What follows belongs to an exercise in optimizing a design on an open flow for small area, a short achievable clock period and few clock cycles per item; a production flow would make more cautious choices.
Where RTL was checked, it was by simulation tests only, not by an equivalence proof against the original.
Not every run is shown, and edits may drop behaviour that the tests do not exercise.
The RTL of runs 2 to 5 was laid out without a check of its function.

[design.v]
package rv32i_types;
    localparam  ROB_ID_SIZE = 4;
    localparam  EX_UNITS = 3;
    typedef enum logic [6:0] {
        op_b_lui   = 7'b0110111,  
        op_b_auipc = 7'b0010111,  
        op_b_jal   = 7'b1101111,  
        op_b_jalr  = 7'b1100111,  
        op_b_br    = 7'b1100011,  
        op_b_load  = 7'b0000011,  
        op_b_store = 7'b0100011,  
        op_b_imm   = 7'b0010011,  
        op_b_reg   = 7'b0110011,  
        op_b_csr   = 7'b1110011   
    } rv32i_op_b_t;
    typedef struct packed{
        logic                   ready;
        logic   [ROB_ID_SIZE-1:0] rob_id;
        logic   [31:0]          rd_data;
      } ex_data_bus_t;
    typedef enum bit [2:0] {
        alu_add = 3'b000,
        alu_sll = 3'b001,
        alu_sra = 3'b010,
        alu_sub = 3'b011,
        alu_xor = 3'b100,
        alu_srl = 3'b101,
        alu_or  = 3'b110,
        alu_and = 3'b111
    } alu_ops;
    typedef enum bit [2:0] {
        mul = 3'b000,
        mulh = 3'b001,
        mulhsu = 3'b010,
        mulhu = 3'b011,
        div = 3'b100,
        divu = 3'b101,
        rem  = 3'b110,
        remu = 3'b111
    } mult_ops;
    typedef enum bit {
        div_idle  = 1'b0,  
        div_compute  = 1'b1
    } div_state;
    typedef enum bit [2:0] {
        beq  = 3'b000,
        bne  = 3'b001,
        blt  = 3'b100,
        bge  = 3'b101,
        bltu = 3'b110,
        bgeu = 3'b111
    } branch_funct3_t;
    typedef struct packed{
        logic   [ROB_ID_SIZE-1:0]            rob_id;
        logic   [ROB_ID_SIZE-1:0]            rob_id2;
        logic   [ROB_ID_SIZE-1:0]            rob_id_dest;
        logic valid;
        logic   [6:0]    opcode;
        logic   [6:0]    funct7;
        logic   [2:0]    funct3;
        logic    alu_cmp;
        logic    [31:0] rs1_v;
        logic    [31:0] rs2_v;
        logic    [2:0]  aluop;
        logic    [2:0]  cmpop;
        logic    r1;
        logic    r2;
      } rs_d;
endpackage
module wallace_multiplier
#(
    parameter int OPERAND_WIDTH = 32, parameter MULT_SETS = 11, parameter int TOTAL_MULTS = 33, parameter STAGES = 8
)
(
    input logic clk,
    input logic rst,
    input logic branch_mispredict,
    input logic start,
    input logic [1:0] mul_type,
    input logic[OPERAND_WIDTH-1:0] a,
    input logic[OPERAND_WIDTH-1:0] b,
    output logic[2*OPERAND_WIDTH-1:0] p,
    output logic done
);
   typedef enum bit [1:0] {
        mult_idle  = 2'b00,
        partial_product = 2'b01,
        wallace_add  = 2'b10,
        sign_conversion = 2'b11
    } mult_controller_states;
    logic [1:0] state, next_state;
    localparam int OP_WIDTH_LOG = $clog2(OPERAND_WIDTH);
    logic [OPERAND_WIDTH - 1:0] counter;
    logic [OPERAND_WIDTH-1:0] a_reg, b_reg;
    logic [2*OPERAND_WIDTH-1:0] computation_stations[0:TOTAL_MULTS - 1];
    logic [2*OPERAND_WIDTH-1:0] final_sol, sol;
    logic [TOTAL_MULTS -1:0] early_finish_check;
    logic [OP_WIDTH_LOG-1:0] mult_indices[0:MULT_SETS - 1];
    logic [OP_WIDTH_LOG-1:0] zero_indices[0:7];
    logic early_finish_true, extremely_early_check, neg_result;
    assign mult_indices[0] = 5'd0;
    assign mult_indices[1] = 5'd3;
    assign mult_indices[2] = 5'd6;
    assign mult_indices[3] = 5'd9;
    assign mult_indices[4] = 5'd12;
    assign mult_indices[5] = 5'd15;
    assign mult_indices[6] = 5'd18;
    assign mult_indices[7] = 5'd21;
    assign mult_indices[8] = 5'd24;
    assign mult_indices[9] = 5'd27;
    assign mult_indices[10] = 5'd30;
    assign zero_indices[0] = 5'd22;
    assign zero_indices[1] = 5'd16;
    assign zero_indices[2] = 5'd12;
    assign zero_indices[3] = 5'd8;
    assign zero_indices[4] = 5'd6;
    assign zero_indices[5] = 5'd4;
    assign zero_indices[6] = 5'd3;
    assign zero_indices[7] = 5'd2;
    logic [OP_WIDTH_LOG-1:0] zero_idx;
    assign zero_idx = (counter < 8) ? zero_indices[counter[2:0]] : 5'd2;
    assign extremely_early_check = ((a_reg == 0)|| (a_reg == 1) || (a_reg ==2) || (b_reg == 0) || (b_reg==1) || (b_reg ==2)) && (state == partial_product);
    assign sol = computation_stations[0] + computation_stations[1];
    always_comb begin
        next_state = state;
        p = '0;
        done = '0;
        unique case (state)
            mult_idle: begin
             if(start) begin
             next_state = partial_product;
             end
             else next_state = mult_idle;
            end
            partial_product: begin
            if(extremely_early_check) next_state = sign_conversion;
            else next_state = wallace_add;
            end
            wallace_add: next_state =  branch_mispredict ? mult_idle : early_finish_true || (counter == 32'h9) ? sign_conversion : wallace_add;
            sign_conversion: begin 
                 done = 1'b1;
                unique case (mul_type)
                    2'b00: p = final_sol[2*OPERAND_WIDTH-1:0];
                    2'b01,
                    2'b10: p = neg_result ? (~final_sol[2*OPERAND_WIDTH-1-1:0])+1'b1 : final_sol;
                    default: ;
                endcase
                next_state = mult_idle;
            end
            default: ;
        endcase
    end
    always_comb begin
        for(int i=0; i<2; i++) begin
           early_finish_check[i] = '0; 
        end
        for(int i=2; i < TOTAL_MULTS; i++) begin
        early_finish_check[i] = |computation_stations[i];
        end
      early_finish_true = (~|early_finish_check) && (counter != '0);    
    end
    always_comb begin
    final_sol = sol;
    if((a_reg == 0) || (b_reg == 0)) final_sol = '0;
    if((a_reg == 1) || (a_reg == 2)) final_sol = {32'b0, b_reg} << {32'b0, (a_reg - 1)};
    if((b_reg == 1) || (b_reg == 2)) final_sol = {32'b0, a_reg} << {32'b0, (b_reg - 1)};
    end
    always_ff @(posedge clk) begin
        if(rst || done || branch_mispredict) begin
            state <= mult_idle;
            counter <= 'x;
            for(int i =0; i < TOTAL_MULTS; i++) begin
                computation_stations[i] <= 'x;
            end
        end
        else begin
            state <= next_state;
            unique case(state)
                mult_idle: begin
                    if(start) begin
                    counter <= '0;
                    for(int i = 0; i < TOTAL_MULTS; i++) begin
			    computation_stations[i] <= '0;
		    end
              unique case (mul_type)
                            2'b00:
                            begin
                                neg_result <= '0;    
                                a_reg <= a;
                                b_reg <= b;
                            end
                            2'b01:
                            begin
                                neg_result <= (a[OPERAND_WIDTH-1] ^ b[OPERAND_WIDTH-1]) && ((a != '0) && (b != '0));
                                a_reg <= (a[OPERAND_WIDTH-1]) ?  {(~a + 1'b1)} : a;
                                b_reg <= (b[OPERAND_WIDTH-1]) ? {(~b + 1'b1)} : b;
                            end
                            2'b10:
                            begin
                                neg_result <= a[OPERAND_WIDTH-1];
                                a_reg <= (a[OPERAND_WIDTH-1]) ? {(~a + 1'b1)} : a;
                                b_reg <= b;
                            end
                            default:;
                        endcase
                    end
                end
                partial_product: begin
                 for (int i = 0; i < 32; i++) begin 
			unique case (b_reg[i])
				1'b1: computation_stations[i] <= ({32'b0, a_reg} << i);
				1'b0: ;
				default:;
			endcase
		end                    
                end
                wallace_add: begin
                 for (int i = 0; i < MULT_SETS; i++) begin 
			         computation_stations[mult_indices[i] + 0 - unsigned'(i)]	<= computation_stations[mult_indices[i] + 0] ^ computation_stations[mult_indices[i] + 1] ^ computation_stations[mult_indices[i] + 2];
			          computation_stations[mult_indices[i] + 1 - unsigned'(i)]	<= ((computation_stations[mult_indices[i] + 0] & computation_stations[mult_indices[i] + 1]) | 
												(computation_stations[mult_indices[i] + 1] & computation_stations[mult_indices[i] + 2]) | 
												(computation_stations[mult_indices[i] + 0] & computation_stations[mult_indices[i] + 2])) << 1;
		         end 
		         for (int i = 0; i < TOTAL_MULTS; i++) begin
			         if (i >= int'(zero_idx)) computation_stations[i] <= '0;
		         end
		          counter <= counter + 1;
                end
                default: ;
            endcase
        end
    end
endmodule
module new_divider
(
	input logic inst_clk,
	input logic rst,
	input logic inst_start,
  input logic branch_mispredict,
	input logic [31:0] inst_a,
	input logic [31:0] inst_b,
	output logic [31:0] quotient_inst,
	output logic [31:0] remainder_inst,
	output logic complete_inst,
	output logic divide_by_0
);
	enum bit [1:0] {
		div_idle			= 2'b00,
		shift_sub		 = 2'b01,
		done			 = 2'b10
	} state, next_state;
	logic [31:0] local_numerator, local_denominator;
	logic [31:0] Q;
	logic [31:0] R;
	logic [31:0] R_SUB;
	logic [31:0] counter;
assign divide_by_0 = (inst_b == '0);
assign quotient_inst = Q;
assign remainder_inst = R;
assign R_SUB = R - inst_b;
always_comb begin
next_state = state;
complete_inst = 1'b0;
 case (state)
    div_idle: begin
        if(inst_start && !divide_by_0) next_state = shift_sub;
        else next_state = div_idle;
        if(inst_start && divide_by_0) complete_inst = 1'b1;
    end
    shift_sub: begin
            if(counter == '0) next_state = done;
            else next_state = shift_sub;
    end
    done: begin
    next_state = div_idle;
    complete_inst = 1'b1;
    end
endcase
end
always_ff @(posedge inst_clk) begin
    if(rst) begin
        counter <= '0;
        Q <= '0;
        R <= '0;
        state <= div_idle;
end
    else begin
    state <= next_state;
    case (state)
        div_idle: begin
            if(inst_start) begin
                Q <= '0;
                R <= '0;
                counter <= log2(inst_a);
            end   
            end
         shift_sub: begin
            if(branch_mispredict) begin
                counter <= '0;
                state <= div_idle;
            end
            else begin
            if (inst_b <= R) begin
							Q[31:0] <= {Q[30:0], 1'b1};
							if (counter != '0)
								R[31:0] <= {R_SUB[30:0], inst_a[counter - 1'b1]};
							else
								R[31:0] <= R_SUB;
					end else begin
							Q <= {Q[30:0], 1'b0};
							if (counter != '0)
								R[31:0] <= {R[30:0], inst_a[counter - 1'b1]};
							else
								R[31:0] <= R[31:0];
					end
					counter <= counter - 1'b1;
          end
         end
         done: begin
            Q <= '0;
            R <= '0;
            counter <= '0;
         end
    endcase
    end
end
function logic [31:0] log2(logic [31:0] data);
      log2 = '0;
      for (int i = 1; i < 32; i = i + 1) begin
        if (data[i] == 1'b1) log2 = unsigned'(i) + 1;
      end
	endfunction
endmodule
import rv32i_types::*;
module cmp
(
    input   logic   [2:0]   cmpop,
    input   logic   [31:0]  a, b,
    output  logic           br_en
);
    logic signed   [31:0] as;
    logic signed   [31:0] bs;
    logic unsigned [31:0] au;
    logic unsigned [31:0] bu;
    assign as =   signed'(a);
    assign bs =   signed'(b);
    assign au = unsigned'(a);
    assign bu = unsigned'(b);
    always_comb begin
        unique case (cmpop)
            beq:  br_en = (au == bu);
            bne:  br_en = (au != bu);
            blt:  br_en = (as <  bs);
            bge:  br_en = (as >=  bs);
            bltu: br_en = (au <  bu);
            bgeu: br_en = (au >=  bu);
            default: br_en = 1'bx;
        endcase
    end
endmodule: cmp
module alu
(
    input   logic   [2:0]   aluop,
    input   logic   [31:0]  a, b,
    output  logic   [31:0]  f
);
    logic signed   [31:0] as;
    logic signed   [31:0] bs;
    logic unsigned [31:0] au;
    logic unsigned [31:0] bu;
    assign as =   signed'(a);
    assign bs =   signed'(b);
    assign au = unsigned'(a);
    assign bu = unsigned'(b);
    always_comb begin
        unique case (aluop)
            alu_add: f = au +   bu;
            alu_sll: f = au <<  bu[4:0];
            alu_sra: f = unsigned'(as >>> bu[4:0]);
            alu_sub: f = au -   bu;
            alu_xor: f = au ^   bu;
            alu_srl: f = au >>  bu[4:0];
            alu_or:  f = au |   bu;
            alu_and: f = au &   bu;
            default: f = 'x;
        endcase
    end
endmodule : alu
module execution_unit
(   
    input logic clk,
    input logic rst,
    input rv32i_types::rs_d rs_data,
    input logic branch_mispredict,
    output logic mult_inst_bit,
    output logic done_inst,
    output logic start_inst,
    output rv32i_types::ex_data_bus_t data_bus
);
    logic   [2:0]   aluop;
    logic   [31:0]  alu_in_1;
    logic   [31:0]  alu_in_2;
    logic   [31:0]  alu_out;
    logic   [2:0]   cmpop;
    logic   [31:0]  cmp_in_1;
    logic   [31:0]  cmp_in_2;
    logic           cmp_out;
    logic   [31:0]  out;
    logic   [2:0]   funct3;
    logic           done;
    logic           start;
    logic   [63:0]  mul_out;
    logic           mult_inst;
    logic           mul_out_top;
    logic           ready;
    logic   [1:0]   mul_type;
    logic   [31:0]  mul_in_1;
    logic   [31:0]  mul_in_2;
    logic valid;
    logic div_inst, start_div, div_complete, state_div, state_div_next,complete, divide_by_zero, divider_bypass_check;
    logic [31:0] div_inp_a, div_inp_b, quotient, remainder, quotient2, remainder2;
    always_comb begin
        div_inp_a = rs_data.rs1_v;
        div_inp_b = rs_data.rs2_v;
        case (funct3)
            div: begin
                div_inp_a = is_neg(rs_data.rs1_v) ? negative(rs_data.rs1_v) : rs_data.rs1_v;
                div_inp_b = is_neg(rs_data.rs2_v) ? negative(rs_data.rs2_v) : rs_data.rs2_v;
            end
            rem: begin
                 div_inp_a = is_neg(rs_data.rs1_v) ? negative(rs_data.rs1_v) : rs_data.rs1_v;
                 div_inp_b = is_neg(rs_data.rs2_v) ? negative(rs_data.rs2_v) : rs_data.rs2_v;
            end
        endcase
    end
    assign divider_bypass_check = divider_bypass(div_inp_a, div_inp_b);
    assign div_complete = complete || divide_by_zero;
    assign done_inst = done;
    assign start_inst = start;
    assign funct3 = rs_data.funct3;
    assign aluop = rs_data.aluop;
    assign cmpop = rs_data.cmpop;
    assign alu_in_1 = rs_data.rs1_v;
    assign alu_in_2 = rs_data.rs2_v;
    assign cmp_in_1 = rs_data.rs1_v;
    assign cmp_in_2 = rs_data.rs2_v;
    assign mul_in_1 = rs_data.rs1_v;
    assign mul_in_2 = rs_data.rs2_v;
    assign data_bus.ready = ready;
    assign data_bus.rob_id = rs_data.rob_id_dest;
    assign data_bus.rd_data = out;
    assign mult_inst_bit = mult_inst;
    assign valid = rs_data.r1 && rs_data.r2;
    alu alu_inst(
        .aluop(aluop),
        .a(alu_in_1),
        .b(alu_in_2),
        .f(alu_out)
    );
    cmp cmp_inst(
        .cmpop(cmpop),
        .a(cmp_in_1),
        .b(cmp_in_2),
        .br_en(cmp_out)
    );
    wallace_multiplier wallace_multiplier(
        .clk(clk),
        .rst(rst),
        .start(start),
        .mul_type(mul_type),
        .branch_mispredict(branch_mispredict),
        .a(mul_in_1),
        .b(mul_in_2),
        .p(mul_out),
        .done(done)
    );
    new_divider new_divider(
    .inst_clk(clk),
    .rst(rst || branch_mispredict),
    .inst_start(start_div),
    .inst_a(div_inp_a),
    .inst_b(div_inp_b),
    .complete_inst(complete),
    .branch_mispredict(branch_mispredict),
    .divide_by_0(divide_by_zero),
    .quotient_inst(quotient),
    .remainder_inst(remainder)
    );
    always_ff @(posedge clk) begin
    if(rst || branch_mispredict) begin
        state_div <= div_idle;
    end
    else begin
        state_div <= state_div_next;
    end
    end
    always_comb begin
        state_div_next = state_div;
        start_div = 1'b0;
        case (state_div)
            div_idle: begin
                state_div_next = (div_inst && valid && rs_data.r1 && rs_data.r2 && ~divider_bypass_check) ? div_compute : div_idle;
                start_div = (div_inst && valid && rs_data.r1 && rs_data.r2 && ~divider_bypass_check) ? 1'b1: 1'b0;
            end
            div_compute: begin
                state_div_next = (div_inst && valid && rs_data.r1 && rs_data.r2 && div_complete) ? div_idle : div_compute;
                start_div = 1'b0;
            end
        endcase
    end
    always_comb begin
        mult_inst = 1'b0;
        div_inst = 1'b0;
        if (rs_data.opcode == op_b_reg && rs_data.funct7 == 7'b0000001 && valid && ((funct3 == mul) || (funct3 == mulh) || (funct3 ==mulhsu) || (funct3 == mulhu))) begin
            mult_inst = 1'b1;
        end
        if (rs_data.opcode == op_b_reg && rs_data.funct7 == 7'b0000001 && valid && ((funct3 == div) || (funct3 == divu) || (funct3 == rem) || (funct3 == remu))) begin
            div_inst = 1'b1;
        end
        if (mult_inst && valid) begin   
            ready = done && rs_data.r1 && rs_data.r2;
            start = (rs_data.r1 && rs_data.r2) || done;
        end
        else if(div_inst && valid) begin
            ready = ~divider_bypass_check && valid && rs_data.r1 && rs_data.r2 && div_complete && !start_div || divider_bypass_check && valid && rs_data.r1 && rs_data.r2;
            start = 1'b0;
        end
        else begin
            ready =  rs_data.r1 && rs_data.r2;
            start = 1'b0;      
        end
        unique case (funct3)
            mul : begin
                mul_type = 2'b01;
                mul_out_top = 1'b0;
            end
            mulh : begin
                mul_type = 2'b01;
                mul_out_top = 1'b1;
            end
            mulhsu : begin
                mul_type = 2'b10;
                mul_out_top = 1'b1;
            end
            mulhu : begin
                mul_type = 2'b00;
                mul_out_top = 1'b1;
            end
            default : begin
                mul_type = 2'bx;
                mul_out_top = 1'bx;
            end
        endcase
        if (rs_data.alu_cmp == 1'b1) begin
            out = {31'd0, cmp_out};
        end 
        else if (mult_inst) begin
            out = mul_out[31:0];
            if (mul_out_top) begin
                out = mul_out[63:32];
            end
            else begin
                out = mul_out[31:0];
            end
        end
        else if(div_inst) begin
            case (funct3)
              div: begin
                  if(divider_bypass_check) begin
                          out = ((is_neg(rs_data.rs1_v)) ^ (is_neg(rs_data.rs2_v))) ? negative(quotient2) : quotient2; 
                  end
                  else begin
                      case (divide_by_zero)
                          1'b1: begin
                            out = 32'hffffffff;
                          end
                          1'b0: begin
                          out = ((is_neg(rs_data.rs1_v)) ^ (is_neg(rs_data.rs2_v))) ? negative(quotient) : quotient;   
                          end
                      endcase
                  end
              end
              rem: begin
                   if(divider_bypass_check) begin
                        out = (is_neg(rs_data.rs1_v)) ? negative(remainder2) : remainder2;
                   end
                   else begin
                       case (divide_by_zero)
                          1'b1: begin
                            out = rs_data.rs1_v;
                          end
                          1'b0: begin
                          out = (is_neg(rs_data.rs1_v)) ? negative(remainder) : remainder;   
                          end
                      endcase
                  end
              end
               divu: begin
                   if(divider_bypass_check) begin
                       out = quotient2; 
                   end
                   else begin
                       case (divide_by_zero)
                          1'b1: begin
                            out = 32'hffffffff;
                          end
                          1'b0: begin
                          out = quotient;  
                          end
                      endcase
                  end
              end
              remu: begin
                   if(divider_bypass_check) begin
                        out = remainder2;
                   end
                   else begin
                       case (divide_by_zero)
                          1'b1: begin
                            out = div_inp_a;
                          end
                          1'b0: begin
                          out = remainder;  
                          end
                      endcase
                  end
              end
              default: begin
                  out = 'x;
              end
           endcase 
        end
        else begin
            out = alu_out;
        end
    end
    always_comb begin
        quotient2 = '0;
        remainder2 = '0;
        if(div_inp_a == '0) begin
            quotient2 = '0;
            remainder2 = '0;
        end
        else if(div_inp_b > div_inp_a) begin
            quotient2 = '0;
            remainder2 = div_inp_a;
        end
        else if(div_inp_a == div_inp_b) begin
            quotient2 = 1;
            remainder2 = 0;
        end
        else if(div_inp_b == 1) begin
            quotient2 = div_inp_a;
            remainder2 = '0;
        end
        else if((div_inp_a == 1) && (div_inp_b != 1)) begin
                quotient2 = 0;
                remainder2 = 1;
        end
    end
function logic is_neg(logic [31:0] data);
		is_neg = data[31];
endfunction
	function logic [31:0] negative(logic [31:0] data);
		negative = (~data) + 1;
	endfunction
function logic divider_bypass(logic [31:0] a, logic [31:0] b);
    if((b != 0) && ((a==b) || (a == 0) || ((a==1) || (b==1)) || (b > a))) begin
        divider_bypass = 1;
        end
     else divider_bypass = 0;
 endfunction
endmodule : execution_unit
import rv32i_types::*;
module exec_unit_top
(
    input  logic        clk,
    input  logic        rst,
    input  logic        branch_mispredict,
    input  logic        in_valid,
    input  logic [6:0]  opcode,
    input  logic [6:0]  funct7,
    input  logic [2:0]  funct3,
    input  logic        alu_cmp,
    input  logic [2:0]  aluop,
    input  logic [2:0]  cmpop,
    input  logic [31:0] rs1_v,
    input  logic [31:0] rs2_v,
    input  logic [3:0]  rob_id_dest,
    output logic        ready,
    output logic [3:0]  rob_id,
    output logic [31:0] rd_data
);
    rv32i_types::rs_d          rs_data;
    rv32i_types::ex_data_bus_t data_bus;
    logic         mult_inst_bit, done_inst, start_inst;
    always_comb begin
        rs_data             = '0;
        rs_data.rob_id_dest = rob_id_dest;
        rs_data.valid       = in_valid;
        rs_data.opcode      = opcode;
        rs_data.funct7      = funct7;
        rs_data.funct3      = funct3;
        rs_data.alu_cmp     = alu_cmp;
        rs_data.rs1_v       = rs1_v;
        rs_data.rs2_v       = rs2_v;
        rs_data.aluop       = aluop;
        rs_data.cmpop       = cmpop;
        rs_data.r1          = in_valid;
        rs_data.r2          = in_valid;
    end
    execution_unit exec_unit (
        .clk(clk),
        .rst(rst),
        .rs_data(rs_data),
        .branch_mispredict(branch_mispredict),
        .mult_inst_bit(mult_inst_bit),
        .done_inst(done_inst),
        .start_inst(start_inst),
        .data_bus(data_bus)
    );
    assign ready   = data_bus.ready;
    assign rob_id  = data_bus.rob_id;
    assign rd_data = data_bus.rd_data;
endmodule
[run.sh]
#!/bin/bash
# synth_recipe.tcl (not shown) runs the flow's synth.tcl, then flattens the netlist and writes it again
# the make line also repeats each setting of config.mk as NAME=value (left out here)
make -C /OpenROAD-flow-scripts/flow DESIGN_CONFIG=/design/flow/config.mk WORK_HOME=/design/flow/orfs CLKGATE_MAP_FILE= SYNTH_SCRIPT=/design/flow/synth_recipe.tcl finish
[config.mk]
export PLATFORM = sky130hd
export DESIGN_NAME = exec_unit_top
export DESIGN_NICKNAME = exec_unit_top
export VERILOG_FILES = /design/flow/design.v
export SDC_FILE = /design/flow/constraint.sdc
export NUM_CORES = 4
export LEC_CHECK = 0
export CAP_MARGIN = 20
export CORE_MARGIN = 2
export CORE_UTILIZATION = 40
export SETUP_SLACK_MARGIN = 0.5
export SLEW_MARGIN = 20
[constraint.sdc]
create_clock -name core_clock -period 12.0 [get_ports {clk}]
set_input_delay 2.4000 -clock core_clock [delete_from_list [all_inputs] [get_ports {clk}]]
set_output_delay 2.4000 -clock core_clock [all_outputs]
set_load 0.01 [all_outputs]
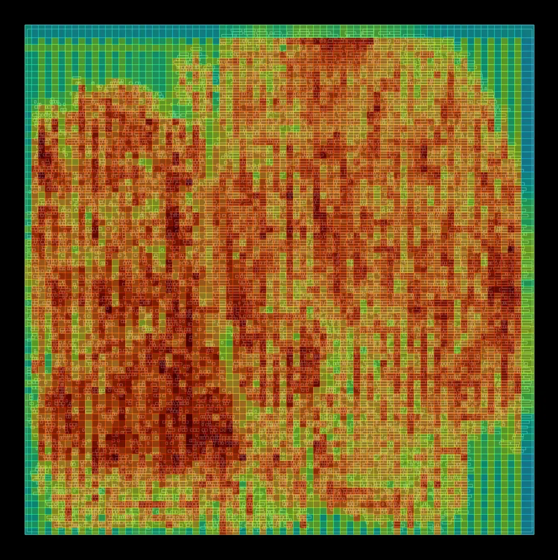
run_1/congestion_map.png
met2 Usage GRT: 57.5%
Global Route Usage Sum: 37.9%
routed len/inst: 36.3 µm

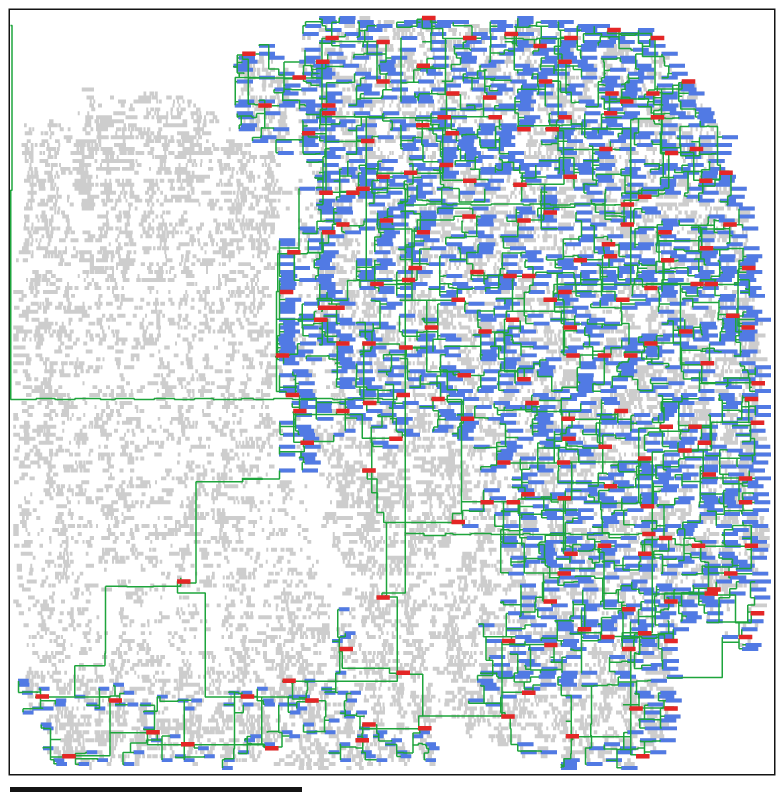
run_1/clock_wires.png
The bar under the picture is 200 µm long.
red -> clock-net drivers  # count 184
green -> clock wires  # length 22.6 mm
blue -> flip-flops  # count 1,647
routed clock nets = 185
clock latency on the worst-skew pair: 0.89 ns
clk_skew: 0.0913 ns

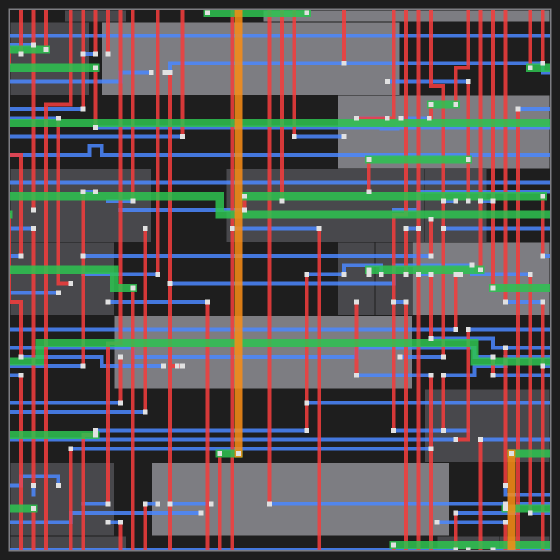
run_1/closeup.png
Window x 383 to 403, y 383 to 403 µm. Cells in grey, sequential cells in the stronger grey; small squares are vias.
blue -> M1
green -> M3
red -> M2
orange -> M4
netlist names of flops here include = `exec_unit.wallace_multiplier.computation_stations` (4)
sequential cells in the window = 4
most frequent = fa_1 (5), edfxtp_1 (4), nand2_1 (2)
cells with their middle in the window = 12

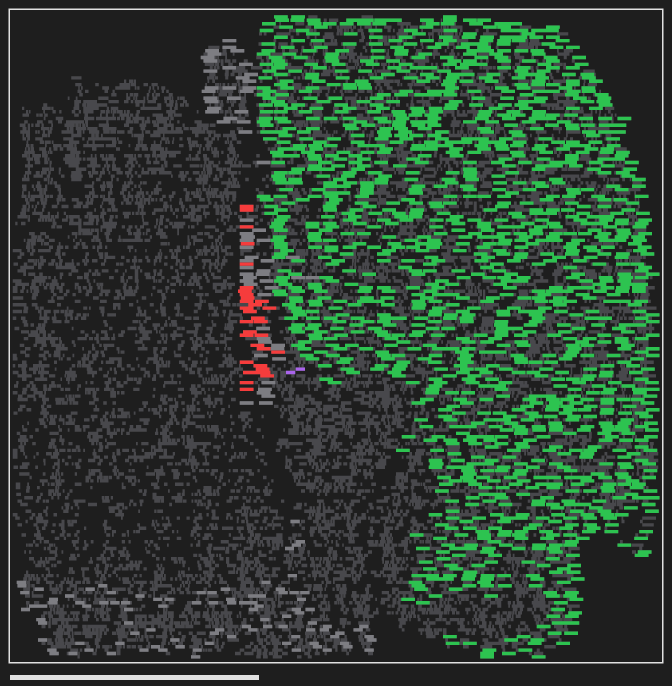
run_1/ff_map.png
The bar under the picture is 200 µm long. Other sequential cells in the stronger grey, the rest of the logic in the fainter grey.
red -> `exec_unit.wallace_multiplier.a_reg`  # placed flops 32
green -> `exec_unit.wallace_multiplier.computation_stations`  # placed flops 1,449
purple -> `exec_unit.wallace_multiplier.state`  # placed flops 2
not coloured = 164
fraction of area in registers: 39.2%

==> results_dict.tcl, run 1 <==
set metrics [dict create \
    synth.distinct_cells 111 \
    htreeDepth 4 \
    regToRegEndpoint "exec_unit.new_divider.R[28]$_SDFFE_PP0P_" \
    arrival_ns 9.10 \
    yosysSeqAreaShare_pct 44.8 \
    synth-edff-count 1546 \
    grt_max_degree 129 \
    fin_util_pct 46.1 \
    max_cap_violations 0 \
    synthMuxAreaShare_pct 3.78 \
    synth_seq_cells 1647 \
    die_area_um2 274000 \
    cts_hold_buf 0 \
    drtIter0Drc 14647 \
    grt_pass1_vias 90915 \
    cts_buffer_depth 4 \
    regMostFlops "exec_unit.wallace_multiplier.computation_stations" \
    max_clock_freq_ghz 0.0870 \
    setup_viol 0 \
    syn_nets 11440 \
    cts-buffers-inserted 184 \
    cp_data_required_time_ns 9.60 \
    syn_avg_cell_area_um2 10.2 \
    vias 95618 \
    cts_tree "built" \
    antenna_found_initial 27 \
    min_path_cells 2 \
    hold_violations 0 \
    crit_path_start "rs1_v[28]" \
    final_max_slew_viol_count 0 \
    cts-root-buf "clkbuf_16" \
    synthAdderAreaFrac_pct 11.6 \
    fin_tns_setup_ns 0 \
    max_slew_margin_pct 16.8 \
    finalInstanceArea_um2 124000 \
    dpl.hpwl_mm 405 \
    vias_per_cell 6.53 \
    io_buffer_count 124 \
    finalNonFillerCells 14651 \
    rsz0062_at_grt "true" \
    synth_xor_area_share_pct 2.84 \
    yosysWarnings 8 \
    core_area_um2 268000 \
    rows 190 \
    r2r_setup_slack_ns 6.86 \
    syn-cell-area_um2 108000 \
    post_cts_buffers 8 \
    syn_inst 10604 \
    gp_congestion 1.08 \
    outcome "timing/DRC/antenna clean" \
    final_cell_mix "edfxtp_1, nand2_1, a21oi_1, buf_4, nor2_1" \
    post-route-period-util_pct 95.8 \
    cpMaxStageDelayCell "o21ai_0" \
    worstSetupPathType "in -> out" \
    hp-start "exec_unit.new_divider.counter[21]$_SDFFE_PP0P_" \
    crit_top_cell "buf_4" \
    crit_path_end_kind "output port" \
    fin_hold_ws_ns 0.473 \
    synth_compound_area_share_pct 14.3 \
    largest_reg_flops 1449 \
    setup_slack_ns 0.502 \
    worst_path_largest_cell_delay_ns 0.83 \
    drtAntennaViolNets 0 \
    worstReg2RegStart "exec_unit.new_divider.R[0]$_SDFFE_PP0P_" \
]
Testbench counts for the RTL of run 1, summed over its fixed seeds: cycles 21,221, items 5,600.
## run 1: worst max-delay path: cells and delay by family
family	cells	cell delay [ns]
compound gates	5	1.38
fa+ha+maj	1	0.30
buf+inv	10	2.30
simple gates	11	2.69
## run 1: cell usage after synthesis (57+ instances only)
cell type / instances / area share, %
o31ai_1: 69 / 0.48
inv_1: 237 / 0.82
a221oi_1: 62 / 0.50
nor4_1: 459 / 2.7
clkbuf_1: 665 / 2.3
a22oi_1: 70 / 0.49
o211ai_1: 72 / 0.50
a211oi_1: 69 / 0.48
a21o_1: 116 / 0.81
nand3_1: 207 / 0.96
nor2_1: 791 / 2.7
buf_1: 57 / 0.20
dfxtp_1: 101 / 1.9
xor2_1: 94 / 0.76
mux2i_1: 140 / 1.3
edfxtp_1: 1546 / 43
or3_1: 83 / 0.48
mux4_2: 110 / 2.3
a21oi_1: 1062 / 4.9
nand2_1: 1199 / 4.2
and2_1: 715 / 4.1
xnor2_1: 254 / 2.1
fa_1: 441 / 8.2
o21ai_0: 439 / 2.0
and3_1: 65 / 0.38
nor3_1: 154 / 0.71
ha_1: 299 / 3.5
nand4_1: 174 / 1.0
a31oi_1: 96 / 0.56
## run 1: kinds of logic (layout without fill, tap and decap cells)
logic type / after synthesis / after routing
buf+inv: 1014 / 1488
other cells: 0 / 21
xor+xnor: 349 / 349
simple gates: 4094 / 4094
flops: 1647 / 1647
compound gates: 2492 / 2492
mux: 268 / 268
fa+ha+maj: 740 / 740
## run 1: cell type report
class	instances	area, µm²
Antenna cell	21	52.6
Multi-Input combinational cell	7943	56700
Clock buffer	223	4860
Tap cell	3552	4440
Fill cell	25180	145000
Sequential cell	1647	48400
Timing Repair Buffer	914	7370
Inverter	247	928
Clock inverter	104	978
## run 1: routing by layer
layer | track usage, % | share of wire, % | vias up
li1 | - | - | 39809
met1 | 49.1 | 38 | 47793
met2 | 57.5 | 44 | 6562
met3 | 8.35 | 10 | 1440
met4 | 23.9 | 7.7 | 14
met5 | 0 | 0.016 | -
--- run 2 (changed files replaced; the others as in run 1) ---
==> design.v <==
package rv32i_types;
    localparam  ROB_ID_SIZE = 4;
    typedef enum bit [2:0] {
        alu_add = 3'b000,
        alu_sll = 3'b001,
        alu_sra = 3'b010,
        alu_sub = 3'b011,
        alu_xor = 3'b100,
        alu_srl = 3'b101,
        alu_or  = 3'b110,
        alu_and = 3'b111
    } alu_ops;
endpackage
module booth_step
(
    input  logic [32:0] x,         
    input  logic [8:0]  ybits,
    input  logic [33:0] acc_in,    
    output logic [33:0] acc_out,   
    output logic [7:0]  lo_out
);
    localparam int W = 42;
    logic [W-1:0] row [0:3];
    logic [W-1:0] negv;
    logic [W-1:0] accx;
    logic [W-1:0] s1, c1, s2, c2, s3, c3, s4, c4;
    logic [W-1:0] total;
    always_comb begin
        negv = '0;
        for (int i = 0; i < 4; i++) begin
            logic b0, b1, b2, neg, one, two;
            logic [34:0] mag;
            b0 = ybits[2*i];
            b1 = ybits[2*i+1];
            b2 = ybits[2*i+2];
            neg = b2 & ~(b1 & b0);
            one = b1 ^ b0;
            two = (b2 & ~b1 & ~b0) | (~b2 & b1 & b0);
            mag = one ? {{2{x[32]}}, x} : (two ? {x[32], x, 1'b0} : 35'd0);
            if (neg) mag = ~mag;
            row[i] = {{(W-35){mag[34]}}, mag} << (2*i);
            negv[2*i] = neg;
        end
    end
    assign accx = {{(W-34){acc_in[33]}}, acc_in};
    function automatic logic [2*W-1:0] csa(input logic [W-1:0] p, q, r);
        logic [W-1:0] s, c;
        s = p ^ q ^ r;
        c = ((p & q) | (p & r) | (q & r)) << 1;
        csa = {c, s};
    endfunction
    assign {c1, s1} = csa(row[0], row[1], row[2]);
    assign {c2, s2} = csa(row[3], negv, accx);
    assign {c3, s3} = csa(s1, c1, s2);
    assign {c4, s4} = csa(s3, c3, c2);
    assign total = s4 + c4;
    assign lo_out  = total[7:0];
    assign acc_out = total[41:8];
endmodule : booth_step
module div_steps
(
    input  logic [31:0] r_in,
    input  logic [31:0] q_in,
    input  logic [31:0] b,
    output logic [31:0] r_out,
    output logic [31:0] q_out
);
    always_comb begin
        logic [31:0] r, q;
        logic [32:0] rp;
        logic [33:0] d;
        r = r_in;
        q = q_in;
        for (int i = 0; i < 4; i++) begin
            rp = {r, q[31]};
            q  = {q[30:0], 1'b0};
            d  = {1'b0, rp} - {2'b00, b};
            if (!d[33]) begin
                r    = d[31:0];
                q[0] = 1'b1;
            end else begin
                r    = rp[31:0];
            end
        end
        r_out = r;
        q_out = q;
    end
endmodule : div_steps
import rv32i_types::*;
module alu_cmp_unit
(
    input   logic           alu_cmp,
    input   logic   [2:0]   aluop,
    input   logic   [2:0]   cmpop,
    input   logic   [31:0]  a, b,
    output  logic   [31:0]  f
);
    logic        sub;
    logic [32:0] sum;
    logic        eq, lts, ltu, br_en;
    logic [31:0] sh_in, sh_out, a_rev;
    logic [32:0] sr;
    logic        sh_left;
    assign sub = alu_cmp | (aluop == alu_sub);
    assign sum = {1'b0, a} + {1'b0, b ^ {32{sub}}} + {32'd0, sub};
    assign eq  = (a == b);
    assign ltu = ~sum[32];
    assign lts = (a[31] ^ b[31]) ? a[31] : sum[31];
    assign br_en = (cmpop[2] ? (cmpop[1] ? ltu : lts) : eq) ^ cmpop[0];
    always_comb begin
        for (int i = 0; i < 32; i++) a_rev[i] = a[31-i];
    end
    assign sh_left = (aluop == alu_sll);
    assign sh_in   = sh_left ? a_rev : a;
    assign sr      = $signed({(aluop == alu_sra) & a[31], sh_in}) >>> b[4:0];
    always_comb begin
        for (int i = 0; i < 32; i++) sh_out[i] = sh_left ? sr[31-i] : sr[i];
    end
    always_comb begin
        if (alu_cmp) f = {31'd0, br_en};
        else begin
            case (aluop)
                alu_add, alu_sub: f = sum[31:0];
                alu_sll, alu_sra, alu_srl: f = sh_out;
                alu_xor: f = a ^ b;
                alu_or:  f = a | b;
                default: f = a & b;
            endcase
        end
    end
endmodule : alu_cmp_unit
import rv32i_types::*;
module exec_unit_top
(
    input  logic        clk,
    input  logic        rst,
    input  logic        branch_mispredict,
    input  logic        in_valid,
    input  logic [6:0]  opcode,
    input  logic [6:0]  funct7,
    input  logic [2:0]  funct3,
    input  logic        alu_cmp,
    input  logic [2:0]  aluop,
    input  logic [2:0]  cmpop,
    input  logic [31:0] rs1_v,
    input  logic [31:0] rs2_v,
    input  logic [3:0]  rob_id_dest,
    output logic        ready,
    output logic [3:0]  rob_id,
    output logic [31:0] rd_data
);
    logic is_m, is_mul, is_div;
    assign is_m   = (opcode == 7'b0110011) && (funct7 == 7'b0000001);
    assign is_mul = is_m & ~funct3[2];
    assign is_div = is_m &  funct3[2];
    logic        busy, done;
    logic [2:0]  cnt;
    logic [33:0] acc;      
    logic [31:0] lo;       
    logic [31:0] breg;     
    logic [31:0] alu_f;
    alu_cmp_unit u_alu (
        .alu_cmp(alu_cmp), .aluop(aluop), .cmpop(cmpop),
        .a(rs1_v), .b(rs2_v), .f(alu_f)
    );
    function automatic logic [2:0] nchunks(input logic [32:0] v);
        if      (v[32:7]  == {26{v[32]}}) nchunks = 3'd1;
        else if (v[32:15] == {18{v[32]}}) nchunks = 3'd2;
        else if (v[32:23] == {10{v[32]}}) nchunks = 3'd3;
        else if (v[32:31] == {2{v[32]}})  nchunks = 3'd4;
        else                              nchunks = 3'd5;
    endfunction
    logic        a_sg, b_sg, swap;
    logic [32:0] ax, bx, mx, my;
    logic [2:0]  ma, mb, mm, kk;
    logic [40:0] yext;
    logic [8:0]  ybits;
    logic [33:0] acc_in, acc_n;
    logic [7:0]  lo_n;
    assign a_sg = (funct3[1:0] != 2'b11);    
    assign b_sg = ~funct3[1];                
    assign ax   = {a_sg & rs1_v[31], rs1_v};
    assign bx   = {b_sg & rs2_v[31], rs2_v};
    assign ma   = nchunks(ax);
    assign mb   = nchunks(bx);
    assign swap = (ma < mb);
    assign mx   = swap ? bx : ax;
    assign my   = swap ? ax : bx;
    assign mm   = swap ? ma : mb;
    assign kk   = busy ? cnt : 3'd0;
    assign yext = {{7{my[32]}}, my, 1'b0};
    always_comb begin
        case (kk)
            3'd0:    ybits = yext[8:0];
            3'd1:    ybits = yext[16:8];
            3'd2:    ybits = yext[24:16];
            3'd3:    ybits = yext[32:24];
            default: ybits = yext[40:32];
        endcase
    end
    assign acc_in = busy ? acc : 34'd0;
    booth_step u_booth (
        .x(mx), .ybits(ybits), .acc_in(acc_in), .acc_out(acc_n), .lo_out(lo_n)
    );
    logic [31:0] p_hi, p_lo, mul_out;
    logic        s;
    assign s = acc[33];
    always_comb begin
        case (cnt)
            3'd1:    begin p_hi = {{22{s}}, acc[33:24]}; p_lo = {acc[23:0], lo[31:24]}; end
            3'd2:    begin p_hi = {{14{s}}, acc[33:16]}; p_lo = {acc[15:0], lo[31:16]}; end
            3'd3:    begin p_hi = {{6{s}},  acc[33:8]};  p_lo = {acc[7:0],  lo[31:8]};  end
            3'd4:    begin p_hi = acc[31:0];             p_lo = lo;                     end
            default: begin p_hi = {acc[23:0], lo[31:24]}; p_lo = lo;                   end
        endcase
    end
    assign mul_out = (funct3[1:0] == 2'b00) ? p_lo : p_hi;
    function automatic logic [5:0] clz32(input logic [31:0] v);
        clz32 = 6'd32;
        for (int i = 0; i < 32; i++) if (v[i]) clz32 = 6'(31 - i);
    endfunction
    logic        d_sg, d_rem, bz, bypass;
    logic [31:0] da, db;
    logic [5:0]  lza, lzb;
    logic [6:0]  nq;
    logic [3:0]  nc;           
    logic [63:0] dinit;
    logic [31:0] r_n, q_n, dval, dfix, dbyp, div_out;
    logic        dneg;
    assign d_sg  = ~funct3[0];               
    assign d_rem =  funct3[1];               
    assign da    = (d_sg & rs1_v[31]) ? (~rs1_v + 32'd1) : rs1_v;
    assign db    = (d_sg & rs2_v[31]) ? (~rs2_v + 32'd1) : rs2_v;
    assign bz    = (rs2_v == 32'd0);
    assign bypass = bz | (da < db);
    assign lza   = clz32(da);
    assign lzb   = clz32(db);
    assign nq    = {1'b0, lzb} - {1'b0, lza} + 7'd4;
    assign nc    = nq[5:2];
    assign dinit = {32'd0, da} << {(4'd8 - nc), 2'b00};
    div_steps u_div (
        .r_in(acc[31:0]), .q_in(lo), .b(breg), .r_out(r_n), .q_out(q_n)
    );
    assign dval = d_rem ? acc[31:0] : lo;
    assign dneg = d_sg & (d_rem ? rs1_v[31] : (rs1_v[31] ^ rs2_v[31]));
    assign dfix = dneg ? (~dval + 32'd1) : dval;
    assign dbyp = d_rem ? rs1_v : {32{bz}};
    assign div_out = done ? dfix : dbyp;
    always_ff @(posedge clk) begin
        if (rst || branch_mispredict) begin
            busy <= 1'b0;
            done <= 1'b0;
        end else if (done) begin
            busy <= 1'b0;
            done <= 1'b0;
        end else if (!busy) begin
            if (in_valid && is_mul) begin
                busy <= 1'b1;
                done <= (mm == 3'd1);
            end else if (in_valid && is_div && !bypass) begin
                busy <= 1'b1;
            end
        end else begin
            if (is_mul) done <= (cnt + 3'd1 == mm);
            else        done <= (cnt == 3'd0);
        end
    end
    always_ff @(posedge clk) begin
        if (!busy) begin
            if (is_div) begin
                cnt  <= 3'(nc - 4'd1);
                acc  <= {2'b00, dinit[63:32]};
                lo   <= dinit[31:0];
                breg <= db;
            end else begin
                cnt  <= 3'd1;
                acc  <= acc_n;
                lo   <= {lo_n, lo[31:8]};
            end
        end else if (!done) begin
            if (is_mul) begin
                cnt <= cnt + 3'd1;
                acc <= acc_n;
                lo  <= {lo_n, lo[31:8]};
            end else begin
                cnt <= cnt - 3'd1;
                acc <= {2'b00, r_n};
                lo  <= q_n;
            end
        end
    end
    assign ready   = in_valid & (~is_m | (is_mul & done) | (is_div & (done | bypass)));
    assign rob_id  = rob_id_dest;
    assign rd_data = is_m ? (is_div ? div_out : mul_out) : alu_f;
endmodule
==> config.mk <==
export PLATFORM = sky130hd
export DESIGN_NAME = exec_unit_top
export DESIGN_NICKNAME = exec_unit_top
export VERILOG_FILES = /design/flow/design.v
export SDC_FILE = /design/flow/constraint.sdc
export NUM_CORES = 4
export LEC_CHECK = 0
export CAP_MARGIN = 20
export CORE_MARGIN = 2
export CORE_UTILIZATION = 40
export SETUP_SLACK_MARGIN = 4
export SLEW_MARGIN = 20
==> results_dict.tcl, run 2 <==
set metrics [dict create \
    dpl.hpwl_mm 172 \
    htreeDepth 3 \
    synth_seq_cells 103 \
    synthTopCellsByArea "ha_1, edfxtp_1, a21oi_1" \
    synth_top_area_share_pct 11.9 \
    yosysSeqAreaShare_pct 8.07 \
    rows 113 \
    cts-buffers-inserted 9 \
    async_reset_ff_share_pct 0 \
    syn_avg_cell_area_um2 7.18 \
    synth-edff-count 101 \
    yosys.area.top_type "ha_1" \
    initial_core_util_pct 40.2 \
    cts_buffer_depth 2 \
    io_pins 133 \
    failing_step "5_1_grt" \
    syn-cell-area_um2 38100 \
    yosysMostFrequentCell "a21oi_1" \
    grt_max_degree 70 \
    clock_sinks 103 \
    die_h_um 312 \
    cts_hold_buf 0 \
    syn_inst 5305 \
    outcome "stopped before the end" \
    error "[ERROR GRT-0232] Routing congestion too high. Check the congestion heatmap in the GUI." \
    yosysWarnings 5 \
    syn_nets 5878 \
    grt_usage_pct 44.0 \
    die_w_um 312 \
    dp_cells 6942 \
    gp_congestion 1.10 \
    ys.flop_type "edfxtp_1" \
    ys_top_cells_by_count "a21oi_1, inv_1, nor2_1" \
    synth.distinct_cells 100 \
    cts-root-buf "clkbuf_16" \
    gr-total-overflow 1 \
    io_buffer_count 124 \
]
run 2: cell types whose count changed after synthesis, sizes merged, moves of 134 or more:
cell    previous run  this run
nand4            176        41
edfxtp          1546       101
fa               441       115
nor4             465        36
nand2           1199       383
nor2             793       419
a21oi           1062       568
clkbuf           666       305
nand3            207        73
inv              241       450
o21ai            446       285
and2             716        58
run 2: cell families after synthesis:
logic type / synth area share [%]
multiplexers: 7.87
buffers and inverters: 8.62
XOR/XNOR: 8.98
flip-flops: 8.07
AO/OA/AOI/OAI: 29.6
adder cells (fa/ha/maj): 17.9
AND/OR/NAND/NOR: 18.9
run 2: what timing repair did:
item                       in CTS
setup endpoints to repair     101
cloned                          7
resized for setup             520
pin swaps                     190
buffers inserted              169
run 2: worst max-delay path by stage:
stage	end	slack [ns]	depth (start not counted)
detailed placement	acc[1]$_DFFE_PP_	-0.55	55
floorplan	acc[15]$_DFFE_PP_	0.78	53
CTS	acc[15]$_DFFE_PP_	0.04	55
global placement	acc[1]$_DFFE_PP_	-0.48	54
run 2: through the flow:
| step | area (µm²) | worst slack (ns) |
|---|---|---|
| after floorplan | 39200 | 0.779 |
| after global placement | 45300 | -0.482 |
| after detailed placement | 45300 | -0.548 |
| after CTS | 48900 | 0.0422 |
run 2: metal layers:
metal | GRT usage [%] | overflow
met1 | 54.3 | 0
met2 | 64.5 | 1
met3 | 12.8 | 0
met4 | 33.8 | 0
met5 | 0.338 | 0
--- run 3 (changed files replaced; the others as in run 2) ---
==> design.v <==
package rv32i_types;
    localparam  ROB_ID_SIZE = 4;
    typedef enum bit [2:0] {
        alu_add = 3'b000,
        alu_sll = 3'b001,
        alu_sra = 3'b010,
        alu_sub = 3'b011,
        alu_xor = 3'b100,
        alu_srl = 3'b101,
        alu_or  = 3'b110,
        alu_and = 3'b111
    } alu_ops;
endpackage
module booth_step
(
    input  logic [32:0] x,         
    input  logic [4:0]  ybits,
    input  logic [37:0] lo_in,
    input  logic [25:0] up_in,
    input  logic [1:0]  pend_in,
    output logic [37:0] lo_out,
    output logic [25:0] up_out,
    output logic [1:0]  pend_out
);
    localparam int W = 40;         
    logic [W-1:0] row [0:1];
    logic [W-1:0] op0;
    logic [W-1:0] s1, c1, total;
    logic [25:0]  up_fix;
    always_comb begin
        op0 = {2'b00, lo_in[33:0], 4'b0000};
        for (int i = 0; i < 2; i++) begin
            logic b0, b1, b2, neg, one, two;
            logic [34:0] mag;
            b0 = ybits[2*i];
            b1 = ybits[2*i+1];
            b2 = ybits[2*i+2];
            neg = b2 & ~(b1 & b0);
            one = b1 ^ b0;
            two = (b2 & ~b1 & ~b0) | (~b2 & b1 & b0);
            mag = one ? {{2{x[32]}}, x} : (two ? {x[32], x, 1'b0} : 35'd0);
            if (neg) mag = ~mag;
            row[i] = {{(W-35){mag[34]}}, mag} << (2*i);
            op0[2*i] = neg;
        end
    end
    assign s1 = op0 ^ row[0] ^ row[1];
    assign c1 = ((op0 & row[0]) | (op0 & row[1]) | (row[0] & row[1])) << 1;
    assign total = s1 + c1;
    assign up_fix   = up_in + {{25{pend_in[1]}}, pend_in[0]};
    assign up_out   = {up_fix[21:0], lo_in[37:34]};
    assign lo_out   = total[37:0];
    assign pend_out = total[39:38];
endmodule : booth_step
module div_steps
(
    input  logic [31:0] r_in,
    input  logic [31:0] q_in,
    input  logic [32:0] bal_in,
    output logic [31:0] r_out,
    output logic [31:0] q_out,
    output logic [32:0] bal_out
);
    always_comb begin
        logic [31:0] r, q;
        logic [32:0] bal;
        logic [33:0] d;
        r   = r_in;
        q   = q_in;
        bal = bal_in;
        for (int i = 0; i < 2; i++) begin
            d = {2'b00, r} - {1'b0, bal};
            q = {q[30:0], ~d[33]};
            if (!d[33]) r = d[31:0];
            bal = {1'b0, bal[32:1]};
        end
        r_out   = r;
        q_out   = q;
        bal_out = bal;
    end
endmodule : div_steps
import rv32i_types::*;
module alu_cmp_unit
(
    input   logic           alu_cmp,
    input   logic   [2:0]   aluop,
    input   logic   [2:0]   cmpop,
    input   logic   [31:0]  a, b,
    output  logic   [31:0]  f
);
    logic        sub;
    logic [31:0] bb, p, g, sum, lg;
    logic [32:0] c;
    logic        eq, lts, ltu, br_en;
    assign sub = alu_cmp | (aluop == alu_sub);
    assign bb  = b ^ {32{sub}};
    assign p   = a ^ bb;
    assign g   = a & bb;
    always_comb begin
        logic [31:0] gg, pp, gn, pn;
        gg = g; pp = p;
        gg[0] = g[0] | (p[0] & sub);
        for (int l = 0; l < 5; l++) begin
            gn = gg; pn = pp;
            for (int i = 0; i < 32; i++) begin
                if ((i >> l) & 1) begin
                    int j;
                    j = ((i >> l) << l) - 1;
                    gn[i] = gg[i] | (pp[i] & gg[j]);
                    pn[i] = pp[i] & pp[j];
                end
            end
            gg = gn; pp = pn;
        end
        c[0] = sub;
        for (int i = 0; i < 32; i++) c[i+1] = gg[i];
    end
    assign sum = p ^ c[31:0];
    assign eq  = &p;                  
    assign ltu = ~c[32];
    assign lts = (a[31] ^ b[31]) ? a[31] : sum[31];
    assign br_en = (cmpop[2] ? (cmpop[1] ? ltu : lts) : eq) ^ cmpop[0];
    always_comb begin
        case (aluop[1:0])
            2'b00:   lg = p;          
            2'b10:   lg = p | g;      
            default: lg = g;          
        endcase
    end
    logic [31:0] sh_out, sr_in;
    logic [32:0] sr;
    logic        sh_left;
    assign sh_left = (aluop == alu_sll);
    always_comb begin
        for (int i = 0; i < 32; i++) sr_in[i] = sh_left ? a[31-i] : a[i];
    end
    assign sr = $signed({(aluop == alu_sra) & a[31], sr_in}) >>> b[4:0];
    always_comb begin
        for (int i = 0; i < 32; i++) sh_out[i] = sh_left ? sr[31-i] : sr[i];
    end
    always_comb begin
        if (alu_cmp) f = {31'd0, br_en};
        else begin
            case (aluop)
                alu_add, alu_sub: f = sum;
                alu_sll, alu_sra, alu_srl: f = sh_out;
                default: f = lg;
            endcase
        end
    end
endmodule : alu_cmp_unit
import rv32i_types::*;
module exec_unit_top
(
    input  logic        clk,
    input  logic        rst,
    input  logic        branch_mispredict,
    input  logic        in_valid,
    input  logic [6:0]  opcode,
    input  logic [6:0]  funct7,
    input  logic [2:0]  funct3,
    input  logic        alu_cmp,
    input  logic [2:0]  aluop,
    input  logic [2:0]  cmpop,
    input  logic [31:0] rs1_v,
    input  logic [31:0] rs2_v,
    input  logic [3:0]  rob_id_dest,
    output logic        ready,
    output logic [3:0]  rob_id,
    output logic [31:0] rd_data
);
    logic is_m, is_mul, is_div;
    assign is_m   = (opcode == 7'b0110011) && (funct7 == 7'b0000001);
    assign is_mul = is_m & ~funct3[2];
    assign is_div = is_m &  funct3[2];
    logic        busy, done;
    logic [3:0]  cnt;
    logic [63:0] acc;      
    logic [1:0]  pend;     
    logic [32:0] bal;      
    logic [31:0] alu_f;
    alu_cmp_unit u_alu (
        .alu_cmp(alu_cmp), .aluop(aluop), .cmpop(cmpop),
        .a(rs1_v), .b(rs2_v), .f(alu_f)
    );
    function automatic logic [7:0] fits(input logic [32:0] v);
        logic [32:0] d;
        d = v ^ {33{v[32]}};       
        for (int k = 1; k <= 8; k++) fits[k-1] = ((d >> (4*k-1)) == 33'd0);
    endfunction
    function automatic logic [4:0] chunk(input logic [32:0] v, input logic [3:0] k);
        logic [36:0] e;
        e = {{3{v[32]}}, v, 1'b0};
        case (k)
            4'd0:    chunk = e[4:0];
            4'd1:    chunk = e[8:4];
            4'd2:    chunk = e[12:8];
            4'd3:    chunk = e[16:12];
            4'd4:    chunk = e[20:16];
            4'd5:    chunk = e[24:20];
            4'd6:    chunk = e[28:24];
            4'd7:    chunk = e[32:28];
            default: chunk = e[36:32];
        endcase
    endfunction
    function automatic logic [4:0] topchunk(input logic [32:0] v, input logic [7:0] f);
        logic [36:0] e;
        e = {{3{v[32]}}, v, 1'b0};
        topchunk = f[0] ? e[4:0] : 5'd0;
        for (int k = 1; k < 8; k++)
            if (f[k] & ~f[k-1]) topchunk = topchunk | e[4*k+4 -: 5];
        if (~f[7]) topchunk = topchunk | e[36:32];
    endfunction
    function automatic logic [3:0] nchunks(input logic [7:0] f);
        nchunks = 4'd9;
        for (int k = 8; k >= 1; k--) if (f[k-1]) nchunks = 4'(k);
    endfunction
    logic        a_sg, b_sg, swap;
    logic [32:0] ax, bx, mx;
    logic [7:0]  fa, fb;
    logic [3:0]  mm;
    logic [4:0]  ya, yb, ybits;
    logic [37:0] lo_n;
    logic [25:0] up_n;
    logic [1:0]  pend_n;
    assign a_sg = (funct3[1:0] != 2'b11);    
    assign b_sg = ~funct3[1];                
    assign ax   = {a_sg & rs1_v[31], rs1_v};
    assign bx   = {b_sg & rs2_v[31], rs2_v};
    assign fa   = fits(ax);
    assign fb   = fits(bx);
    assign swap = |(fa & ~fb);
    assign mx   = swap ? bx : ax;
    assign mm   = swap ? nchunks(fa) : nchunks(fb);
    assign ya    = busy ? chunk(ax, cnt) : topchunk(ax, fa);
    assign yb    = busy ? chunk(bx, cnt) : topchunk(bx, fb);
    assign ybits = swap ? ya : yb;
    booth_step u_booth (
        .x(mx), .ybits(ybits),
        .lo_in(busy ? acc[37:0] : 38'd0), .up_in(busy ? acc[63:38] : 26'd0),
        .pend_in(busy ? pend : 2'd0),
        .lo_out(lo_n), .up_out(up_n), .pend_out(pend_n)
    );
    logic [25:0] up_fin;
    logic [31:0] mul_out;
    assign up_fin  = acc[63:38] + {{25{pend[1]}}, pend[0]};
    assign mul_out = (funct3[1:0] == 2'b00) ? acc[31:0] : {up_fin, acc[37:32]};
    function automatic logic [5:0] clz32(input logic [31:0] v);
        clz32 = 6'd32;
        for (int i = 0; i < 32; i++) if (v[i]) clz32 = 6'(31 - i);
    endfunction
    logic        d_sg, d_rem, bz, bypass;
    logic [31:0] da, db;
    logic [5:0]  lza, lzb;
    logic [5:0]  nq;
    logic [3:0]  c1;           
    logic [32:0] bal0;
    logic [31:0] r_n, q_n, dval, dfix, dbyp, div_out;
    logic [32:0] bal_n;
    logic        dneg;
    assign d_sg  = ~funct3[0];               
    assign d_rem =  funct3[1];               
    assign da    = (d_sg & rs1_v[31]) ? (~rs1_v + 32'd1) : rs1_v;
    assign db    = (d_sg & rs2_v[31]) ? (~rs2_v + 32'd1) : rs2_v;
    assign bz    = (rs2_v == 32'd0);
    assign bypass = bz | (da < db);
    assign lza   = clz32(da);
    assign lzb   = clz32(db);
    assign nq    = lzb - lza;
    assign c1    = nq[4:1];
    assign bal0  = {1'b0, db} << {c1, 1'b1};
    div_steps u_div (
        .r_in(acc[31:0]), .q_in(acc[63:32]), .bal_in(bal),
        .r_out(r_n), .q_out(q_n), .bal_out(bal_n)
    );
    assign dval = d_rem ? acc[31:0] : acc[63:32];
    assign dneg = d_sg & (rs1_v[31] ^ (~d_rem & rs2_v[31]));
    assign dfix = dneg ? (~dval + 32'd1) : dval;
    assign dbyp = d_rem ? rs1_v : {32{bz}};
    assign div_out = done ? dfix : dbyp;
    always_ff @(posedge clk) begin
        if (rst || branch_mispredict) begin
            busy <= 1'b0;
            done <= 1'b0;
        end else if (done) begin
            busy <= 1'b0;
            done <= 1'b0;
        end else if (!busy) begin
            if (in_valid && is_mul) begin
                busy <= 1'b1;
                done <= swap ? fa[0] : fb[0];
            end else if (in_valid && is_div && !bypass) begin
                busy <= 1'b1;
            end
        end else begin
            done <= (cnt == 4'd0);
        end
    end
    always_ff @(posedge clk) begin
        if (!busy) begin
            if (is_div) begin
                cnt <= c1;
                acc <= {32'd0, da};
                bal <= bal0;
            end else begin
                cnt  <= mm - 4'd2;
                acc  <= {up_n, lo_n};
                pend <= pend_n;
            end
        end else if (!done) begin
            cnt <= cnt - 4'd1;
            if (is_mul) begin
                acc  <= {up_n, lo_n};
                pend <= pend_n;
            end else begin
                acc <= {q_n, r_n};
                bal <= bal_n;
            end
        end
    end
    assign ready   = in_valid & (~is_m | (is_mul & done) | (is_div & (done | bypass)));
    assign rob_id  = rob_id_dest;
    assign rd_data = is_m ? (is_div ? div_out : mul_out) : alu_f;
endmodule
==> config.mk <==
export PLATFORM = sky130hd
export DESIGN_NAME = exec_unit_top
export DESIGN_NICKNAME = exec_unit_top
export VERILOG_FILES = /design/flow/design.v
export SDC_FILE = /design/flow/constraint.sdc
export NUM_CORES = 4
export LEC_CHECK = 0
export CAP_MARGIN = 20
export CORE_MARGIN = 2
export CORE_UTILIZATION = 40
export SETUP_SLACK_MARGIN = 0.5
export SLEW_MARGIN = 20
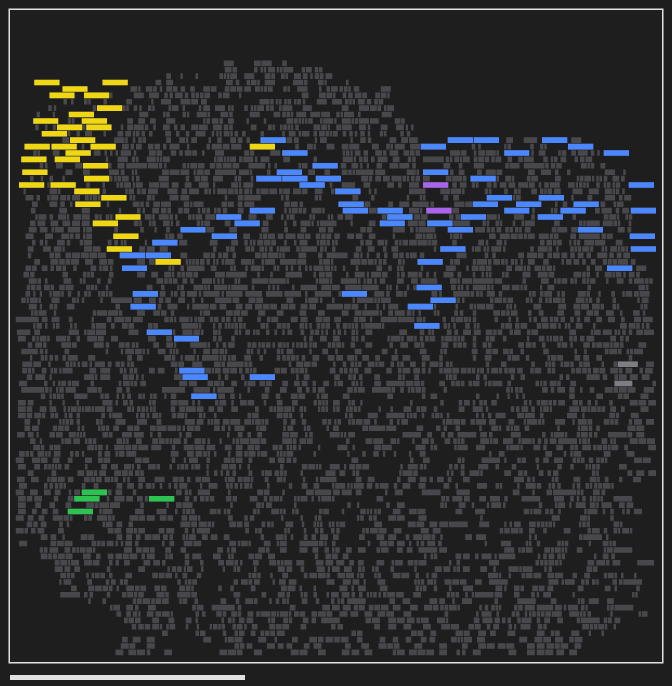
run_3/ff_map.png
The bar under the picture is 100 µm long. Other sequential cells in the stronger grey, the rest of the logic in the fainter grey.
fraction of area in registers: 9.51%
register area: 3140 µm²
final core area utilization: 44.5%

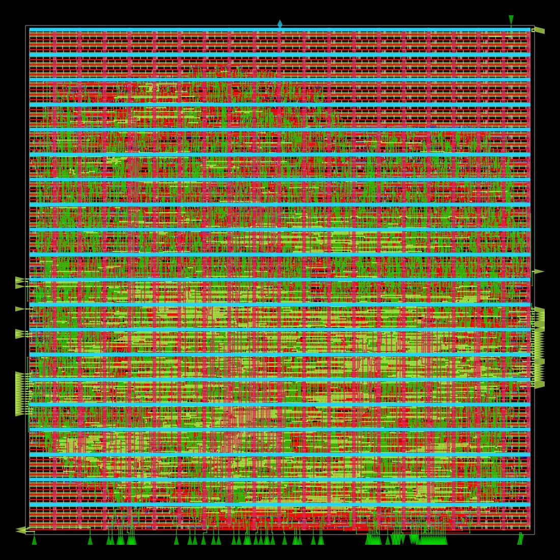
run_3/top_view.png
Design Area, Final: 33,000 µm²
num rows: 100
I/O pin cnt: 133
chip width: 277 µm

==> results_dict.tcl, run 3 <==
set metrics [dict create \
    synth_top_area_share_pct 11.0 \
    fillers 7825 \
    synthAdderAreaFrac_pct 14.0 \
    cts_buffer_depth 2 \
    yosysMostFrequentCell "a21oi_1" \
    fin_tns_setup_ns 0 \
    io_buffer_count 124 \
    synth-simple-area-share_pct 19.9 \
    yosysWarnings 5 \
    final_max_slew_viol_count 0 \
    final.setup_skew_ns 0.0154 \
    setup_viol 0 \
    antenna_found_initial 3 \
    initial_core_util_pct 40.2 \
    finalNonFillerCells 5222 \
    grt_max_degree 72 \
    fin_hold_ws_ns 0.579 \
    dp_cells 5204 \
    rsz0062_at_grt "false" \
    hold_violations 0 \
    dpl.hpwl_mm 107 \
    crit_buf_inv 3 \
    synthTopCellsByArea "ha_1, edfxtp_1, a21oi_1" \
    synth_seq_cells 105 \
    syn_nets 4627 \
    max_clock_freq_ghz 0.0872 \
    grt_pass1_vias 30065 \
    syn-cell-area_um2 29800 \
    final_cell_mix "a21oi_1, nand2_1, nor2_1, o21ai_0, inv_1" \
    ys_top_cells_by_count "a21oi_1, nand2_1, nor2_1" \
    synthMuxAreaShare_pct 9.08 \
    cpMaxStageDelayCell "clkdlybuf4s50_1" \
    drtIter0Drc 4569 \
    crit_path_end_kind "output port" \
    outcome "timing/DRC/antenna clean" \
    cts_hold_buf 0 \
    worstSetupPathType "in -> out" \
    synth_compound_area_share_pct 29.0 \
    drtAntennaViolNets 0 \
    synth.distinct_cells 97 \
    vias 33030 \
    wl_per_cell_um 26.0 \
    ys.flop_type "edfxtp_1" \
    clock_sinks 105 \
    max_slew_margin_pct 24.6 \
    yosys.area.top_type "ha_1" \
    regMostFlops "acc" \
    synth_xor_area_share_pct 9.87 \
    vias_per_cell 6.33 \
    cts-root-buf "clkbuf_16" \
    synth_top_family_by_area "compound AO/OA/AOI/OAI gates" \
    async_reset_ff_share_pct 0 \
    htreeDepth 3 \
    cpLargestDelayFamily "compound AO/OA/AOI/OAI gates" \
    worst_path_largest_cell_delay_ns 0.72 \
    synth-edff-count 103 \
]
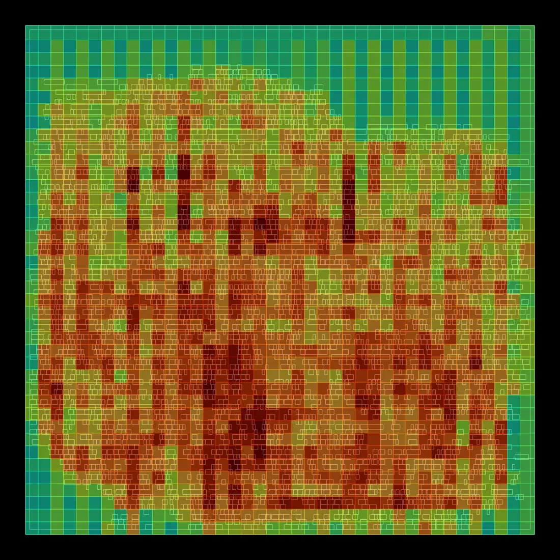
run_3/congestion_map.png
met1 GRT Util: 45.7%
Global Route Usage Sum: 34.0%

[run 3: kinds of logic (layout without fill, tap and decap cells)]
logic type	count (synthesis)	count (layout)
buffers and inverters	603	631
AO/OA/AOI/OAI	1367	1367
adder cells (fa/ha/maj)	306	306
flip-flops	105	105
XOR/XNOR	336	336
AND/OR/NAND/NOR	1272	1272
multiplexers	236	236
[run 3: through the flow]
stage	util [%]	worst slack (ns)	area (µm²)
final	44.5	0.528	33000
after global routing	44.5	0.505	33000
after CTS	44.5	0.534	32900
after detailed placement	44.0	0.210	32600
after global placement	44.0	0.339	32600
after floorplan	-	0.968	29800
[run 3: path summary, 6_finish.rpt]
kind,startpoint,to,slack (ns),depth (start not counted)
hold / removal,bal[5]$_DFFE_PP_,bal[3]$_DFFE_PP_,0.58,2
hold reg to reg,bal[5]$_DFFE_PP_,bal[3]$_DFFE_PP_,0.58,2
setup / recovery,rs2_v[0],rd_data[0],0.53,23
setup reg to reg,acc[1]$_DFFE_PP_,acc[12]$_DFFE_PP_,1.48,36
[run 3: layer usage]
layer	vias to the layer above	wire length, µm	track usage (%)
li1	15290	-	-
met1	15499	55400	45.7
met2	1873	56700	51.0
met3	368	16900	9.43
met4	0	6820	14.2
met5	-	0	0
[run 3: layout make-up]
cell class | count | area, µm² | area share (%)
Clock inverter | 7 | 93.8 | 0.284
Timing Repair Buffer | 305 | 2600 | 7.88
Tap cell | 969 | 1210 | 3.68
Inverter | 310 | 1160 | 3.53
Clock buffer | 9 | 225 | 0.683
Sequential cell | 105 | 3140 | 9.51
Multi-Input combinational cell | 3517 | 24600 | 74.4
[run 3: repair_timing]
action	CTS	global route
gates cloned	0	0
setup endpoints to repair	3	5
resized for setup	3	6
setup buffers	1	0
run_3/closeup.png
Window x 198 to 218, y 198 to 218 µm. Cells in grey, sequential cells in the stronger grey; small squares are vias.
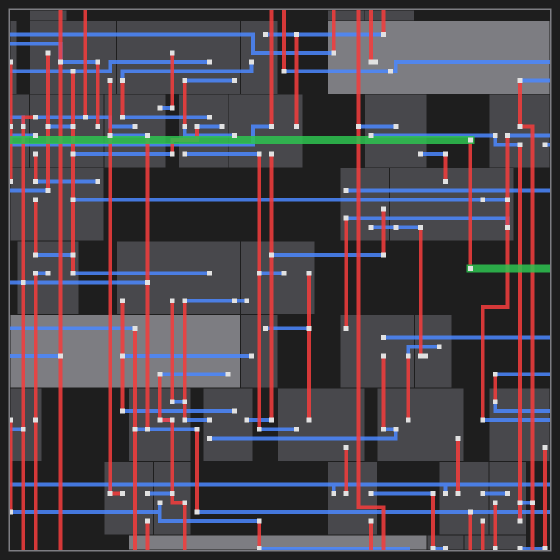

==> run 4, diff against run 3 <==
--- a/design.v
+++ b/design.v
@@ -14,22 +14,22 @@
 module booth_step
 (
     input  logic [32:0] x,         
-    input  logic [4:0]  ybits,
-    input  logic [37:0] lo_in,
-    input  logic [25:0] up_in,
+    input  logic [6:0]  ybits,
+    input  logic [39:0] lo_in,
+    input  logic [23:0] up_in,
     input  logic [1:0]  pend_in,
-    output logic [37:0] lo_out,
-    output logic [25:0] up_out,
+    output logic [39:0] lo_out,
+    output logic [23:0] up_out,
     output logic [1:0]  pend_out
 );
-    localparam int W = 40;         
-    logic [W-1:0] row [0:1];
+    localparam int W = 42;         
+    logic [W-1:0] row [0:2];
     logic [W-1:0] op0;
-    logic [W-1:0] s1, c1, total;
-    logic [25:0]  up_fix;
+    logic [W-1:0] s1, c1, s2, c2, total;
+    logic [23:0]  up_fix;
     always_comb begin
-        op0 = {2'b00, lo_in[33:0], 4'b0000};
-        for (int i = 0; i < 2; i++) begin
+        op0 = {2'b00, lo_in[33:0], 6'b000000};
+        for (int i = 0; i < 3; i++) begin
             logic b0, b1, b2, neg, one, two;
             logic [34:0] mag;
             b0 = ybits[2*i];
@@ -46,11 +46,13 @@
     end
     assign s1 = op0 ^ row[0] ^ row[1];
     assign c1 = ((op0 & row[0]) | (op0 & row[1]) | (row[0] & row[1])) << 1;
-    assign total = s1 + c1;
-    assign up_fix   = up_in + {{25{pend_in[1]}}, pend_in[0]};
-    assign up_out   = {up_fix[21:0], lo_in[37:34]};
-    assign lo_out   = total[37:0];
-    assign pend_out = total[39:38];
+    assign s2 = s1 ^ c1 ^ row[2];
+    assign c2 = ((s1 & c1) | (s1 & row[2]) | (c1 & row[2])) << 1;
+    assign total = s2 + c2;
+    assign up_fix   = up_in + {{23{pend_in[1]}}, pend_in[0]};
+    assign up_out   = {up_fix[17:0], lo_in[39:34]};
+    assign lo_out   = total[39:0];
+    assign pend_out = total[41:40];
 endmodule : booth_step
 module div_steps
 (
@@ -183,45 +185,42 @@
         .alu_cmp(alu_cmp), .aluop(aluop), .cmpop(cmpop),
         .a(rs1_v), .b(rs2_v), .f(alu_f)
     );
-    function automatic logic [7:0] fits(input logic [32:0] v);
+    function automatic logic [4:0] fits(input logic [32:0] v);
         logic [32:0] d;
         d = v ^ {33{v[32]}};       
-        for (int k = 1; k <= 8; k++) fits[k-1] = ((d >> (4*k-1)) == 33'd0);
+        for (int k = 1; k <= 5; k++) fits[k-1] = ((d >> (6*k-1)) == 33'd0);
     endfunction
-    function automatic logic [4:0] chunk(input logic [32:0] v, input logic [3:0] k);
+    function automatic logic [6:0] chunk(input logic [32:0] v, input logic [3:0] k);
         logic [36:0] e;
         e = {{3{v[32]}}, v, 1'b0};
         case (k)
-            4'd0:    chunk = e[4:0];
-            4'd1:    chunk = e[8:4];
-            4'd2:    chunk = e[12:8];
-            4'd3:    chunk = e[16:12];
-            4'd4:    chunk = e[20:16];
-            4'd5:    chunk = e[24:20];
-            4'd6:    chunk = e[28:24];
-            4'd7:    chunk = e[32:28];
-            default: chunk = e[36:32];
+            4'd0:    chunk = e[6:0];
+            4'd1:    chunk = e[12:6];
+            4'd2:    chunk = e[18:12];
+            4'd3:    chunk = e[24:18];
+            4'd4:    chunk = e[30:24];
+            default: chunk = e[36:30];
         endcase
     endfunction
-    function automatic logic [4:0] topchunk(input logic [32:0] v, input logic [7:0] f);
+    function automatic logic [6:0] topchunk(input logic [32:0] v, input logic [4:0] f);
         logic [36:0] e;
         e = {{3{v[32]}}, v, 1'b0};
-        topchunk = f[0] ? e[4:0] : 5'd0;
-        for (int k = 1; k < 8; k++)
-            if (f[k] & ~f[k-1]) topchunk = topchunk | e[4*k+4 -: 5];
-        if (~f[7]) topchunk = topchunk | e[36:32];
+        topchunk = f[0] ? e[6:0] : 7'd0;
+        for (int k = 1; k < 5; k++)
+            if (f[k] & ~f[k-1]) topchunk = topchunk | e[6*k+6 -: 7];
+        if (~f[4]) topchunk = topchunk | e[36:30];
     endfunction
-    function automatic logic [3:0] nchunks(input logic [7:0] f);
-        nchunks = 4'd9;
-        for (int k = 8; k >= 1; k--) if (f[k-1]) nchunks = 4'(k);
+    function automatic logic [3:0] nchunks(input logic [4:0] f);
+        nchunks = 4'd6;
+        for (int k = 5; k >= 1; k--) if (f[k-1]) nchunks = 4'(k);
     endfunction
     logic        a_sg, b_sg, swap;
     logic [32:0] ax, bx, mx;
-    logic [7:0]  fa, fb;
+    logic [4:0]  fa, fb;
     logic [3:0]  mm;
-    logic [4:0]  ya, yb, ybits;
-    logic [37:0] lo_n;
-    logic [25:0] up_n;
+    logic [6:0]  ya, yb, ybits;
+    logic [39:0] lo_n;
+    logic [23:0] up_n;
     logic [1:0]  pend_n;
     assign a_sg = (funct3[1:0] != 2'b11);    
     assign b_sg = ~funct3[1];                
@@ -237,14 +236,14 @@
     assign ybits = swap ? ya : yb;
     booth_step u_booth (
         .x(mx), .ybits(ybits),
-        .lo_in(busy ? acc[37:0] : 38'd0), .up_in(busy ? acc[63:38] : 26'd0),
+        .lo_in(busy ? acc[39:0] : 40'd0), .up_in(busy ? acc[63:40] : 24'd0),
         .pend_in(busy ? pend : 2'd0),
         .lo_out(lo_n), .up_out(up_n), .pend_out(pend_n)
     );
-    logic [25:0] up_fin;
+    logic [23:0] up_fin;
     logic [31:0] mul_out;
-    assign up_fin  = acc[63:38] + {{25{pend[1]}}, pend[0]};
-    assign mul_out = (funct3[1:0] == 2'b00) ? acc[31:0] : {up_fin, acc[37:32]};
+    assign up_fin  = acc[63:40] + {{23{pend[1]}}, pend[0]};
+    assign mul_out = (funct3[1:0] == 2'b00) ? acc[31:0] : {up_fin, acc[39:32]};
     function automatic logic [5:0] clz32(input logic [31:0] v);
         clz32 = 6'd32;
         for (int i = 0; i < 32; i++) if (v[i]) clz32 = 6'(31 - i);
--- a/config.mk
+++ b/config.mk
@@ -8,5 +8,5 @@
 export CAP_MARGIN = 20
 export CORE_MARGIN = 2
 export CORE_UTILIZATION = 40
-export SETUP_SLACK_MARGIN = 0.5
+export SETUP_SLACK_MARGIN = 4
 export SLEW_MARGIN = 20
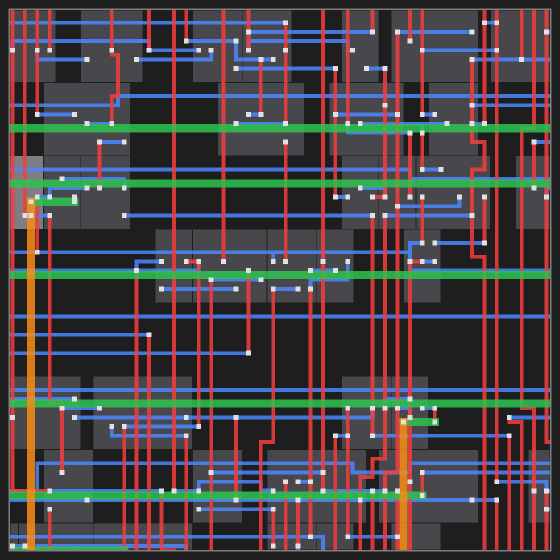
run_4/closeup.png
Window x 203 to 223, y 203 to 223 µm. Cells in grey, sequential cells in the stronger grey; small squares are vias.
green -> M3
blue -> M1
red -> M2
orange -> M4
most frequent = o21ai_0 (4), mux2i_1 (4), nand2_1 (4)
cells with their middle in the window = 28
sequential cells in the window = 0

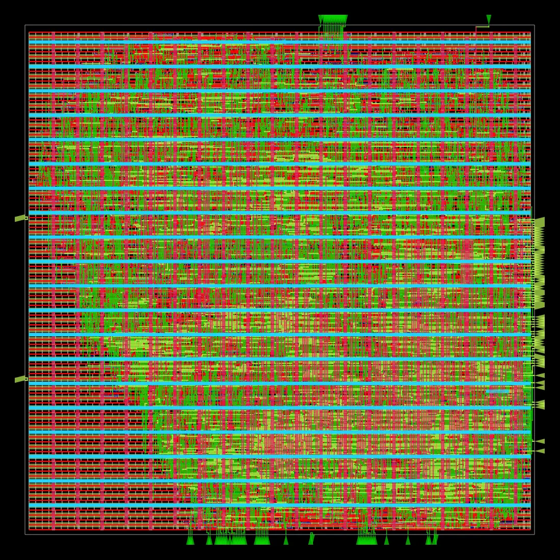
run_4/top_view.png
non-filler instance count after layout: 5,542
Routed WL: 164 mm
num rows: 102
final core area utilization: 53.0%

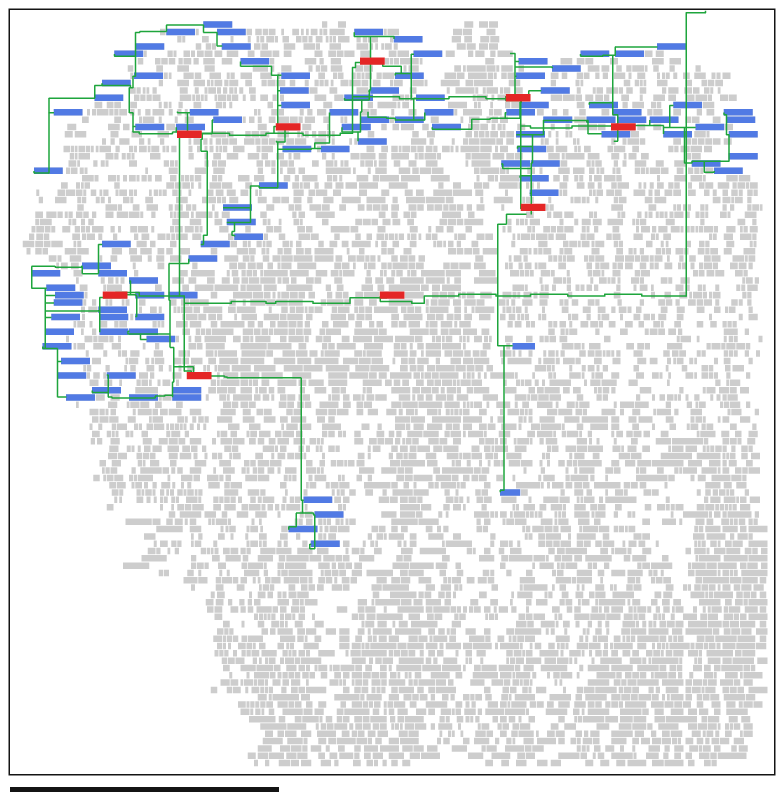
run_4/clock_wires.png
The bar under the picture is 100 µm long.
green -> clock wires  # length 2,180 µm
blue -> flip-flops  # count 105
red -> clock-net drivers  # count 9
routed clock nets = 10
clock latency on the worst-skew pair: 0.41 ns

==> results_dict.tcl, run 4 <==
set metrics [dict create \
    grt_first_pass_wirelength_mm 233 \
    drtAntennaViolNets 0 \
    core_area_um2 77600 \
    hold_path_end "bal[18]$_DFFE_PP_" \
    syn_nets 4630 \
    hold_violations 0 \
    cp_data_required_time_ns 12.15 \
    gr-total-overflow 0 \
    outcome "timing/DRC/antenna clean" \
    ys.flop_type "edfxtp_1" \
    final.setup_skew_ns 0.0215 \
    synth_top_family_by_area "compound AO/OA/AOI/OAI gates" \
    worstSetupPathType "in -> reg" \
    synthAdderAreaFrac_pct 15.5 \
    drive_gt1_share_pct 27.1 \
    die_area_um2 80800 \
    layout.nets 4929 \
    synthTopCellsByArea "ha_1, edfxtp_1, xnor2_1" \
    io_buffer_count 124 \
    synth-simple-area-share_pct 18.5 \
    yosysSeqAreaShare_pct 9.97 \
    final_common_cell "nand2_1" \
    largest_reg_flops 64 \
    drtIter0Drc 5686 \
    grt_max_degree 84 \
    cts_tree "built" \
    use_met3_pct 11.0 \
    cts_buffer_depth 2 \
    clk_pin_slew_worst_paths_ns 0.08 \
    regToRegEndpoint "acc[31]$_DFFE_PP_" \
    clock_sinks 105 \
    crit_path_end_kind "flip-flop" \
    cts-buffers-inserted 9 \
    regMostFlops "acc" \
    antenna_found_initial 3 \
    yosysWarnings 5 \
    ys_top_cells_by_count "nand2_1, a21oi_1, nor2_1" \
    fillers 7343 \
    top_usage_layer "met2" \
    rsz0062_at_grt "true" \
    yosys.area.top_type "ha_1" \
    wl_per_cell_um 29.7 \
    globalRouteMet2Util_pct 58.1 \
    io_pins 133 \
    crit_buf_inv 4 \
    initial_core_util_pct 40.5 \
    min_path_cells 2 \
    fin_crit_ns 9.07 \
    syn_inst 4193 \
    dr.pass1.iters 11 \
    vias_per_cell 6.71 \
    cpMaxStageDelayCell "fa_1" \
    arrival_ns 9.22 \
    area_growth_pct 31.0 \
    setup_viol 0 \
    synthMuxAreaShare_pct 8.48 \
    worstReg2RegStart "acc[1]$_DFFE_PP_" \
    synth_top_area_share_pct 10.3 \
    fin_tns_setup_ns 0 \
    met1_usage_pct 46.4 \
    synth.distinct_cells 105 \
    async_reset_ff_share_pct 0 \
    gp_congestion 1.11 \
    r2r_setup_slack_ns 4.08 \
    fin_hold_ws_ns 0.576 \
    worst_path_largest_cell_delay_ns 0.53 \
    cpLargestDelayFamily "compound AO/OA/AOI/OAI gates" \
    final_max_slew_viol_count 0 \
    start_kind "input pin" \
    max_cap_violations 0 \
    multi_input_area_um2 29900 \
    yosysMostFrequentCell "nand2_1" \
    regArea_um2 3140 \
    final_cell_mix "nand2_1, buf_4, a21oi_1, nor2_1" \
    grt_usage_pct 38.3 \
    max_slew.worst_pin.slew_ns 1.12 \
    drc_errors 0 \
    die_h_um 284 \
    hp-start "bal[20]$_DFFE_PP_" \
    synth-edff-count 103 \
    synth_xor_area_share_pct 10.5 \
    synth_seq_cells 105 \
    post-route-period-util_pct 75.6 \
    hold_path.class "reg -> reg" \
    top_regs "acc: 64 flops, bal: 33 flops, cnt: 4 flops" \
    grt_pass1_vias 34296 \
    htreeDepth 3 \
    vias 37209 \
    worstRegToRegCells 26 \
    die_w_um 284 \
    path_max_fanout 5 \
    max_slew_margin_pct 25.6 \
    synth_compound_area_share_pct 30.1 \
    worst-path-stages 31 \
    dpl.hpwl_mm 119 \
    syn_avg_cell_area_um2 7.49 \
    cts-root-buf "clkbuf_16" \
    max_clock_freq_ghz 0.110 \
    syn-cell-area_um2 31400 \
]
run 4: cell types whose count changed in the layout (fill, tap and decap cells not counted), sizes merged, moves of 31 or more:
cell / delta
nor2: -98
buf: +310
fa: +37
xnor2: +32
a21oi: -102
o21ai: -52
clkdlybuf4s50: -92
nand2: -31
a22oi: +79
o22ai: +32
inv: -70
run 4: timing repair:
item,in CTS,in global routing
cloned,15,1
hold buffers,0,0
setup endpoints to repair,108,105
buffers inserted,153,128
pin swaps,184,165
resized for setup,721,345
hold endpoints to repair,0,0
run 4: worst min-delay path, stage by stage (launching register included):
cell      delay [ns]
edfxtp_1        0.35
nand2_1         0.05
o221ai_1        0.06
run 4: cells by family after synthesis:
logic type | after synthesis
fa+ha+maj | 341
simple gates | 1182
compound gates | 1414
flops | 105
buf+inv | 545
xor+xnor | 374
mux | 232
run 4: area by class of cell:
type / count / share of cell area, %
Clock inverter: 7 / 0.149
Inverter: 246 / 2.44
Antenna cell: 5 / 0.0304
Sequential cell: 105 / 7.63
Multi-Input combinational cell: 3547 / 72.7
Timing Repair Buffer: 582 / 13.3
Clock buffer: 9 / 0.547
Tap cell: 1040 / 3.16
Timing Repair inverter: 1 / 0.0213
run 4: per-stage QoR:
| stage | cell area (µm²) | worst slack [ns] | utilization [%] | cells |
|---|---|---|---|---|
| CTS | 38700 | 3.07 | 49.8 | 5408 |
| global route | 41100 | 2.80 | 53.0 | 5537 |
| floorplan | 32200 | 3.14 | - | 4193 |
| detailed placement | 34700 | 1.07 | 44.7 | 5224 |
| global placement | 34600 | 0.652 | 44.6 | 5223 |
| finish | 41200 | 2.93 | 53.0 | 5542 |
run 4: how the worst max path moves through the flow:
stage / slack (ns) / start / end
3_3_place_gp: 0.65 / rs1_v[26] / pend[1]$_DFFE_PP_
3_5_place_dp: 1.07 / rs1_v[12] / pend[1]$_DFFE_PP_
4_1_cts: 3.07 / funct3[0] / pend[1]$_DFFE_PP_
6_report: 2.93 / rs1_v[7] / acc[37]$_DFFE_PP_
5_1_grt: 2.80 / rs1_v[7] / acc[37]$_DFFE_PP_
2_1_floorplan: 3.14 / rs1_v[5] / pend[1]$_DFFE_PP_
run 4: metal layers:
layer  wire (µm)  up-vias
li1            -    16123
met1       61100    17776
met2       69700     2573
met3       19300      735
met4       14300        2
met5          11        -
run_4/m2.png
Cells faint in the background.
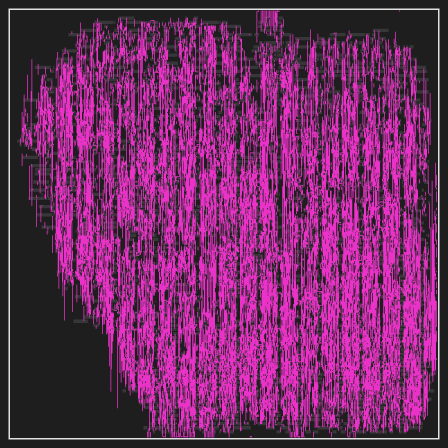

==> run 5, diff against run 4 <==
--- a/config.mk
+++ b/config.mk
@@ -8,5 +8,5 @@
 export CAP_MARGIN = 20
 export CORE_MARGIN = 2
 export CORE_UTILIZATION = 40
-export SETUP_SLACK_MARGIN = 4
+export SETUP_SLACK_MARGIN = 2
 export SLEW_MARGIN = 20
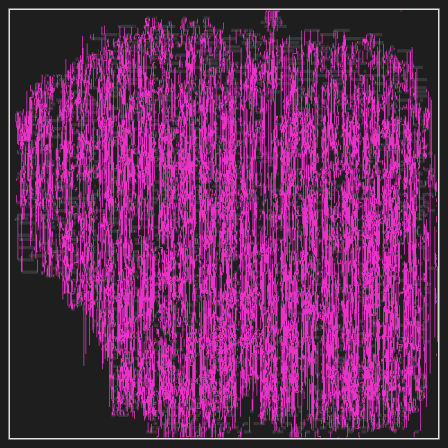
run_5/m2.png
Cells faint in the background.
main direction = vertical
longest straight run = 139 µm
nets with wire on the layer = 3,823
met2 Usage GRT: 57.0%
Routed WL: 154 mm
via count: 34,854

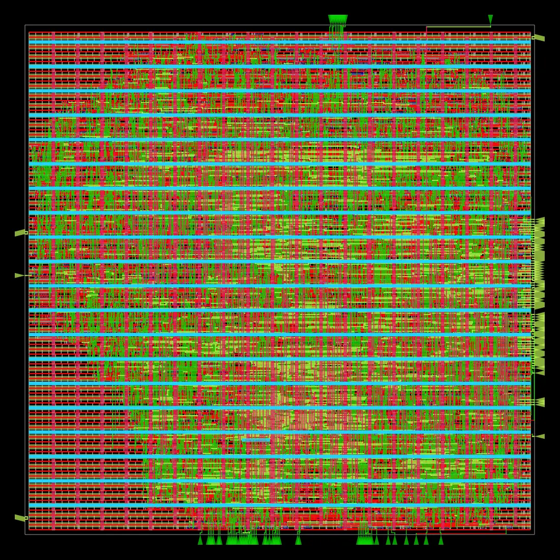
run_5/top_view.png
Chip Height: 284 µm
chip width: 284 µm

==> results_dict.tcl, run 5 <==
set metrics [dict create \
    top_usage_layer "met2" \
    synth_seq_cells 105 \
    top_regs "acc: 64 flops, bal: 33 flops, cnt: 4 flops" \
    io_pins 133 \
    regArea_um2 3140 \
    yosys.area.top_type "ha_1" \
    worst_path_largest_cell_delay_ns 0.71 \
    drtIter0Drc 4743 \
    crit_top_cell "buf_4" \
    ys_top_cells_by_count "nand2_1, a21oi_1, nor2_1" \
    syn_inst 4193 \
    drtAntennaViolNets 0 \
    yosysWarnings 5 \
    setup_viol 0 \
    hold_path.class "reg -> reg" \
    drc_errors 0 \
    cts-root-buf "clkbuf_16" \
    cp_data_required_time_ns 9.60 \
    cts_tree "built" \
    gp_congestion 1.05 \
    cpLargestDelayFamily "compound AO/OA/AOI/OAI gates" \
    gr-total-overflow 0 \
    crit_buf_inv 6 \
    die_area_um2 80800 \
    rsz0062_at_grt "true" \
    fin_crit_ns 9.97 \
    area_growth_pct 13.7 \
    cpMaxStageDelayCell "xnor2_1" \
    syn-cell-area_um2 31400 \
    synthTopCellsByArea "ha_1, edfxtp_1, xnor2_1" \
    fin_hold_ws_ns 0.587 \
    max_clock_freq_ghz 0.100 \
    async_reset_ff_share_pct 0 \
    synth.distinct_cells 105 \
    crit_chain "clkdlybuf4s50_1 > a21oi_4 > buf_4 > buf_4 > xnor2_1 > inv_1 > ha_1 > a21o_1 > a21oi_1 > o21a_1 > nor2_1 > a2111oi_2 > buf_4 > nor2_1 > o32a_1 > o211ai_1 > a21oi_1 > o211ai_1 > clkdlybuf4s50_1" \
    yosysSeqAreaShare_pct 9.97 \
    max_slew_margin_pct 24.1 \
    finalInstanceArea_um2 35700 \
    grt_max_degree 74 \
    outcome "timing/DRC/antenna clean" \
    fillers 7933 \
    arrival_ns 7.57 \
    ys.flop_type "edfxtp_1" \
    cts-buffers-inserted 9 \
    place_area_um2 34200 \
    clock_sinks 105 \
    rows 102 \
    cts_hold_buf 0 \
    final_common_cell "nand2_1" \
    hold_violations 0 \
    synth_top_area_share_pct 10.3 \
    grt_pass1_vias 32826 \
    syn_nets 4630 \
    initial_core_util_pct 40.5 \
    worstSetupPathType "in -> out" \
    clk_pin_slew_worst_paths_ns 0.09 \
    final_cell_mix "nand2_1, a21oi_1, nor2_1, xnor2_1, o21ai_0" \
    final_max_slew_viol_count 0 \
    syn_avg_cell_area_um2 7.49 \
    fin_tns_setup_ns 0 \
    regMostFlops "acc" \
    insertion_delay_ns 0.42 \
    crit_path_end_kind "output port" \
    drive_gt1_share_pct 12.4 \
    final.setup_skew_ns 0.0318 \
    largest_reg_flops 64 \
    cts_buffer_depth 2 \
    multi_input_area_um2 27000 \
    antenna_found_initial 3 \
    grt_first_pass_wirelength_mm 221 \
    post-route-period-util_pct 83.1 \
    htreeDepth 3 \
    max_slew.worst_pin.slew_ns 1.13 \
    dr.pass1.iters 9 \
    start_kind "input pin" \
    path_max_fanout 11 \
    io_buffer_count 124 \
    core_area_um2 77600 \
    yosysMostFrequentCell "nand2_1" \
    max_cap_violations 0 \
    synth-edff-count 103 \
    layout.nets 4697 \
    dpl.hpwl_mm 120 \
    vias_per_cell 6.57 \
]
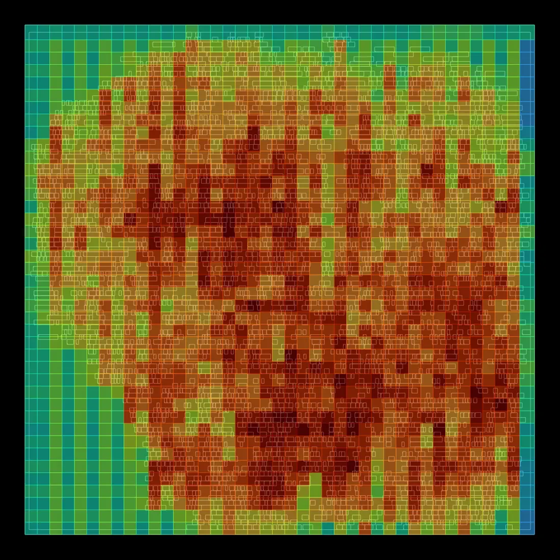
run_5/congestion_map.png
Global Route Usage Sum: 36.5%
met1 GRT Util: 45.8%
met3 Use GR: 6.77%
final core area utilization: 46.0%
routed len/inst: 29.0 µm

## run 5: cell types whose count changed in the layout (fill, tap and decap cells not counted), moves of 42 or more
cell,delta
a21oi_1,+42
buf_4,-137
buf_6,-49
clkdlybuf4s50_1,+61
o21ai_0,+50
xnor2_1,+54
## run 5: cell type report
cell class,count,area share [%]
clock inverters,7,0.242
repair buffers,352,8.60
multi-input cells,3546,75.5
diodes,1,0.00700
flip-flops and latches,105,8.78
clock buffers,9,0.630
inverters,246,2.64
well taps,1040,3.64
## run 5: through the flow
step	utilization, %	setup slack, ns	std cells
global placement	44.1	0.543	5236
finish	46.0	2.03	5306
global route	46.0	1.86	5305
CTS	45.0	1.92	5277
floorplan	-	2.34	4193
detailed placement	44.1	0.325	5236
## run 5: what timing repair did
| item | CTS | global route |
|---|---|---|
| endpoints found under the hold margin | 0 | 0 |
| setup endpoints to repair | 47 | 35 |
| gates resized for setup | 75 | 123 |
| pin swaps | 11 | 45 |
| setup buffers | 23 | 26 |
| gates cloned | 2 | 2 |
## run 5: path summary, 6_finish.rpt
check	startpoint	to	slack, ns	depth (start not counted)
max	aluop[0]	rd_data[31]	2.03	19
max reg2reg	acc[1]$_DFFE_PP_	acc[30]$_DFFE_PP_	3.52	25
min reg2reg	bal[19]$_DFFE_PP_	bal[17]$_DFFE_PP_	0.59	2
min	bal[19]$_DFFE_PP_	bal[17]$_DFFE_PP_	0.59	2
## run 5: logic make-up after synthesis
kind of cell / count (synthesis) / synth area share [%]
adder cells (fa/ha/maj): 341 / 15.5
flip-flops: 105 / 9.97
AND/OR/NAND/NOR: 1182 / 18.5
buffers and inverters: 545 / 6.83
XOR/XNOR: 374 / 10.5
AO/OA/AOI/OAI: 1414 / 30.1
multiplexers: 232 / 8.48
## run 5: layer usage
layer / part of all wire [%] / wire length [µm] / vias up
li1: - / - / 15618
met1: 39 / 60400 / 16600
met2: 43 / 66600 / 2099
met3: 9.5 / 14700 / 535
met4: 7.9 / 12200 / 2
met5: 0.0084 / 13 / -
run_5/closeup.png
Window x 203 to 223, y 203 to 223 µm. Cells in grey, sequential cells in the stronger grey; small squares are vias.
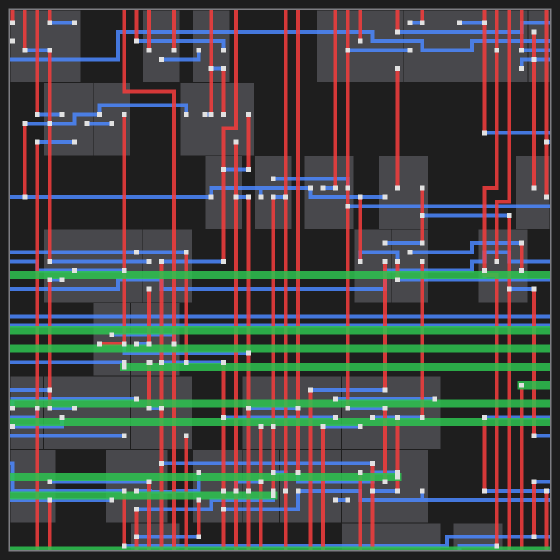

==> run 6, diff against run 5 <==
--- a/design.v
+++ b/design.v
@@ -136,7 +136,7 @@
     always_comb begin
         for (int i = 0; i < 32; i++) sr_in[i] = sh_left ? a[31-i] : a[i];
     end
-    assign sr = $signed({(aluop == alu_sra) & a[31], sr_in}) >>> b[4:0];
+    assign sr = signed'({(aluop == alu_sra) & a[31], sr_in}) >>> b[4:0];
     always_comb begin
         for (int i = 0; i < 32; i++) sh_out[i] = sh_left ? sr[31-i] : sr[i];
     end
@@ -272,11 +272,11 @@
         .r_in(acc[31:0]), .q_in(acc[63:32]), .bal_in(bal),
         .r_out(r_n), .q_out(q_n), .bal_out(bal_n)
     );
-    assign dval = d_rem ? acc[31:0] : acc[63:32];
+    assign dval = d_rem ? r_n : q_n;
     assign dneg = d_sg & (rs1_v[31] ^ (~d_rem & rs2_v[31]));
     assign dfix = dneg ? (~dval + 32'd1) : dval;
     assign dbyp = d_rem ? rs1_v : {32{bz}};
-    assign div_out = done ? dfix : dbyp;
+    assign div_out = busy ? dfix : dbyp;
     always_ff @(posedge clk) begin
         if (rst || branch_mispredict) begin
             busy <= 1'b0;
@@ -291,33 +291,22 @@
             end else if (in_valid && is_div && !bypass) begin
                 busy <= 1'b1;
             end
+        end else if (is_div) begin
+            if (cnt == 4'd0) busy <= 1'b0;
         end else begin
             done <= (cnt == 4'd0);
         end
     end
     always_ff @(posedge clk) begin
-        if (!busy) begin
-            if (is_div) begin
-                cnt <= c1;
-                acc <= {32'd0, da};
-                bal <= bal0;
-            end else begin
-                cnt  <= mm - 4'd2;
-                acc  <= {up_n, lo_n};
-                pend <= pend_n;
-            end
-        end else if (!done) begin
-            cnt <= cnt - 4'd1;
-            if (is_mul) begin
-                acc  <= {up_n, lo_n};
-                pend <= pend_n;
-            end else begin
-                acc <= {q_n, r_n};
-                bal <= bal_n;
-            end
-        end
+        if (!busy) cnt <= is_div ? c1 : (mm - 4'd2);
+        else       cnt <= cnt - 4'd1;
+        if (is_mul || (!busy && !is_div)) acc <= {up_n, lo_n};
+        else if (busy)                    acc <= {q_n, r_n};
+        else                              acc <= {32'd0, da};
+        pend <= pend_n;
+        bal  <= busy ? bal_n : bal0;
     end
-    assign ready   = in_valid & (~is_m | (is_mul & done) | (is_div & (done | bypass)));
+    assign ready   = in_valid & (~is_m | (is_mul & done) | (is_div & (bypass | (busy & (cnt == 4'd0)))));
     assign rob_id  = rob_id_dest;
     assign rd_data = is_m ? (is_div ? div_out : mul_out) : alu_f;
 endmodule
--- a/config.mk
+++ b/config.mk
@@ -8,5 +8,6 @@
 export CAP_MARGIN = 20
 export CORE_MARGIN = 2
 export CORE_UTILIZATION = 40
+export GPL_TIMING_DRIVEN = 0
 export SETUP_SLACK_MARGIN = 2
 export SLEW_MARGIN = 20
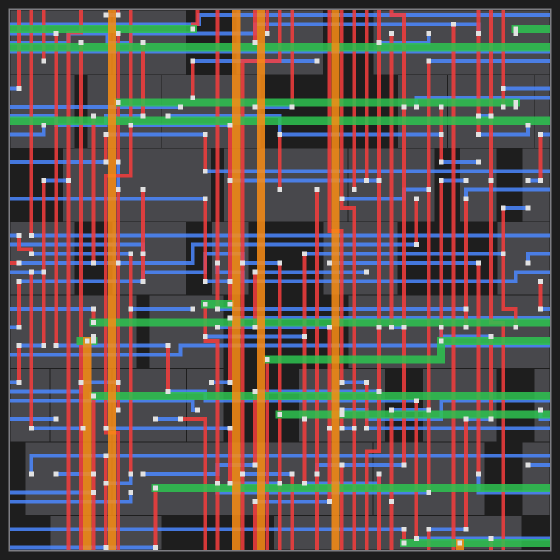
run_6/closeup.png
Window x 200 to 220, y 200 to 220 µm. Cells in grey, sequential cells in the stronger grey; small squares are vias.
orange -> M4
green -> M3
blue -> M1
red -> M2
most frequent = buf_4 (8)
sequential cells in the window = 0
cells with their middle in the window = 30

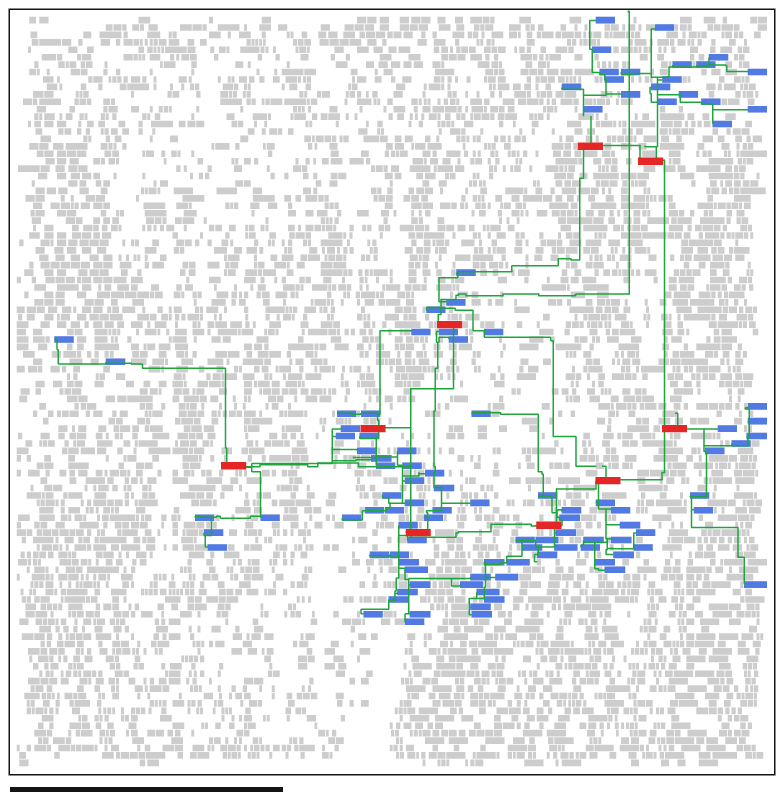
run_6/clock_wires.png
The bar under the picture is 100 µm long.
clock latency on the worst-skew pair: 0.42 ns

==> results_dict.tcl, run 6 <==
set metrics [dict create \
    drive_gt1_share_pct 17.4 \
    cts_buffer_depth 2 \
    place_area_um2 32900 \
    htreeDepth 3 \
    regMostFlops "acc" \
    hold_violations 0 \
    syn_avg_cell_area_um2 6.99 \
    worst-path-stages 31 \
    final_common_cell "nand2_1" \
    synth_seq_cells 105 \
    yosysWarnings 5 \
    clock_sinks 105 \
    clk_pin_slew_worst_paths_ns 0.10 \
    multi_input_area_um2 28200 \
    synth_top_area_share_pct 10.7 \
    layout.nets 5081 \
    die_area_um2 78300 \
    worstReg2RegStart "cnt[0]$_DFF_P_" \
    gp_congestion 1.08 \
    rsz0062_at_grt "true" \
    cp_data_required_time_ns 12.30 \
    drc_errors 0 \
    setup_viol 0 \
    grt_pass1_vias 35284 \
    drtIter0Drc 4695 \
    crit_path_end_kind "flip-flop" \
    cpMaxStageDelayCell "clkdlybuf4s50_1" \
    vias_per_cell 6.71 \
    syn_inst 4351 \
    die_w_um 280 \
    gr-total-overflow 0 \
    cts-root-buf "clkbuf_16" \
    dpl.hpwl_mm 150 \
    die_h_um 280 \
    synth.distinct_cells 118 \
    vias 37827 \
    fin_crit_ns 10.11 \
    outcome "timing/DRC/antenna clean" \
    core_area_um2 75600 \
    cts_tree "built" \
    ys_top_cells_by_count "nand2_1, o21ai_0, a21oi_1" \
    worstRegToRegCells 31 \
    antenna_found_initial 10 \
    yosys.area.top_type "ha_1" \
    hold_path.class "reg -> reg" \
    cts-buffers-inserted 9 \
    dr.pass1.iters 6 \
    fin_hold_ws_ns 0.472 \
    grt_max_degree 27 \
    path_max_fanout 10 \
    async_reset_ff_share_pct 0 \
    worst_path_largest_cell_delay_ns 0.66 \
    synth-edff-count 0 \
    drtAntennaViolNets 0 \
    cpLargestDelayFamily "compound AO/OA/AOI/OAI gates" \
    fillers 7793 \
    cts_hold_buf 0 \
    r2r_setup_slack_ns 3.77 \
    io_pins 133 \
    rows 101 \
    synthTopCellsByArea "ha_1, nand2_1, dfxtp_1" \
    ys.flop_type "dfxtp_1" \
]
Testbench counts for the RTL of run 6, summed over its fixed seeds: cycles 10,517, items 5,600.
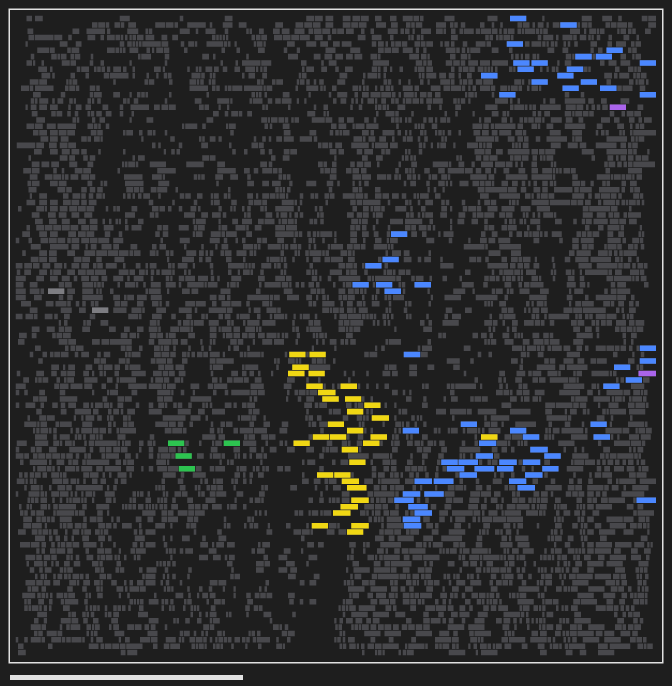
run_6/ff_map.png
The bar under the picture is 100 µm long. Other sequential cells in the stronger grey, the rest of the logic in the fainter grey.
yellow -> `bal`  # placed flops 33
purple -> `pend`  # placed flops 2
blue -> `acc`  # placed flops 64
green -> `cnt`  # placed flops 4
fraction of area in registers: 5.79%
final core area utilization: 49.4%
register area: 2160 µm²

[run 6: cell types whose count changed in the layout (fill, tap and decap cells not counted), sizes merged, moves of 40 or more]
cell,before,now
mux2,62,20
a22oi,110,56
edfxtp,103,0
nand2,370,566
o22ai,57,17
dfxtp,2,105
o21ai,281,383
xnor2,264,204
clkbuf,12,231
buf,231,280
[run 6: layout make-up]
cell class | instances | share of cell area, %
diodes | 10 | 0.0670
inverters | 247 | 2.60
plain buffers | 310 | 5.17
clock inverters | 7 | 0.201
well taps | 978 | 3.28
flip-flops and latches | 105 | 5.79
repair buffers | 281 | 6.64
clock buffers | 9 | 0.603
multi-input cells | 3690 | 75.6
[run 6: cell families after synthesis]
family	after synthesis	share of synthesized area, %
AO/OA/AOI/OAI	1410	30.6
flip-flops	105	6.91
buffers and inverters	557	7.30
XOR/XNOR	351	10.1
AND/OR/NAND/NOR	1375	21.2
adder cells (fa/ha/maj)	341	16.0
multiplexers	212	7.84
[run 6: repair_timing]
action / 4_1_cts / 5_1_grt
gates resized for setup: 531 / 306
gates cloned: 2 / 1
setup endpoints to repair: 104 / 47
pin swaps: 94 / 90
setup buffers: 113 / 49
[run 6: per-stage QoR]
step                cells  TNS, ns  util [%]  worst slack [ns]
finish               5637        0      49.4              1.89
global route         5628        0      49.4              1.75
CTS                  5577        0      47.6              2.00
detailed placement   5446   -24.02      43.5             -1.87
global placement     5433   -31.06      43.3             -1.93
floorplan            4351        0         -              2.04
[run 6: how the worst min path moves through the flow]
stage | from | to | cells after the start
floorplan | bal[3]$_DFF_P_ | bal[1]$_DFF_P_ | 2
global placement | bal[3]$_DFF_P_ | bal[1]$_DFF_P_ | 2
detailed placement | bal[7]$_DFF_P_ | bal[5]$_DFF_P_ | 2
CTS | bal[7]$_DFF_P_ | bal[5]$_DFF_P_ | 2
global route | bal[3]$_DFF_P_ | bal[1]$_DFF_P_ | 2
finish | bal[4]$_DFF_P_ | bal[2]$_DFF_P_ | 2
[run 6: metal layers]
metal	track usage, %	vias up	wire length [µm]
met1	57.1	18166	72200
met3	9.81	749	19100
met2	68.9	2563	78300
met4	35.2	6	17600
met5	1.06	-	138
li1	-	16343	-
run_6/congestion_map.png
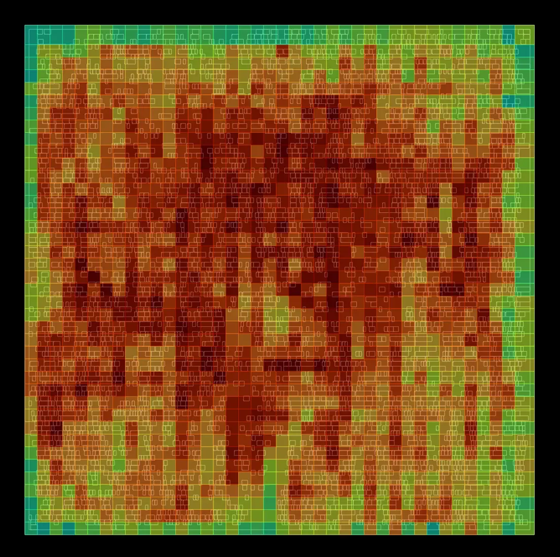

==> run 7, diff against run 6 <==
--- a/config.mk
+++ b/config.mk
@@ -5,9 +5,9 @@
 export SDC_FILE = /design/flow/constraint.sdc
 export NUM_CORES = 4
 export LEC_CHECK = 0
+export ABC_AREA = 1
 export CAP_MARGIN = 20
 export CORE_MARGIN = 2
 export CORE_UTILIZATION = 40
-export GPL_TIMING_DRIVEN = 0
-export SETUP_SLACK_MARGIN = 2
+export SETUP_SLACK_MARGIN = 3
 export SLEW_MARGIN = 20
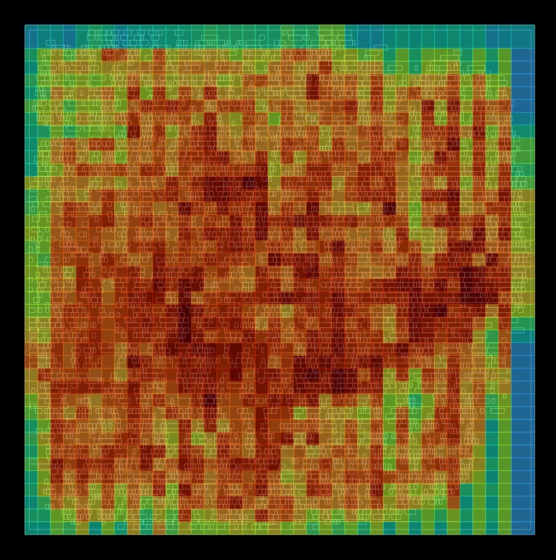
run_7/congestion_map.png
Global Route Usage Sum: 40.6%
met2 Usage GRT: 59.3%
layer with the highest usage: met2
final core area utilization: 54.0%
routed len/inst: 25.4 µm

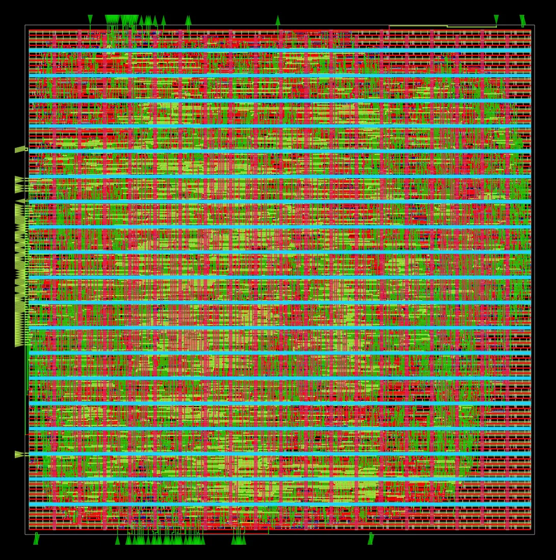
run_7/top_view.png
Design Area, Final: 39,300 µm²
non-filler instance count after layout: 6,424
num rows: 99
Routed WL: 163 mm

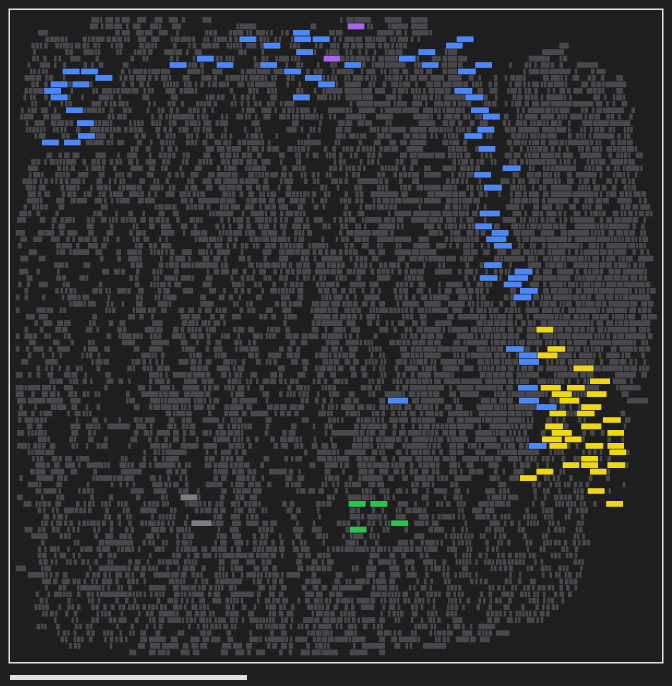
run_7/ff_map.png
The bar under the picture is 100 µm long. Other sequential cells in the stronger grey, the rest of the logic in the fainter grey.
green -> `cnt`  # placed flops 4, where south
blue -> `acc`  # placed flops 64
yellow -> `bal`  # placed flops 33
purple -> `pend`  # placed flops 2
fraction of area in registers: 5.61%

==> results_dict.tcl, run 7 <==
set metrics [dict create \
    final_cell_mix "nand2_1, o21ai_0, inv_1, buf_4, nor2_1" \
    dpl.hpwl_mm 122 \
    area_growth_pct 34.1 \
    layout.nets 5893 \
    cts-root-buf "clkbuf_16" \
    insertion_delay_ns 0.43 \
    die_h_um 275 \
    drive_gt1_share_pct 25.2 \
    ys.flop_type "dfxtp_1" \
    hold_violations 0 \
    regMostFlops "acc" \
    final_common_cell "nand2_1" \
    htreeDepth 3 \
    hold_path.class "reg -> reg" \
    cts_tree "built" \
    crit_path_end_kind "flip-flop" \
    syn_nets 5493 \
    synth.distinct_cells 67 \
    place_area_um2 32000 \
    ys_top_cells_by_count "nand2_1, o21ai_0, inv_1" \
    outcome "timing/DRC/antenna clean" \
    synth_seq_cells 105 \
    worstSetupPathType "in -> reg" \
    die_w_um 275 \
    cts_buffer_depth 2 \
    syn_avg_cell_area_um2 5.80 \
    fillers 7291 \
    synth_top_area_share_pct 14.9 \
    grt_first_pass_wirelength_mm 228 \
    max_cap_violations 0 \
    drtIter0Drc 5039 \
    grt_pass1_vias 34812 \
    rsz0062_at_grt "true" \
    yosysWarnings 5 \
    grt_max_degree 73 \
    start_kind "input pin" \
    largest_reg_flops 64 \
    top_regs "acc: 64 flops, bal: 33 flops, cnt: 4 flops" \
    arrival_ns 9.62 \
    yosysMostFrequentCell "nand2_1" \
    cts-buffers-inserted 9 \
    synthTopCellsByArea "nand2_1, o21ai_0, ha_1" \
    path_max_fanout 10 \
    post-route-period-util_pct 77.4 \
    drtAntennaViolNets 0 \
    core_area_um2 72800 \
    worstRegToRegCells 45 \
    clock_sinks 105 \
    dr.pass1.iters 6 \
    max_slew_margin_pct 20.1 \
    setup_viol 0 \
    gr-total-overflow 0 \
    place_ws_ns 0.728 \
    synth-edff-count 0 \
    fin_tns_setup_ns 0 \
    dp_cells 6038 \
    io_pins 133 \
    final_max_slew_viol_count 0 \
    cpMaxStageDelayCell "fa_1" \
    die_area_um2 75500 \
    min_path_cells 2 \
    async_reset_ff_share_pct 0 \
    max_clock_freq_ghz 0.108 \
    antenna_found_initial 2 \
    yosysSeqAreaShare_pct 7.17 \
    vias_per_cell 6.08 \
    initial_core_util_pct 40.3 \
    setup_slack_ns 2.71 \
    syn-cell-area_um2 29300 \
    gp_congestion 1.09 \
    max_slew.worst_pin.slew_ns 1.19 \
    cp_data_required_time_ns 12.32 \
    fin_crit_ns 9.29 \
    fin_hold_ws_ns 0.510 \
]
## run 7: routing by layer
metal | routed length, µm | GRT usage (%) | vias to the layer above
li1 | - | - | 17741
met1 | 64400 | 54.2 | 18110
met2 | 66400 | 59.3 | 2592
met3 | 18900 | 8.08 | 585
met4 | 13600 | 26.5 | 0
met5 | 0 | 0 | -
## run 7: logic make-up (layout without fill, tap and decap cells)
family	after synthesis	count (layout)	share of synthesized area [%]
and+or+nand+nor	1943	1945	27.2
AOI/OAI and AO/OA	1495	1496	28.6
buffers and inverters	882	1284	11.6
adders and majority gates	341	341	16.6
xor gates and xnor gates	278	278	8.40
DFF	105	105	7.17
muxes	12	12	0.410
other	0	4	0
## run 7: what timing repair did
action                                 4_1_cts  5_1_grt
resized for setup                          857      637
endpoints found under the hold margin        0        0
cloned                                      11       13
hold buffers                                 0        0
buffers inserted                           212      130
setup endpoints to repair                   77       53
pin swaps                                  169      279
## run 7: area by class of cell
| type | count | area, µm² | share of cell area, % |
|---|---|---|---|
| Sequential cell | 105 | 2210 | 5.61 |
| Multi-Input combinational cell | 4072 | 27400 | 69.7 |
| Timing Repair Buffer | 615 | 5580 | 14.2 |
| Timing Repair inverter | 7 | 53.8 | 0.137 |
| Inverter | 646 | 2570 | 6.53 |
| Clock buffer | 9 | 225 | 0.572 |
| Clock inverter | 7 | 81.3 | 0.207 |
| Antenna cell | 4 | 10.0 | 0.0254 |
| Tap cell | 959 | 1200 | 3.05 |
## run 7: final timing paths
kind	end	slack (ns)	from
max	acc[29]$_DFF_P_	2.71	rs2_v[31]
min	bal[25]$_DFF_P_	0.51	bal[27]$_DFF_P_
max reg2reg	acc[29]$_DFF_P_	4.00	cnt[1]$_DFF_P_
min reg2reg	bal[25]$_DFF_P_	0.51	bal[27]$_DFF_P_
## run 7: worst max-delay path, delay by kind of cell
kind	cells	cell delay, ns
XOR/XNOR	1	0.24
AO/OA/AOI/OAI	15	2.09
buffers and inverters	20	2.20
adder cells (fa/ha/maj)	3	1.30
AND/OR/NAND/NOR	13	1.35
run_7/closeup.png
Window x 196 to 216, y 196 to 216 µm. Cells in grey, sequential cells in the stronger grey; small squares are vias.
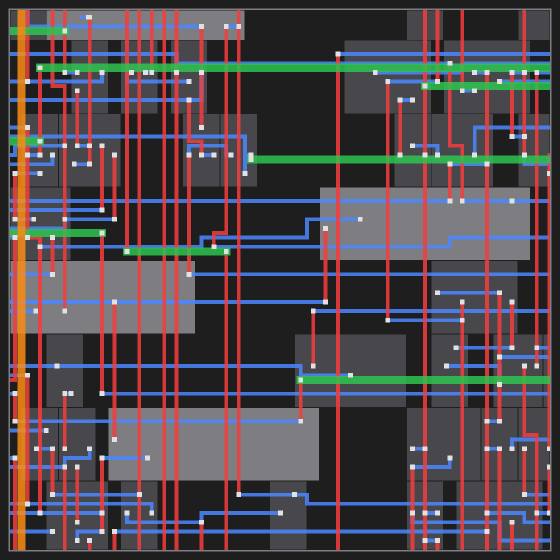

==> run 8, diff against run 7 <==
--- a/config.mk
+++ b/config.mk
@@ -9,5 +9,5 @@
 export CAP_MARGIN = 20
 export CORE_MARGIN = 2
 export CORE_UTILIZATION = 40
-export SETUP_SLACK_MARGIN = 3
+export SETUP_SLACK_MARGIN = 1
 export SLEW_MARGIN = 20
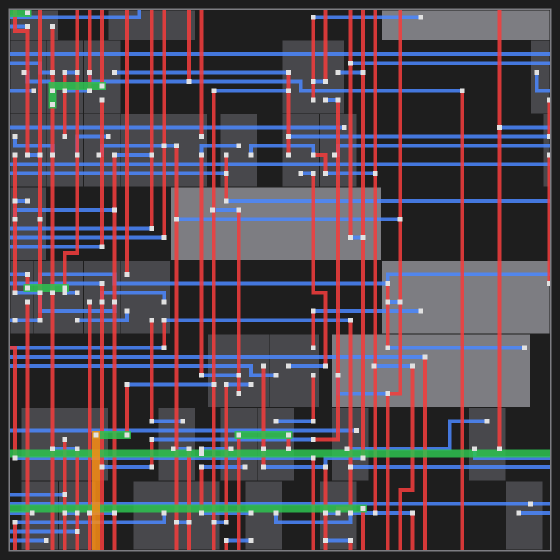
run_8/closeup.png
Window x 196 to 216, y 196 to 216 µm. Cells in grey, sequential cells in the stronger grey; small squares are vias.
green -> M3
blue -> M1
orange -> M4
red -> M2
sequential cells in the window = 3
cells with their middle in the window = 33
most frequent = inv_1 (8), nand2_1 (8), nor2_1 (6)
netlist names of flops here include = `acc` (3)

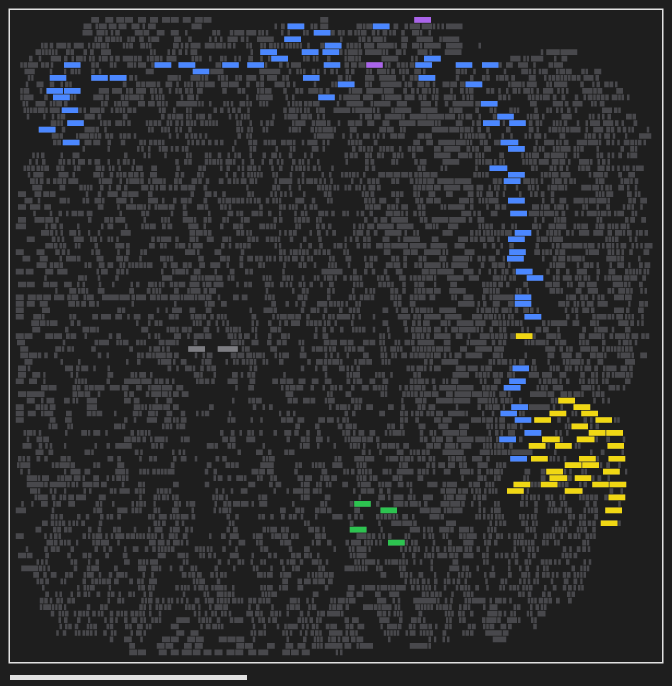
run_8/ff_map.png
The bar under the picture is 100 µm long. Other sequential cells in the stronger grey, the rest of the logic in the fainter grey.
yellow -> `bal`  # placed flops 33
green -> `cnt`  # placed flops 4, where south
blue -> `acc`  # placed flops 64
purple -> `pend`  # placed flops 2
not coloured = 2
register area: 2110 µm²

==> results_dict.tcl, run 8 <==
set metrics [dict create \
    fin_crit_ns 10.67 \
    crit_top_cell "nand2_1" \
    syn-cell-area_um2 29300 \
    gp_congestion 1.09 \
    max_clock_freq_ghz 0.0937 \
    final.setup_skew_ns 0.0304 \
    syn_nets 5493 \
    vias_per_cell 5.98 \
    max_slew_margin_pct 18.5 \
    die_h_um 275 \
    ys_top_cells_by_count "nand2_1, o21ai_0, inv_1" \
    top_regs "acc: 64 flops, bal: 33 flops, cnt: 4 flops" \
    grt_max_degree 81 \
    drtIter0Drc 4850 \
    hold_path.class "reg -> reg" \
    cts_buffer_depth 2 \
    synth_top_area_share_pct 14.9 \
    clk_pin_slew_worst_paths_ns 0.10 \
    rsz0062_at_grt "false" \
    drtAntennaViolNets 0 \
    worstSetupPathType "reg -> out" \
    final_cell_mix "nand2_1, o21ai_0, inv_1, nor2_1, a21oi_1" \
    regMostFlops "acc" \
    largest_reg_flops 64 \
    max_cap_violations 0 \
    post_cts_buffers 11 \
    io_buffer_count 124 \
    fin_hold_ws_ns 0.517 \
    antenna_found_initial 3 \
    cts_hold_buf 0 \
    vias 36469 \
    io_pins 133 \
    initial_core_util_pct 40.3 \
    cts-buffers-inserted 9 \
    htreeDepth 3 \
    rows 99 \
    cpMaxStageDelayCell "dfxtp_1" \
    layout.nets 5569 \
    synth_seq_cells 105 \
    setup_viol 0 \
    start_kind "flip-flop" \
    yosysWarnings 5 \
    outcome "timing/DRC/antenna clean" \
    syn_inst 5056 \
    max_slew.worst_pin.slew_ns 1.22 \
    clock_sinks 105 \
    die_area_um2 75500 \
    drc_errors 0 \
    fin_util_pct 45.0 \
    fin_tns_setup_ns 0 \
    final_max_slew_viol_count 0 \
    insertion_delay_ns 0.42 \
    wl_per_cell_um 24.9 \
    hold_violations 0 \
    yosysSeqAreaShare_pct 7.17 \
    post-route-period-util_pct 88.9 \
    async_reset_ff_share_pct 0 \
    ys.flop_type "dfxtp_1" \
    gr-total-overflow 0 \
    die_w_um 275 \
    cts_tree "built" \
]
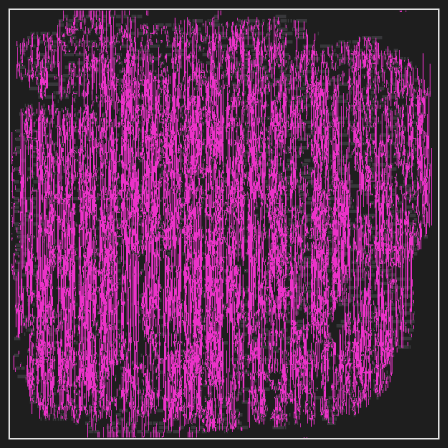
run_8/m2.png
Cells faint in the background.
longest straight run = 123 µm
main direction = vertical
share of all routed wire = 40%
nets with wire on the layer = 4,341
Routed WL: 152 mm
met2 Usage GRT: 57.0%

[run 8: changes by cell type in the layout (fill, tap and decap cells not counted), sizes merged, moves of 5 or more]
cell,previous run,this run
clkdlybuf4s15,14,0
inv,622,632
buf,525,177
clkinvlp,22,2
clkdlybuf4s50,22,117
dlygate4sd2,18,0
bufbuf,5,0
clkbuf,35,10
[run 8: final cells by class]
type / instances / area (µm²)
inverters: 646 / 2430
repair buffers: 301 / 2620
multi-input cells: 4069 / 24100
well taps: 959 / 1200
clock inverters: 7 / 73.8
flip-flops and latches: 105 / 2110
fillers: 8008 / 40100
clock buffers: 9 / 225
[run 8: path summary, 6_finish.rpt]
kind	slack, ns	endpoint	depth (start not counted)	startpoint
setup / recovery	1.33	rd_data[16]	37	acc[18]$_DFF_P_
hold / removal	0.52	bal[0]$_SDFF_PN0_	2	bal[2]$_DFF_P_
setup reg to reg	3.68	acc[38]$_DFF_P_	44	cnt[1]$_DFF_P_
hold reg to reg	0.52	bal[0]$_SDFF_PN0_	2	bal[2]$_DFF_P_
[run 8: critical path, delay by kind of cell (launching register included)]
family / cells / cell delay [ns]
compound gates: 17 / 3.24
simple gates: 13 / 1.83
fa+ha+maj: 4 / 1.21
buf+inv: 3 / 0.96
flops: 1 / 0.58
[run 8: logic make-up after synthesis]
group	after synthesis	share of synthesized area [%]
compound gates	1495	28.6
xor+xnor	278	8.40
fa+ha+maj	341	16.6
buf+inv	882	11.6
flops	105	7.17
mux	12	0.410
simple gates	1943	27.2
[run 8: metal layers]
metal	track usage, %	routed length, µm	vias to the layer above
met1	51.8	62700	16829
met2	57.0	61000	2120
met4	27.2	12700	6
li1	-	-	17056
met5	0	36	-
met3	8.11	15600	458
[run 8: through the flow]
step / cell area (µm²) / instances / worst slack, ns
4_1_cts: 32400 / 6079 / 1.01
3_5_place_dp: 32000 / 6052 / 0.583
5_1_grt: 32800 / 6096 / 0.975
2_1_floorplan: 29300 / 5056 / 2.01
3_3_place_gp: 32000 / 6052 / 0.626
6_report: 32800 / 6096 / 1.33

## Gallery

Top view of the die.
panel A
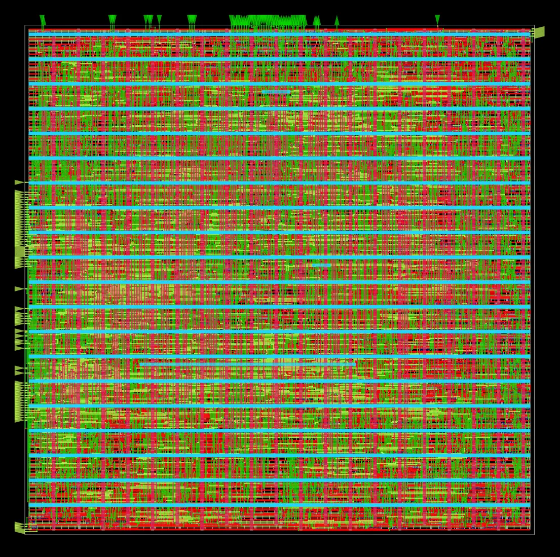
panel B
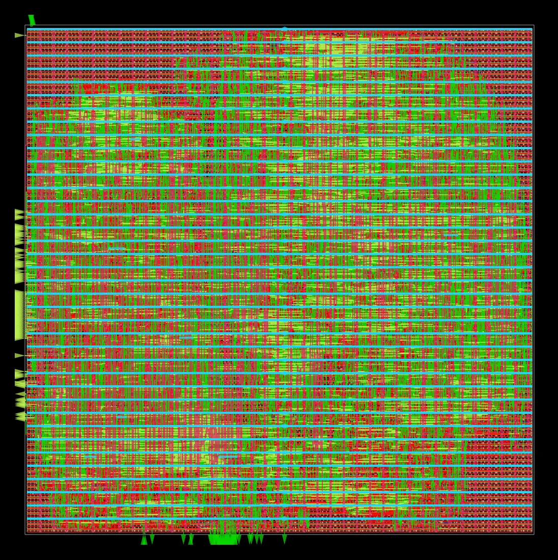
panel C
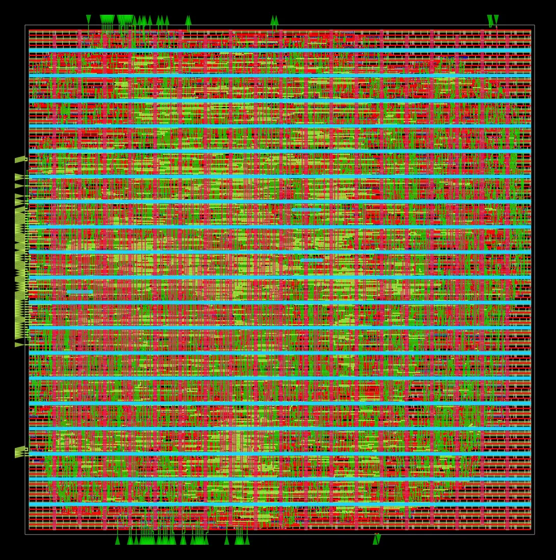
Panel B is run 1.
Panel A is run 6.
Panel C is run 8.


==> gallery <==
M2 wires.
Cells faint in the background.
(a)
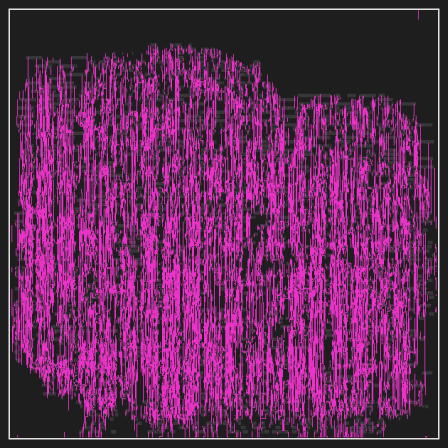
(b)
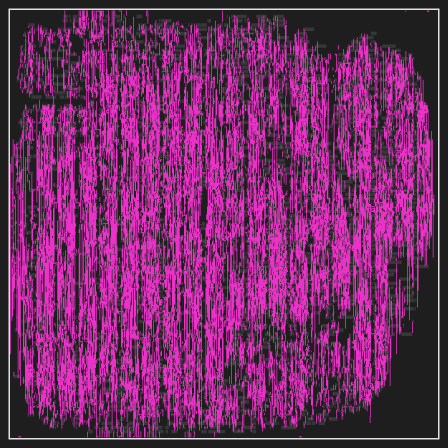
(c)
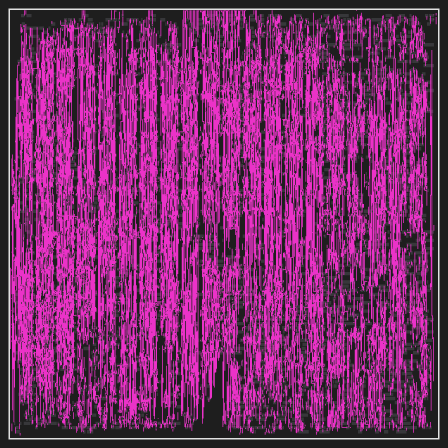
(d)
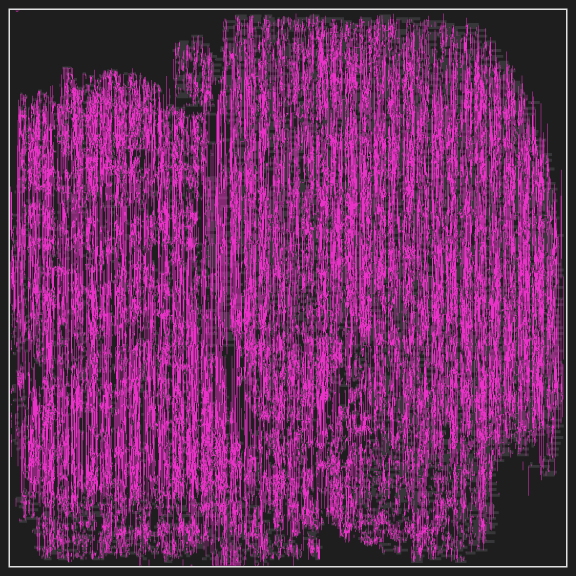
For run 1, see (d).
For run 7, see (b).
For run 6, see (c).
For run 3, see (a).

[static timing again, ports no longer ideal]
Ports are ideal in the flow. The routed layouts listed here were re-timed in OpenROAD. Step 1 sets driving cells, clkbuf_16 on the clock port and buf_2 on the other inputs (assumed; they add their load-dependent delay and slew). Step 2 adds t to the input delays and takes it off the output delays; t is the mean of the earliest and latest rising clock arrival at the registers after step 1. Input paths then give back, and output paths get back, about the clock's delay inside the block. Slacks: ideal ports / drivers / drivers and shift; pairs: ideal ports / drivers.
run	shift t [ns]	slack for setup (ns)	clock arrival spread, ns	worst register clock-pin slew, ns	cell pins on the clock port's net
run 1	0.951	0.502 / 0.478 / 0.478	0.091 / 0.091	0.09 / 0.09	1
run 3	0.465	0.528 / 0.506 / 0.463	0.016 / 0.016	0.10 / 0.10	1
run 4	0.466	2.927 / 2.951 / 2.485	0.022 / 0.022	0.09 / 0.09	1
run 5	0.471	2.030 / 2.002 / 1.629	0.032 / 0.033	0.11 / 0.11	1
run 6	0.469	1.889 / 1.906 / 1.437	0.014 / 0.014	0.10 / 0.10	1
run 7	0.469	2.709 / 2.677 / 2.237	0.035 / 0.036	0.11 / 0.11	1
run 8	0.474	1.332 / 1.266 / 1.042	0.034 / 0.035	0.11 / 0.11	1
After both steps setup and hold are still met in every run listed. The setup slack of run 7, which loses most, moves by -0.032 ns with the drivers and by -0.472 ns with both steps.
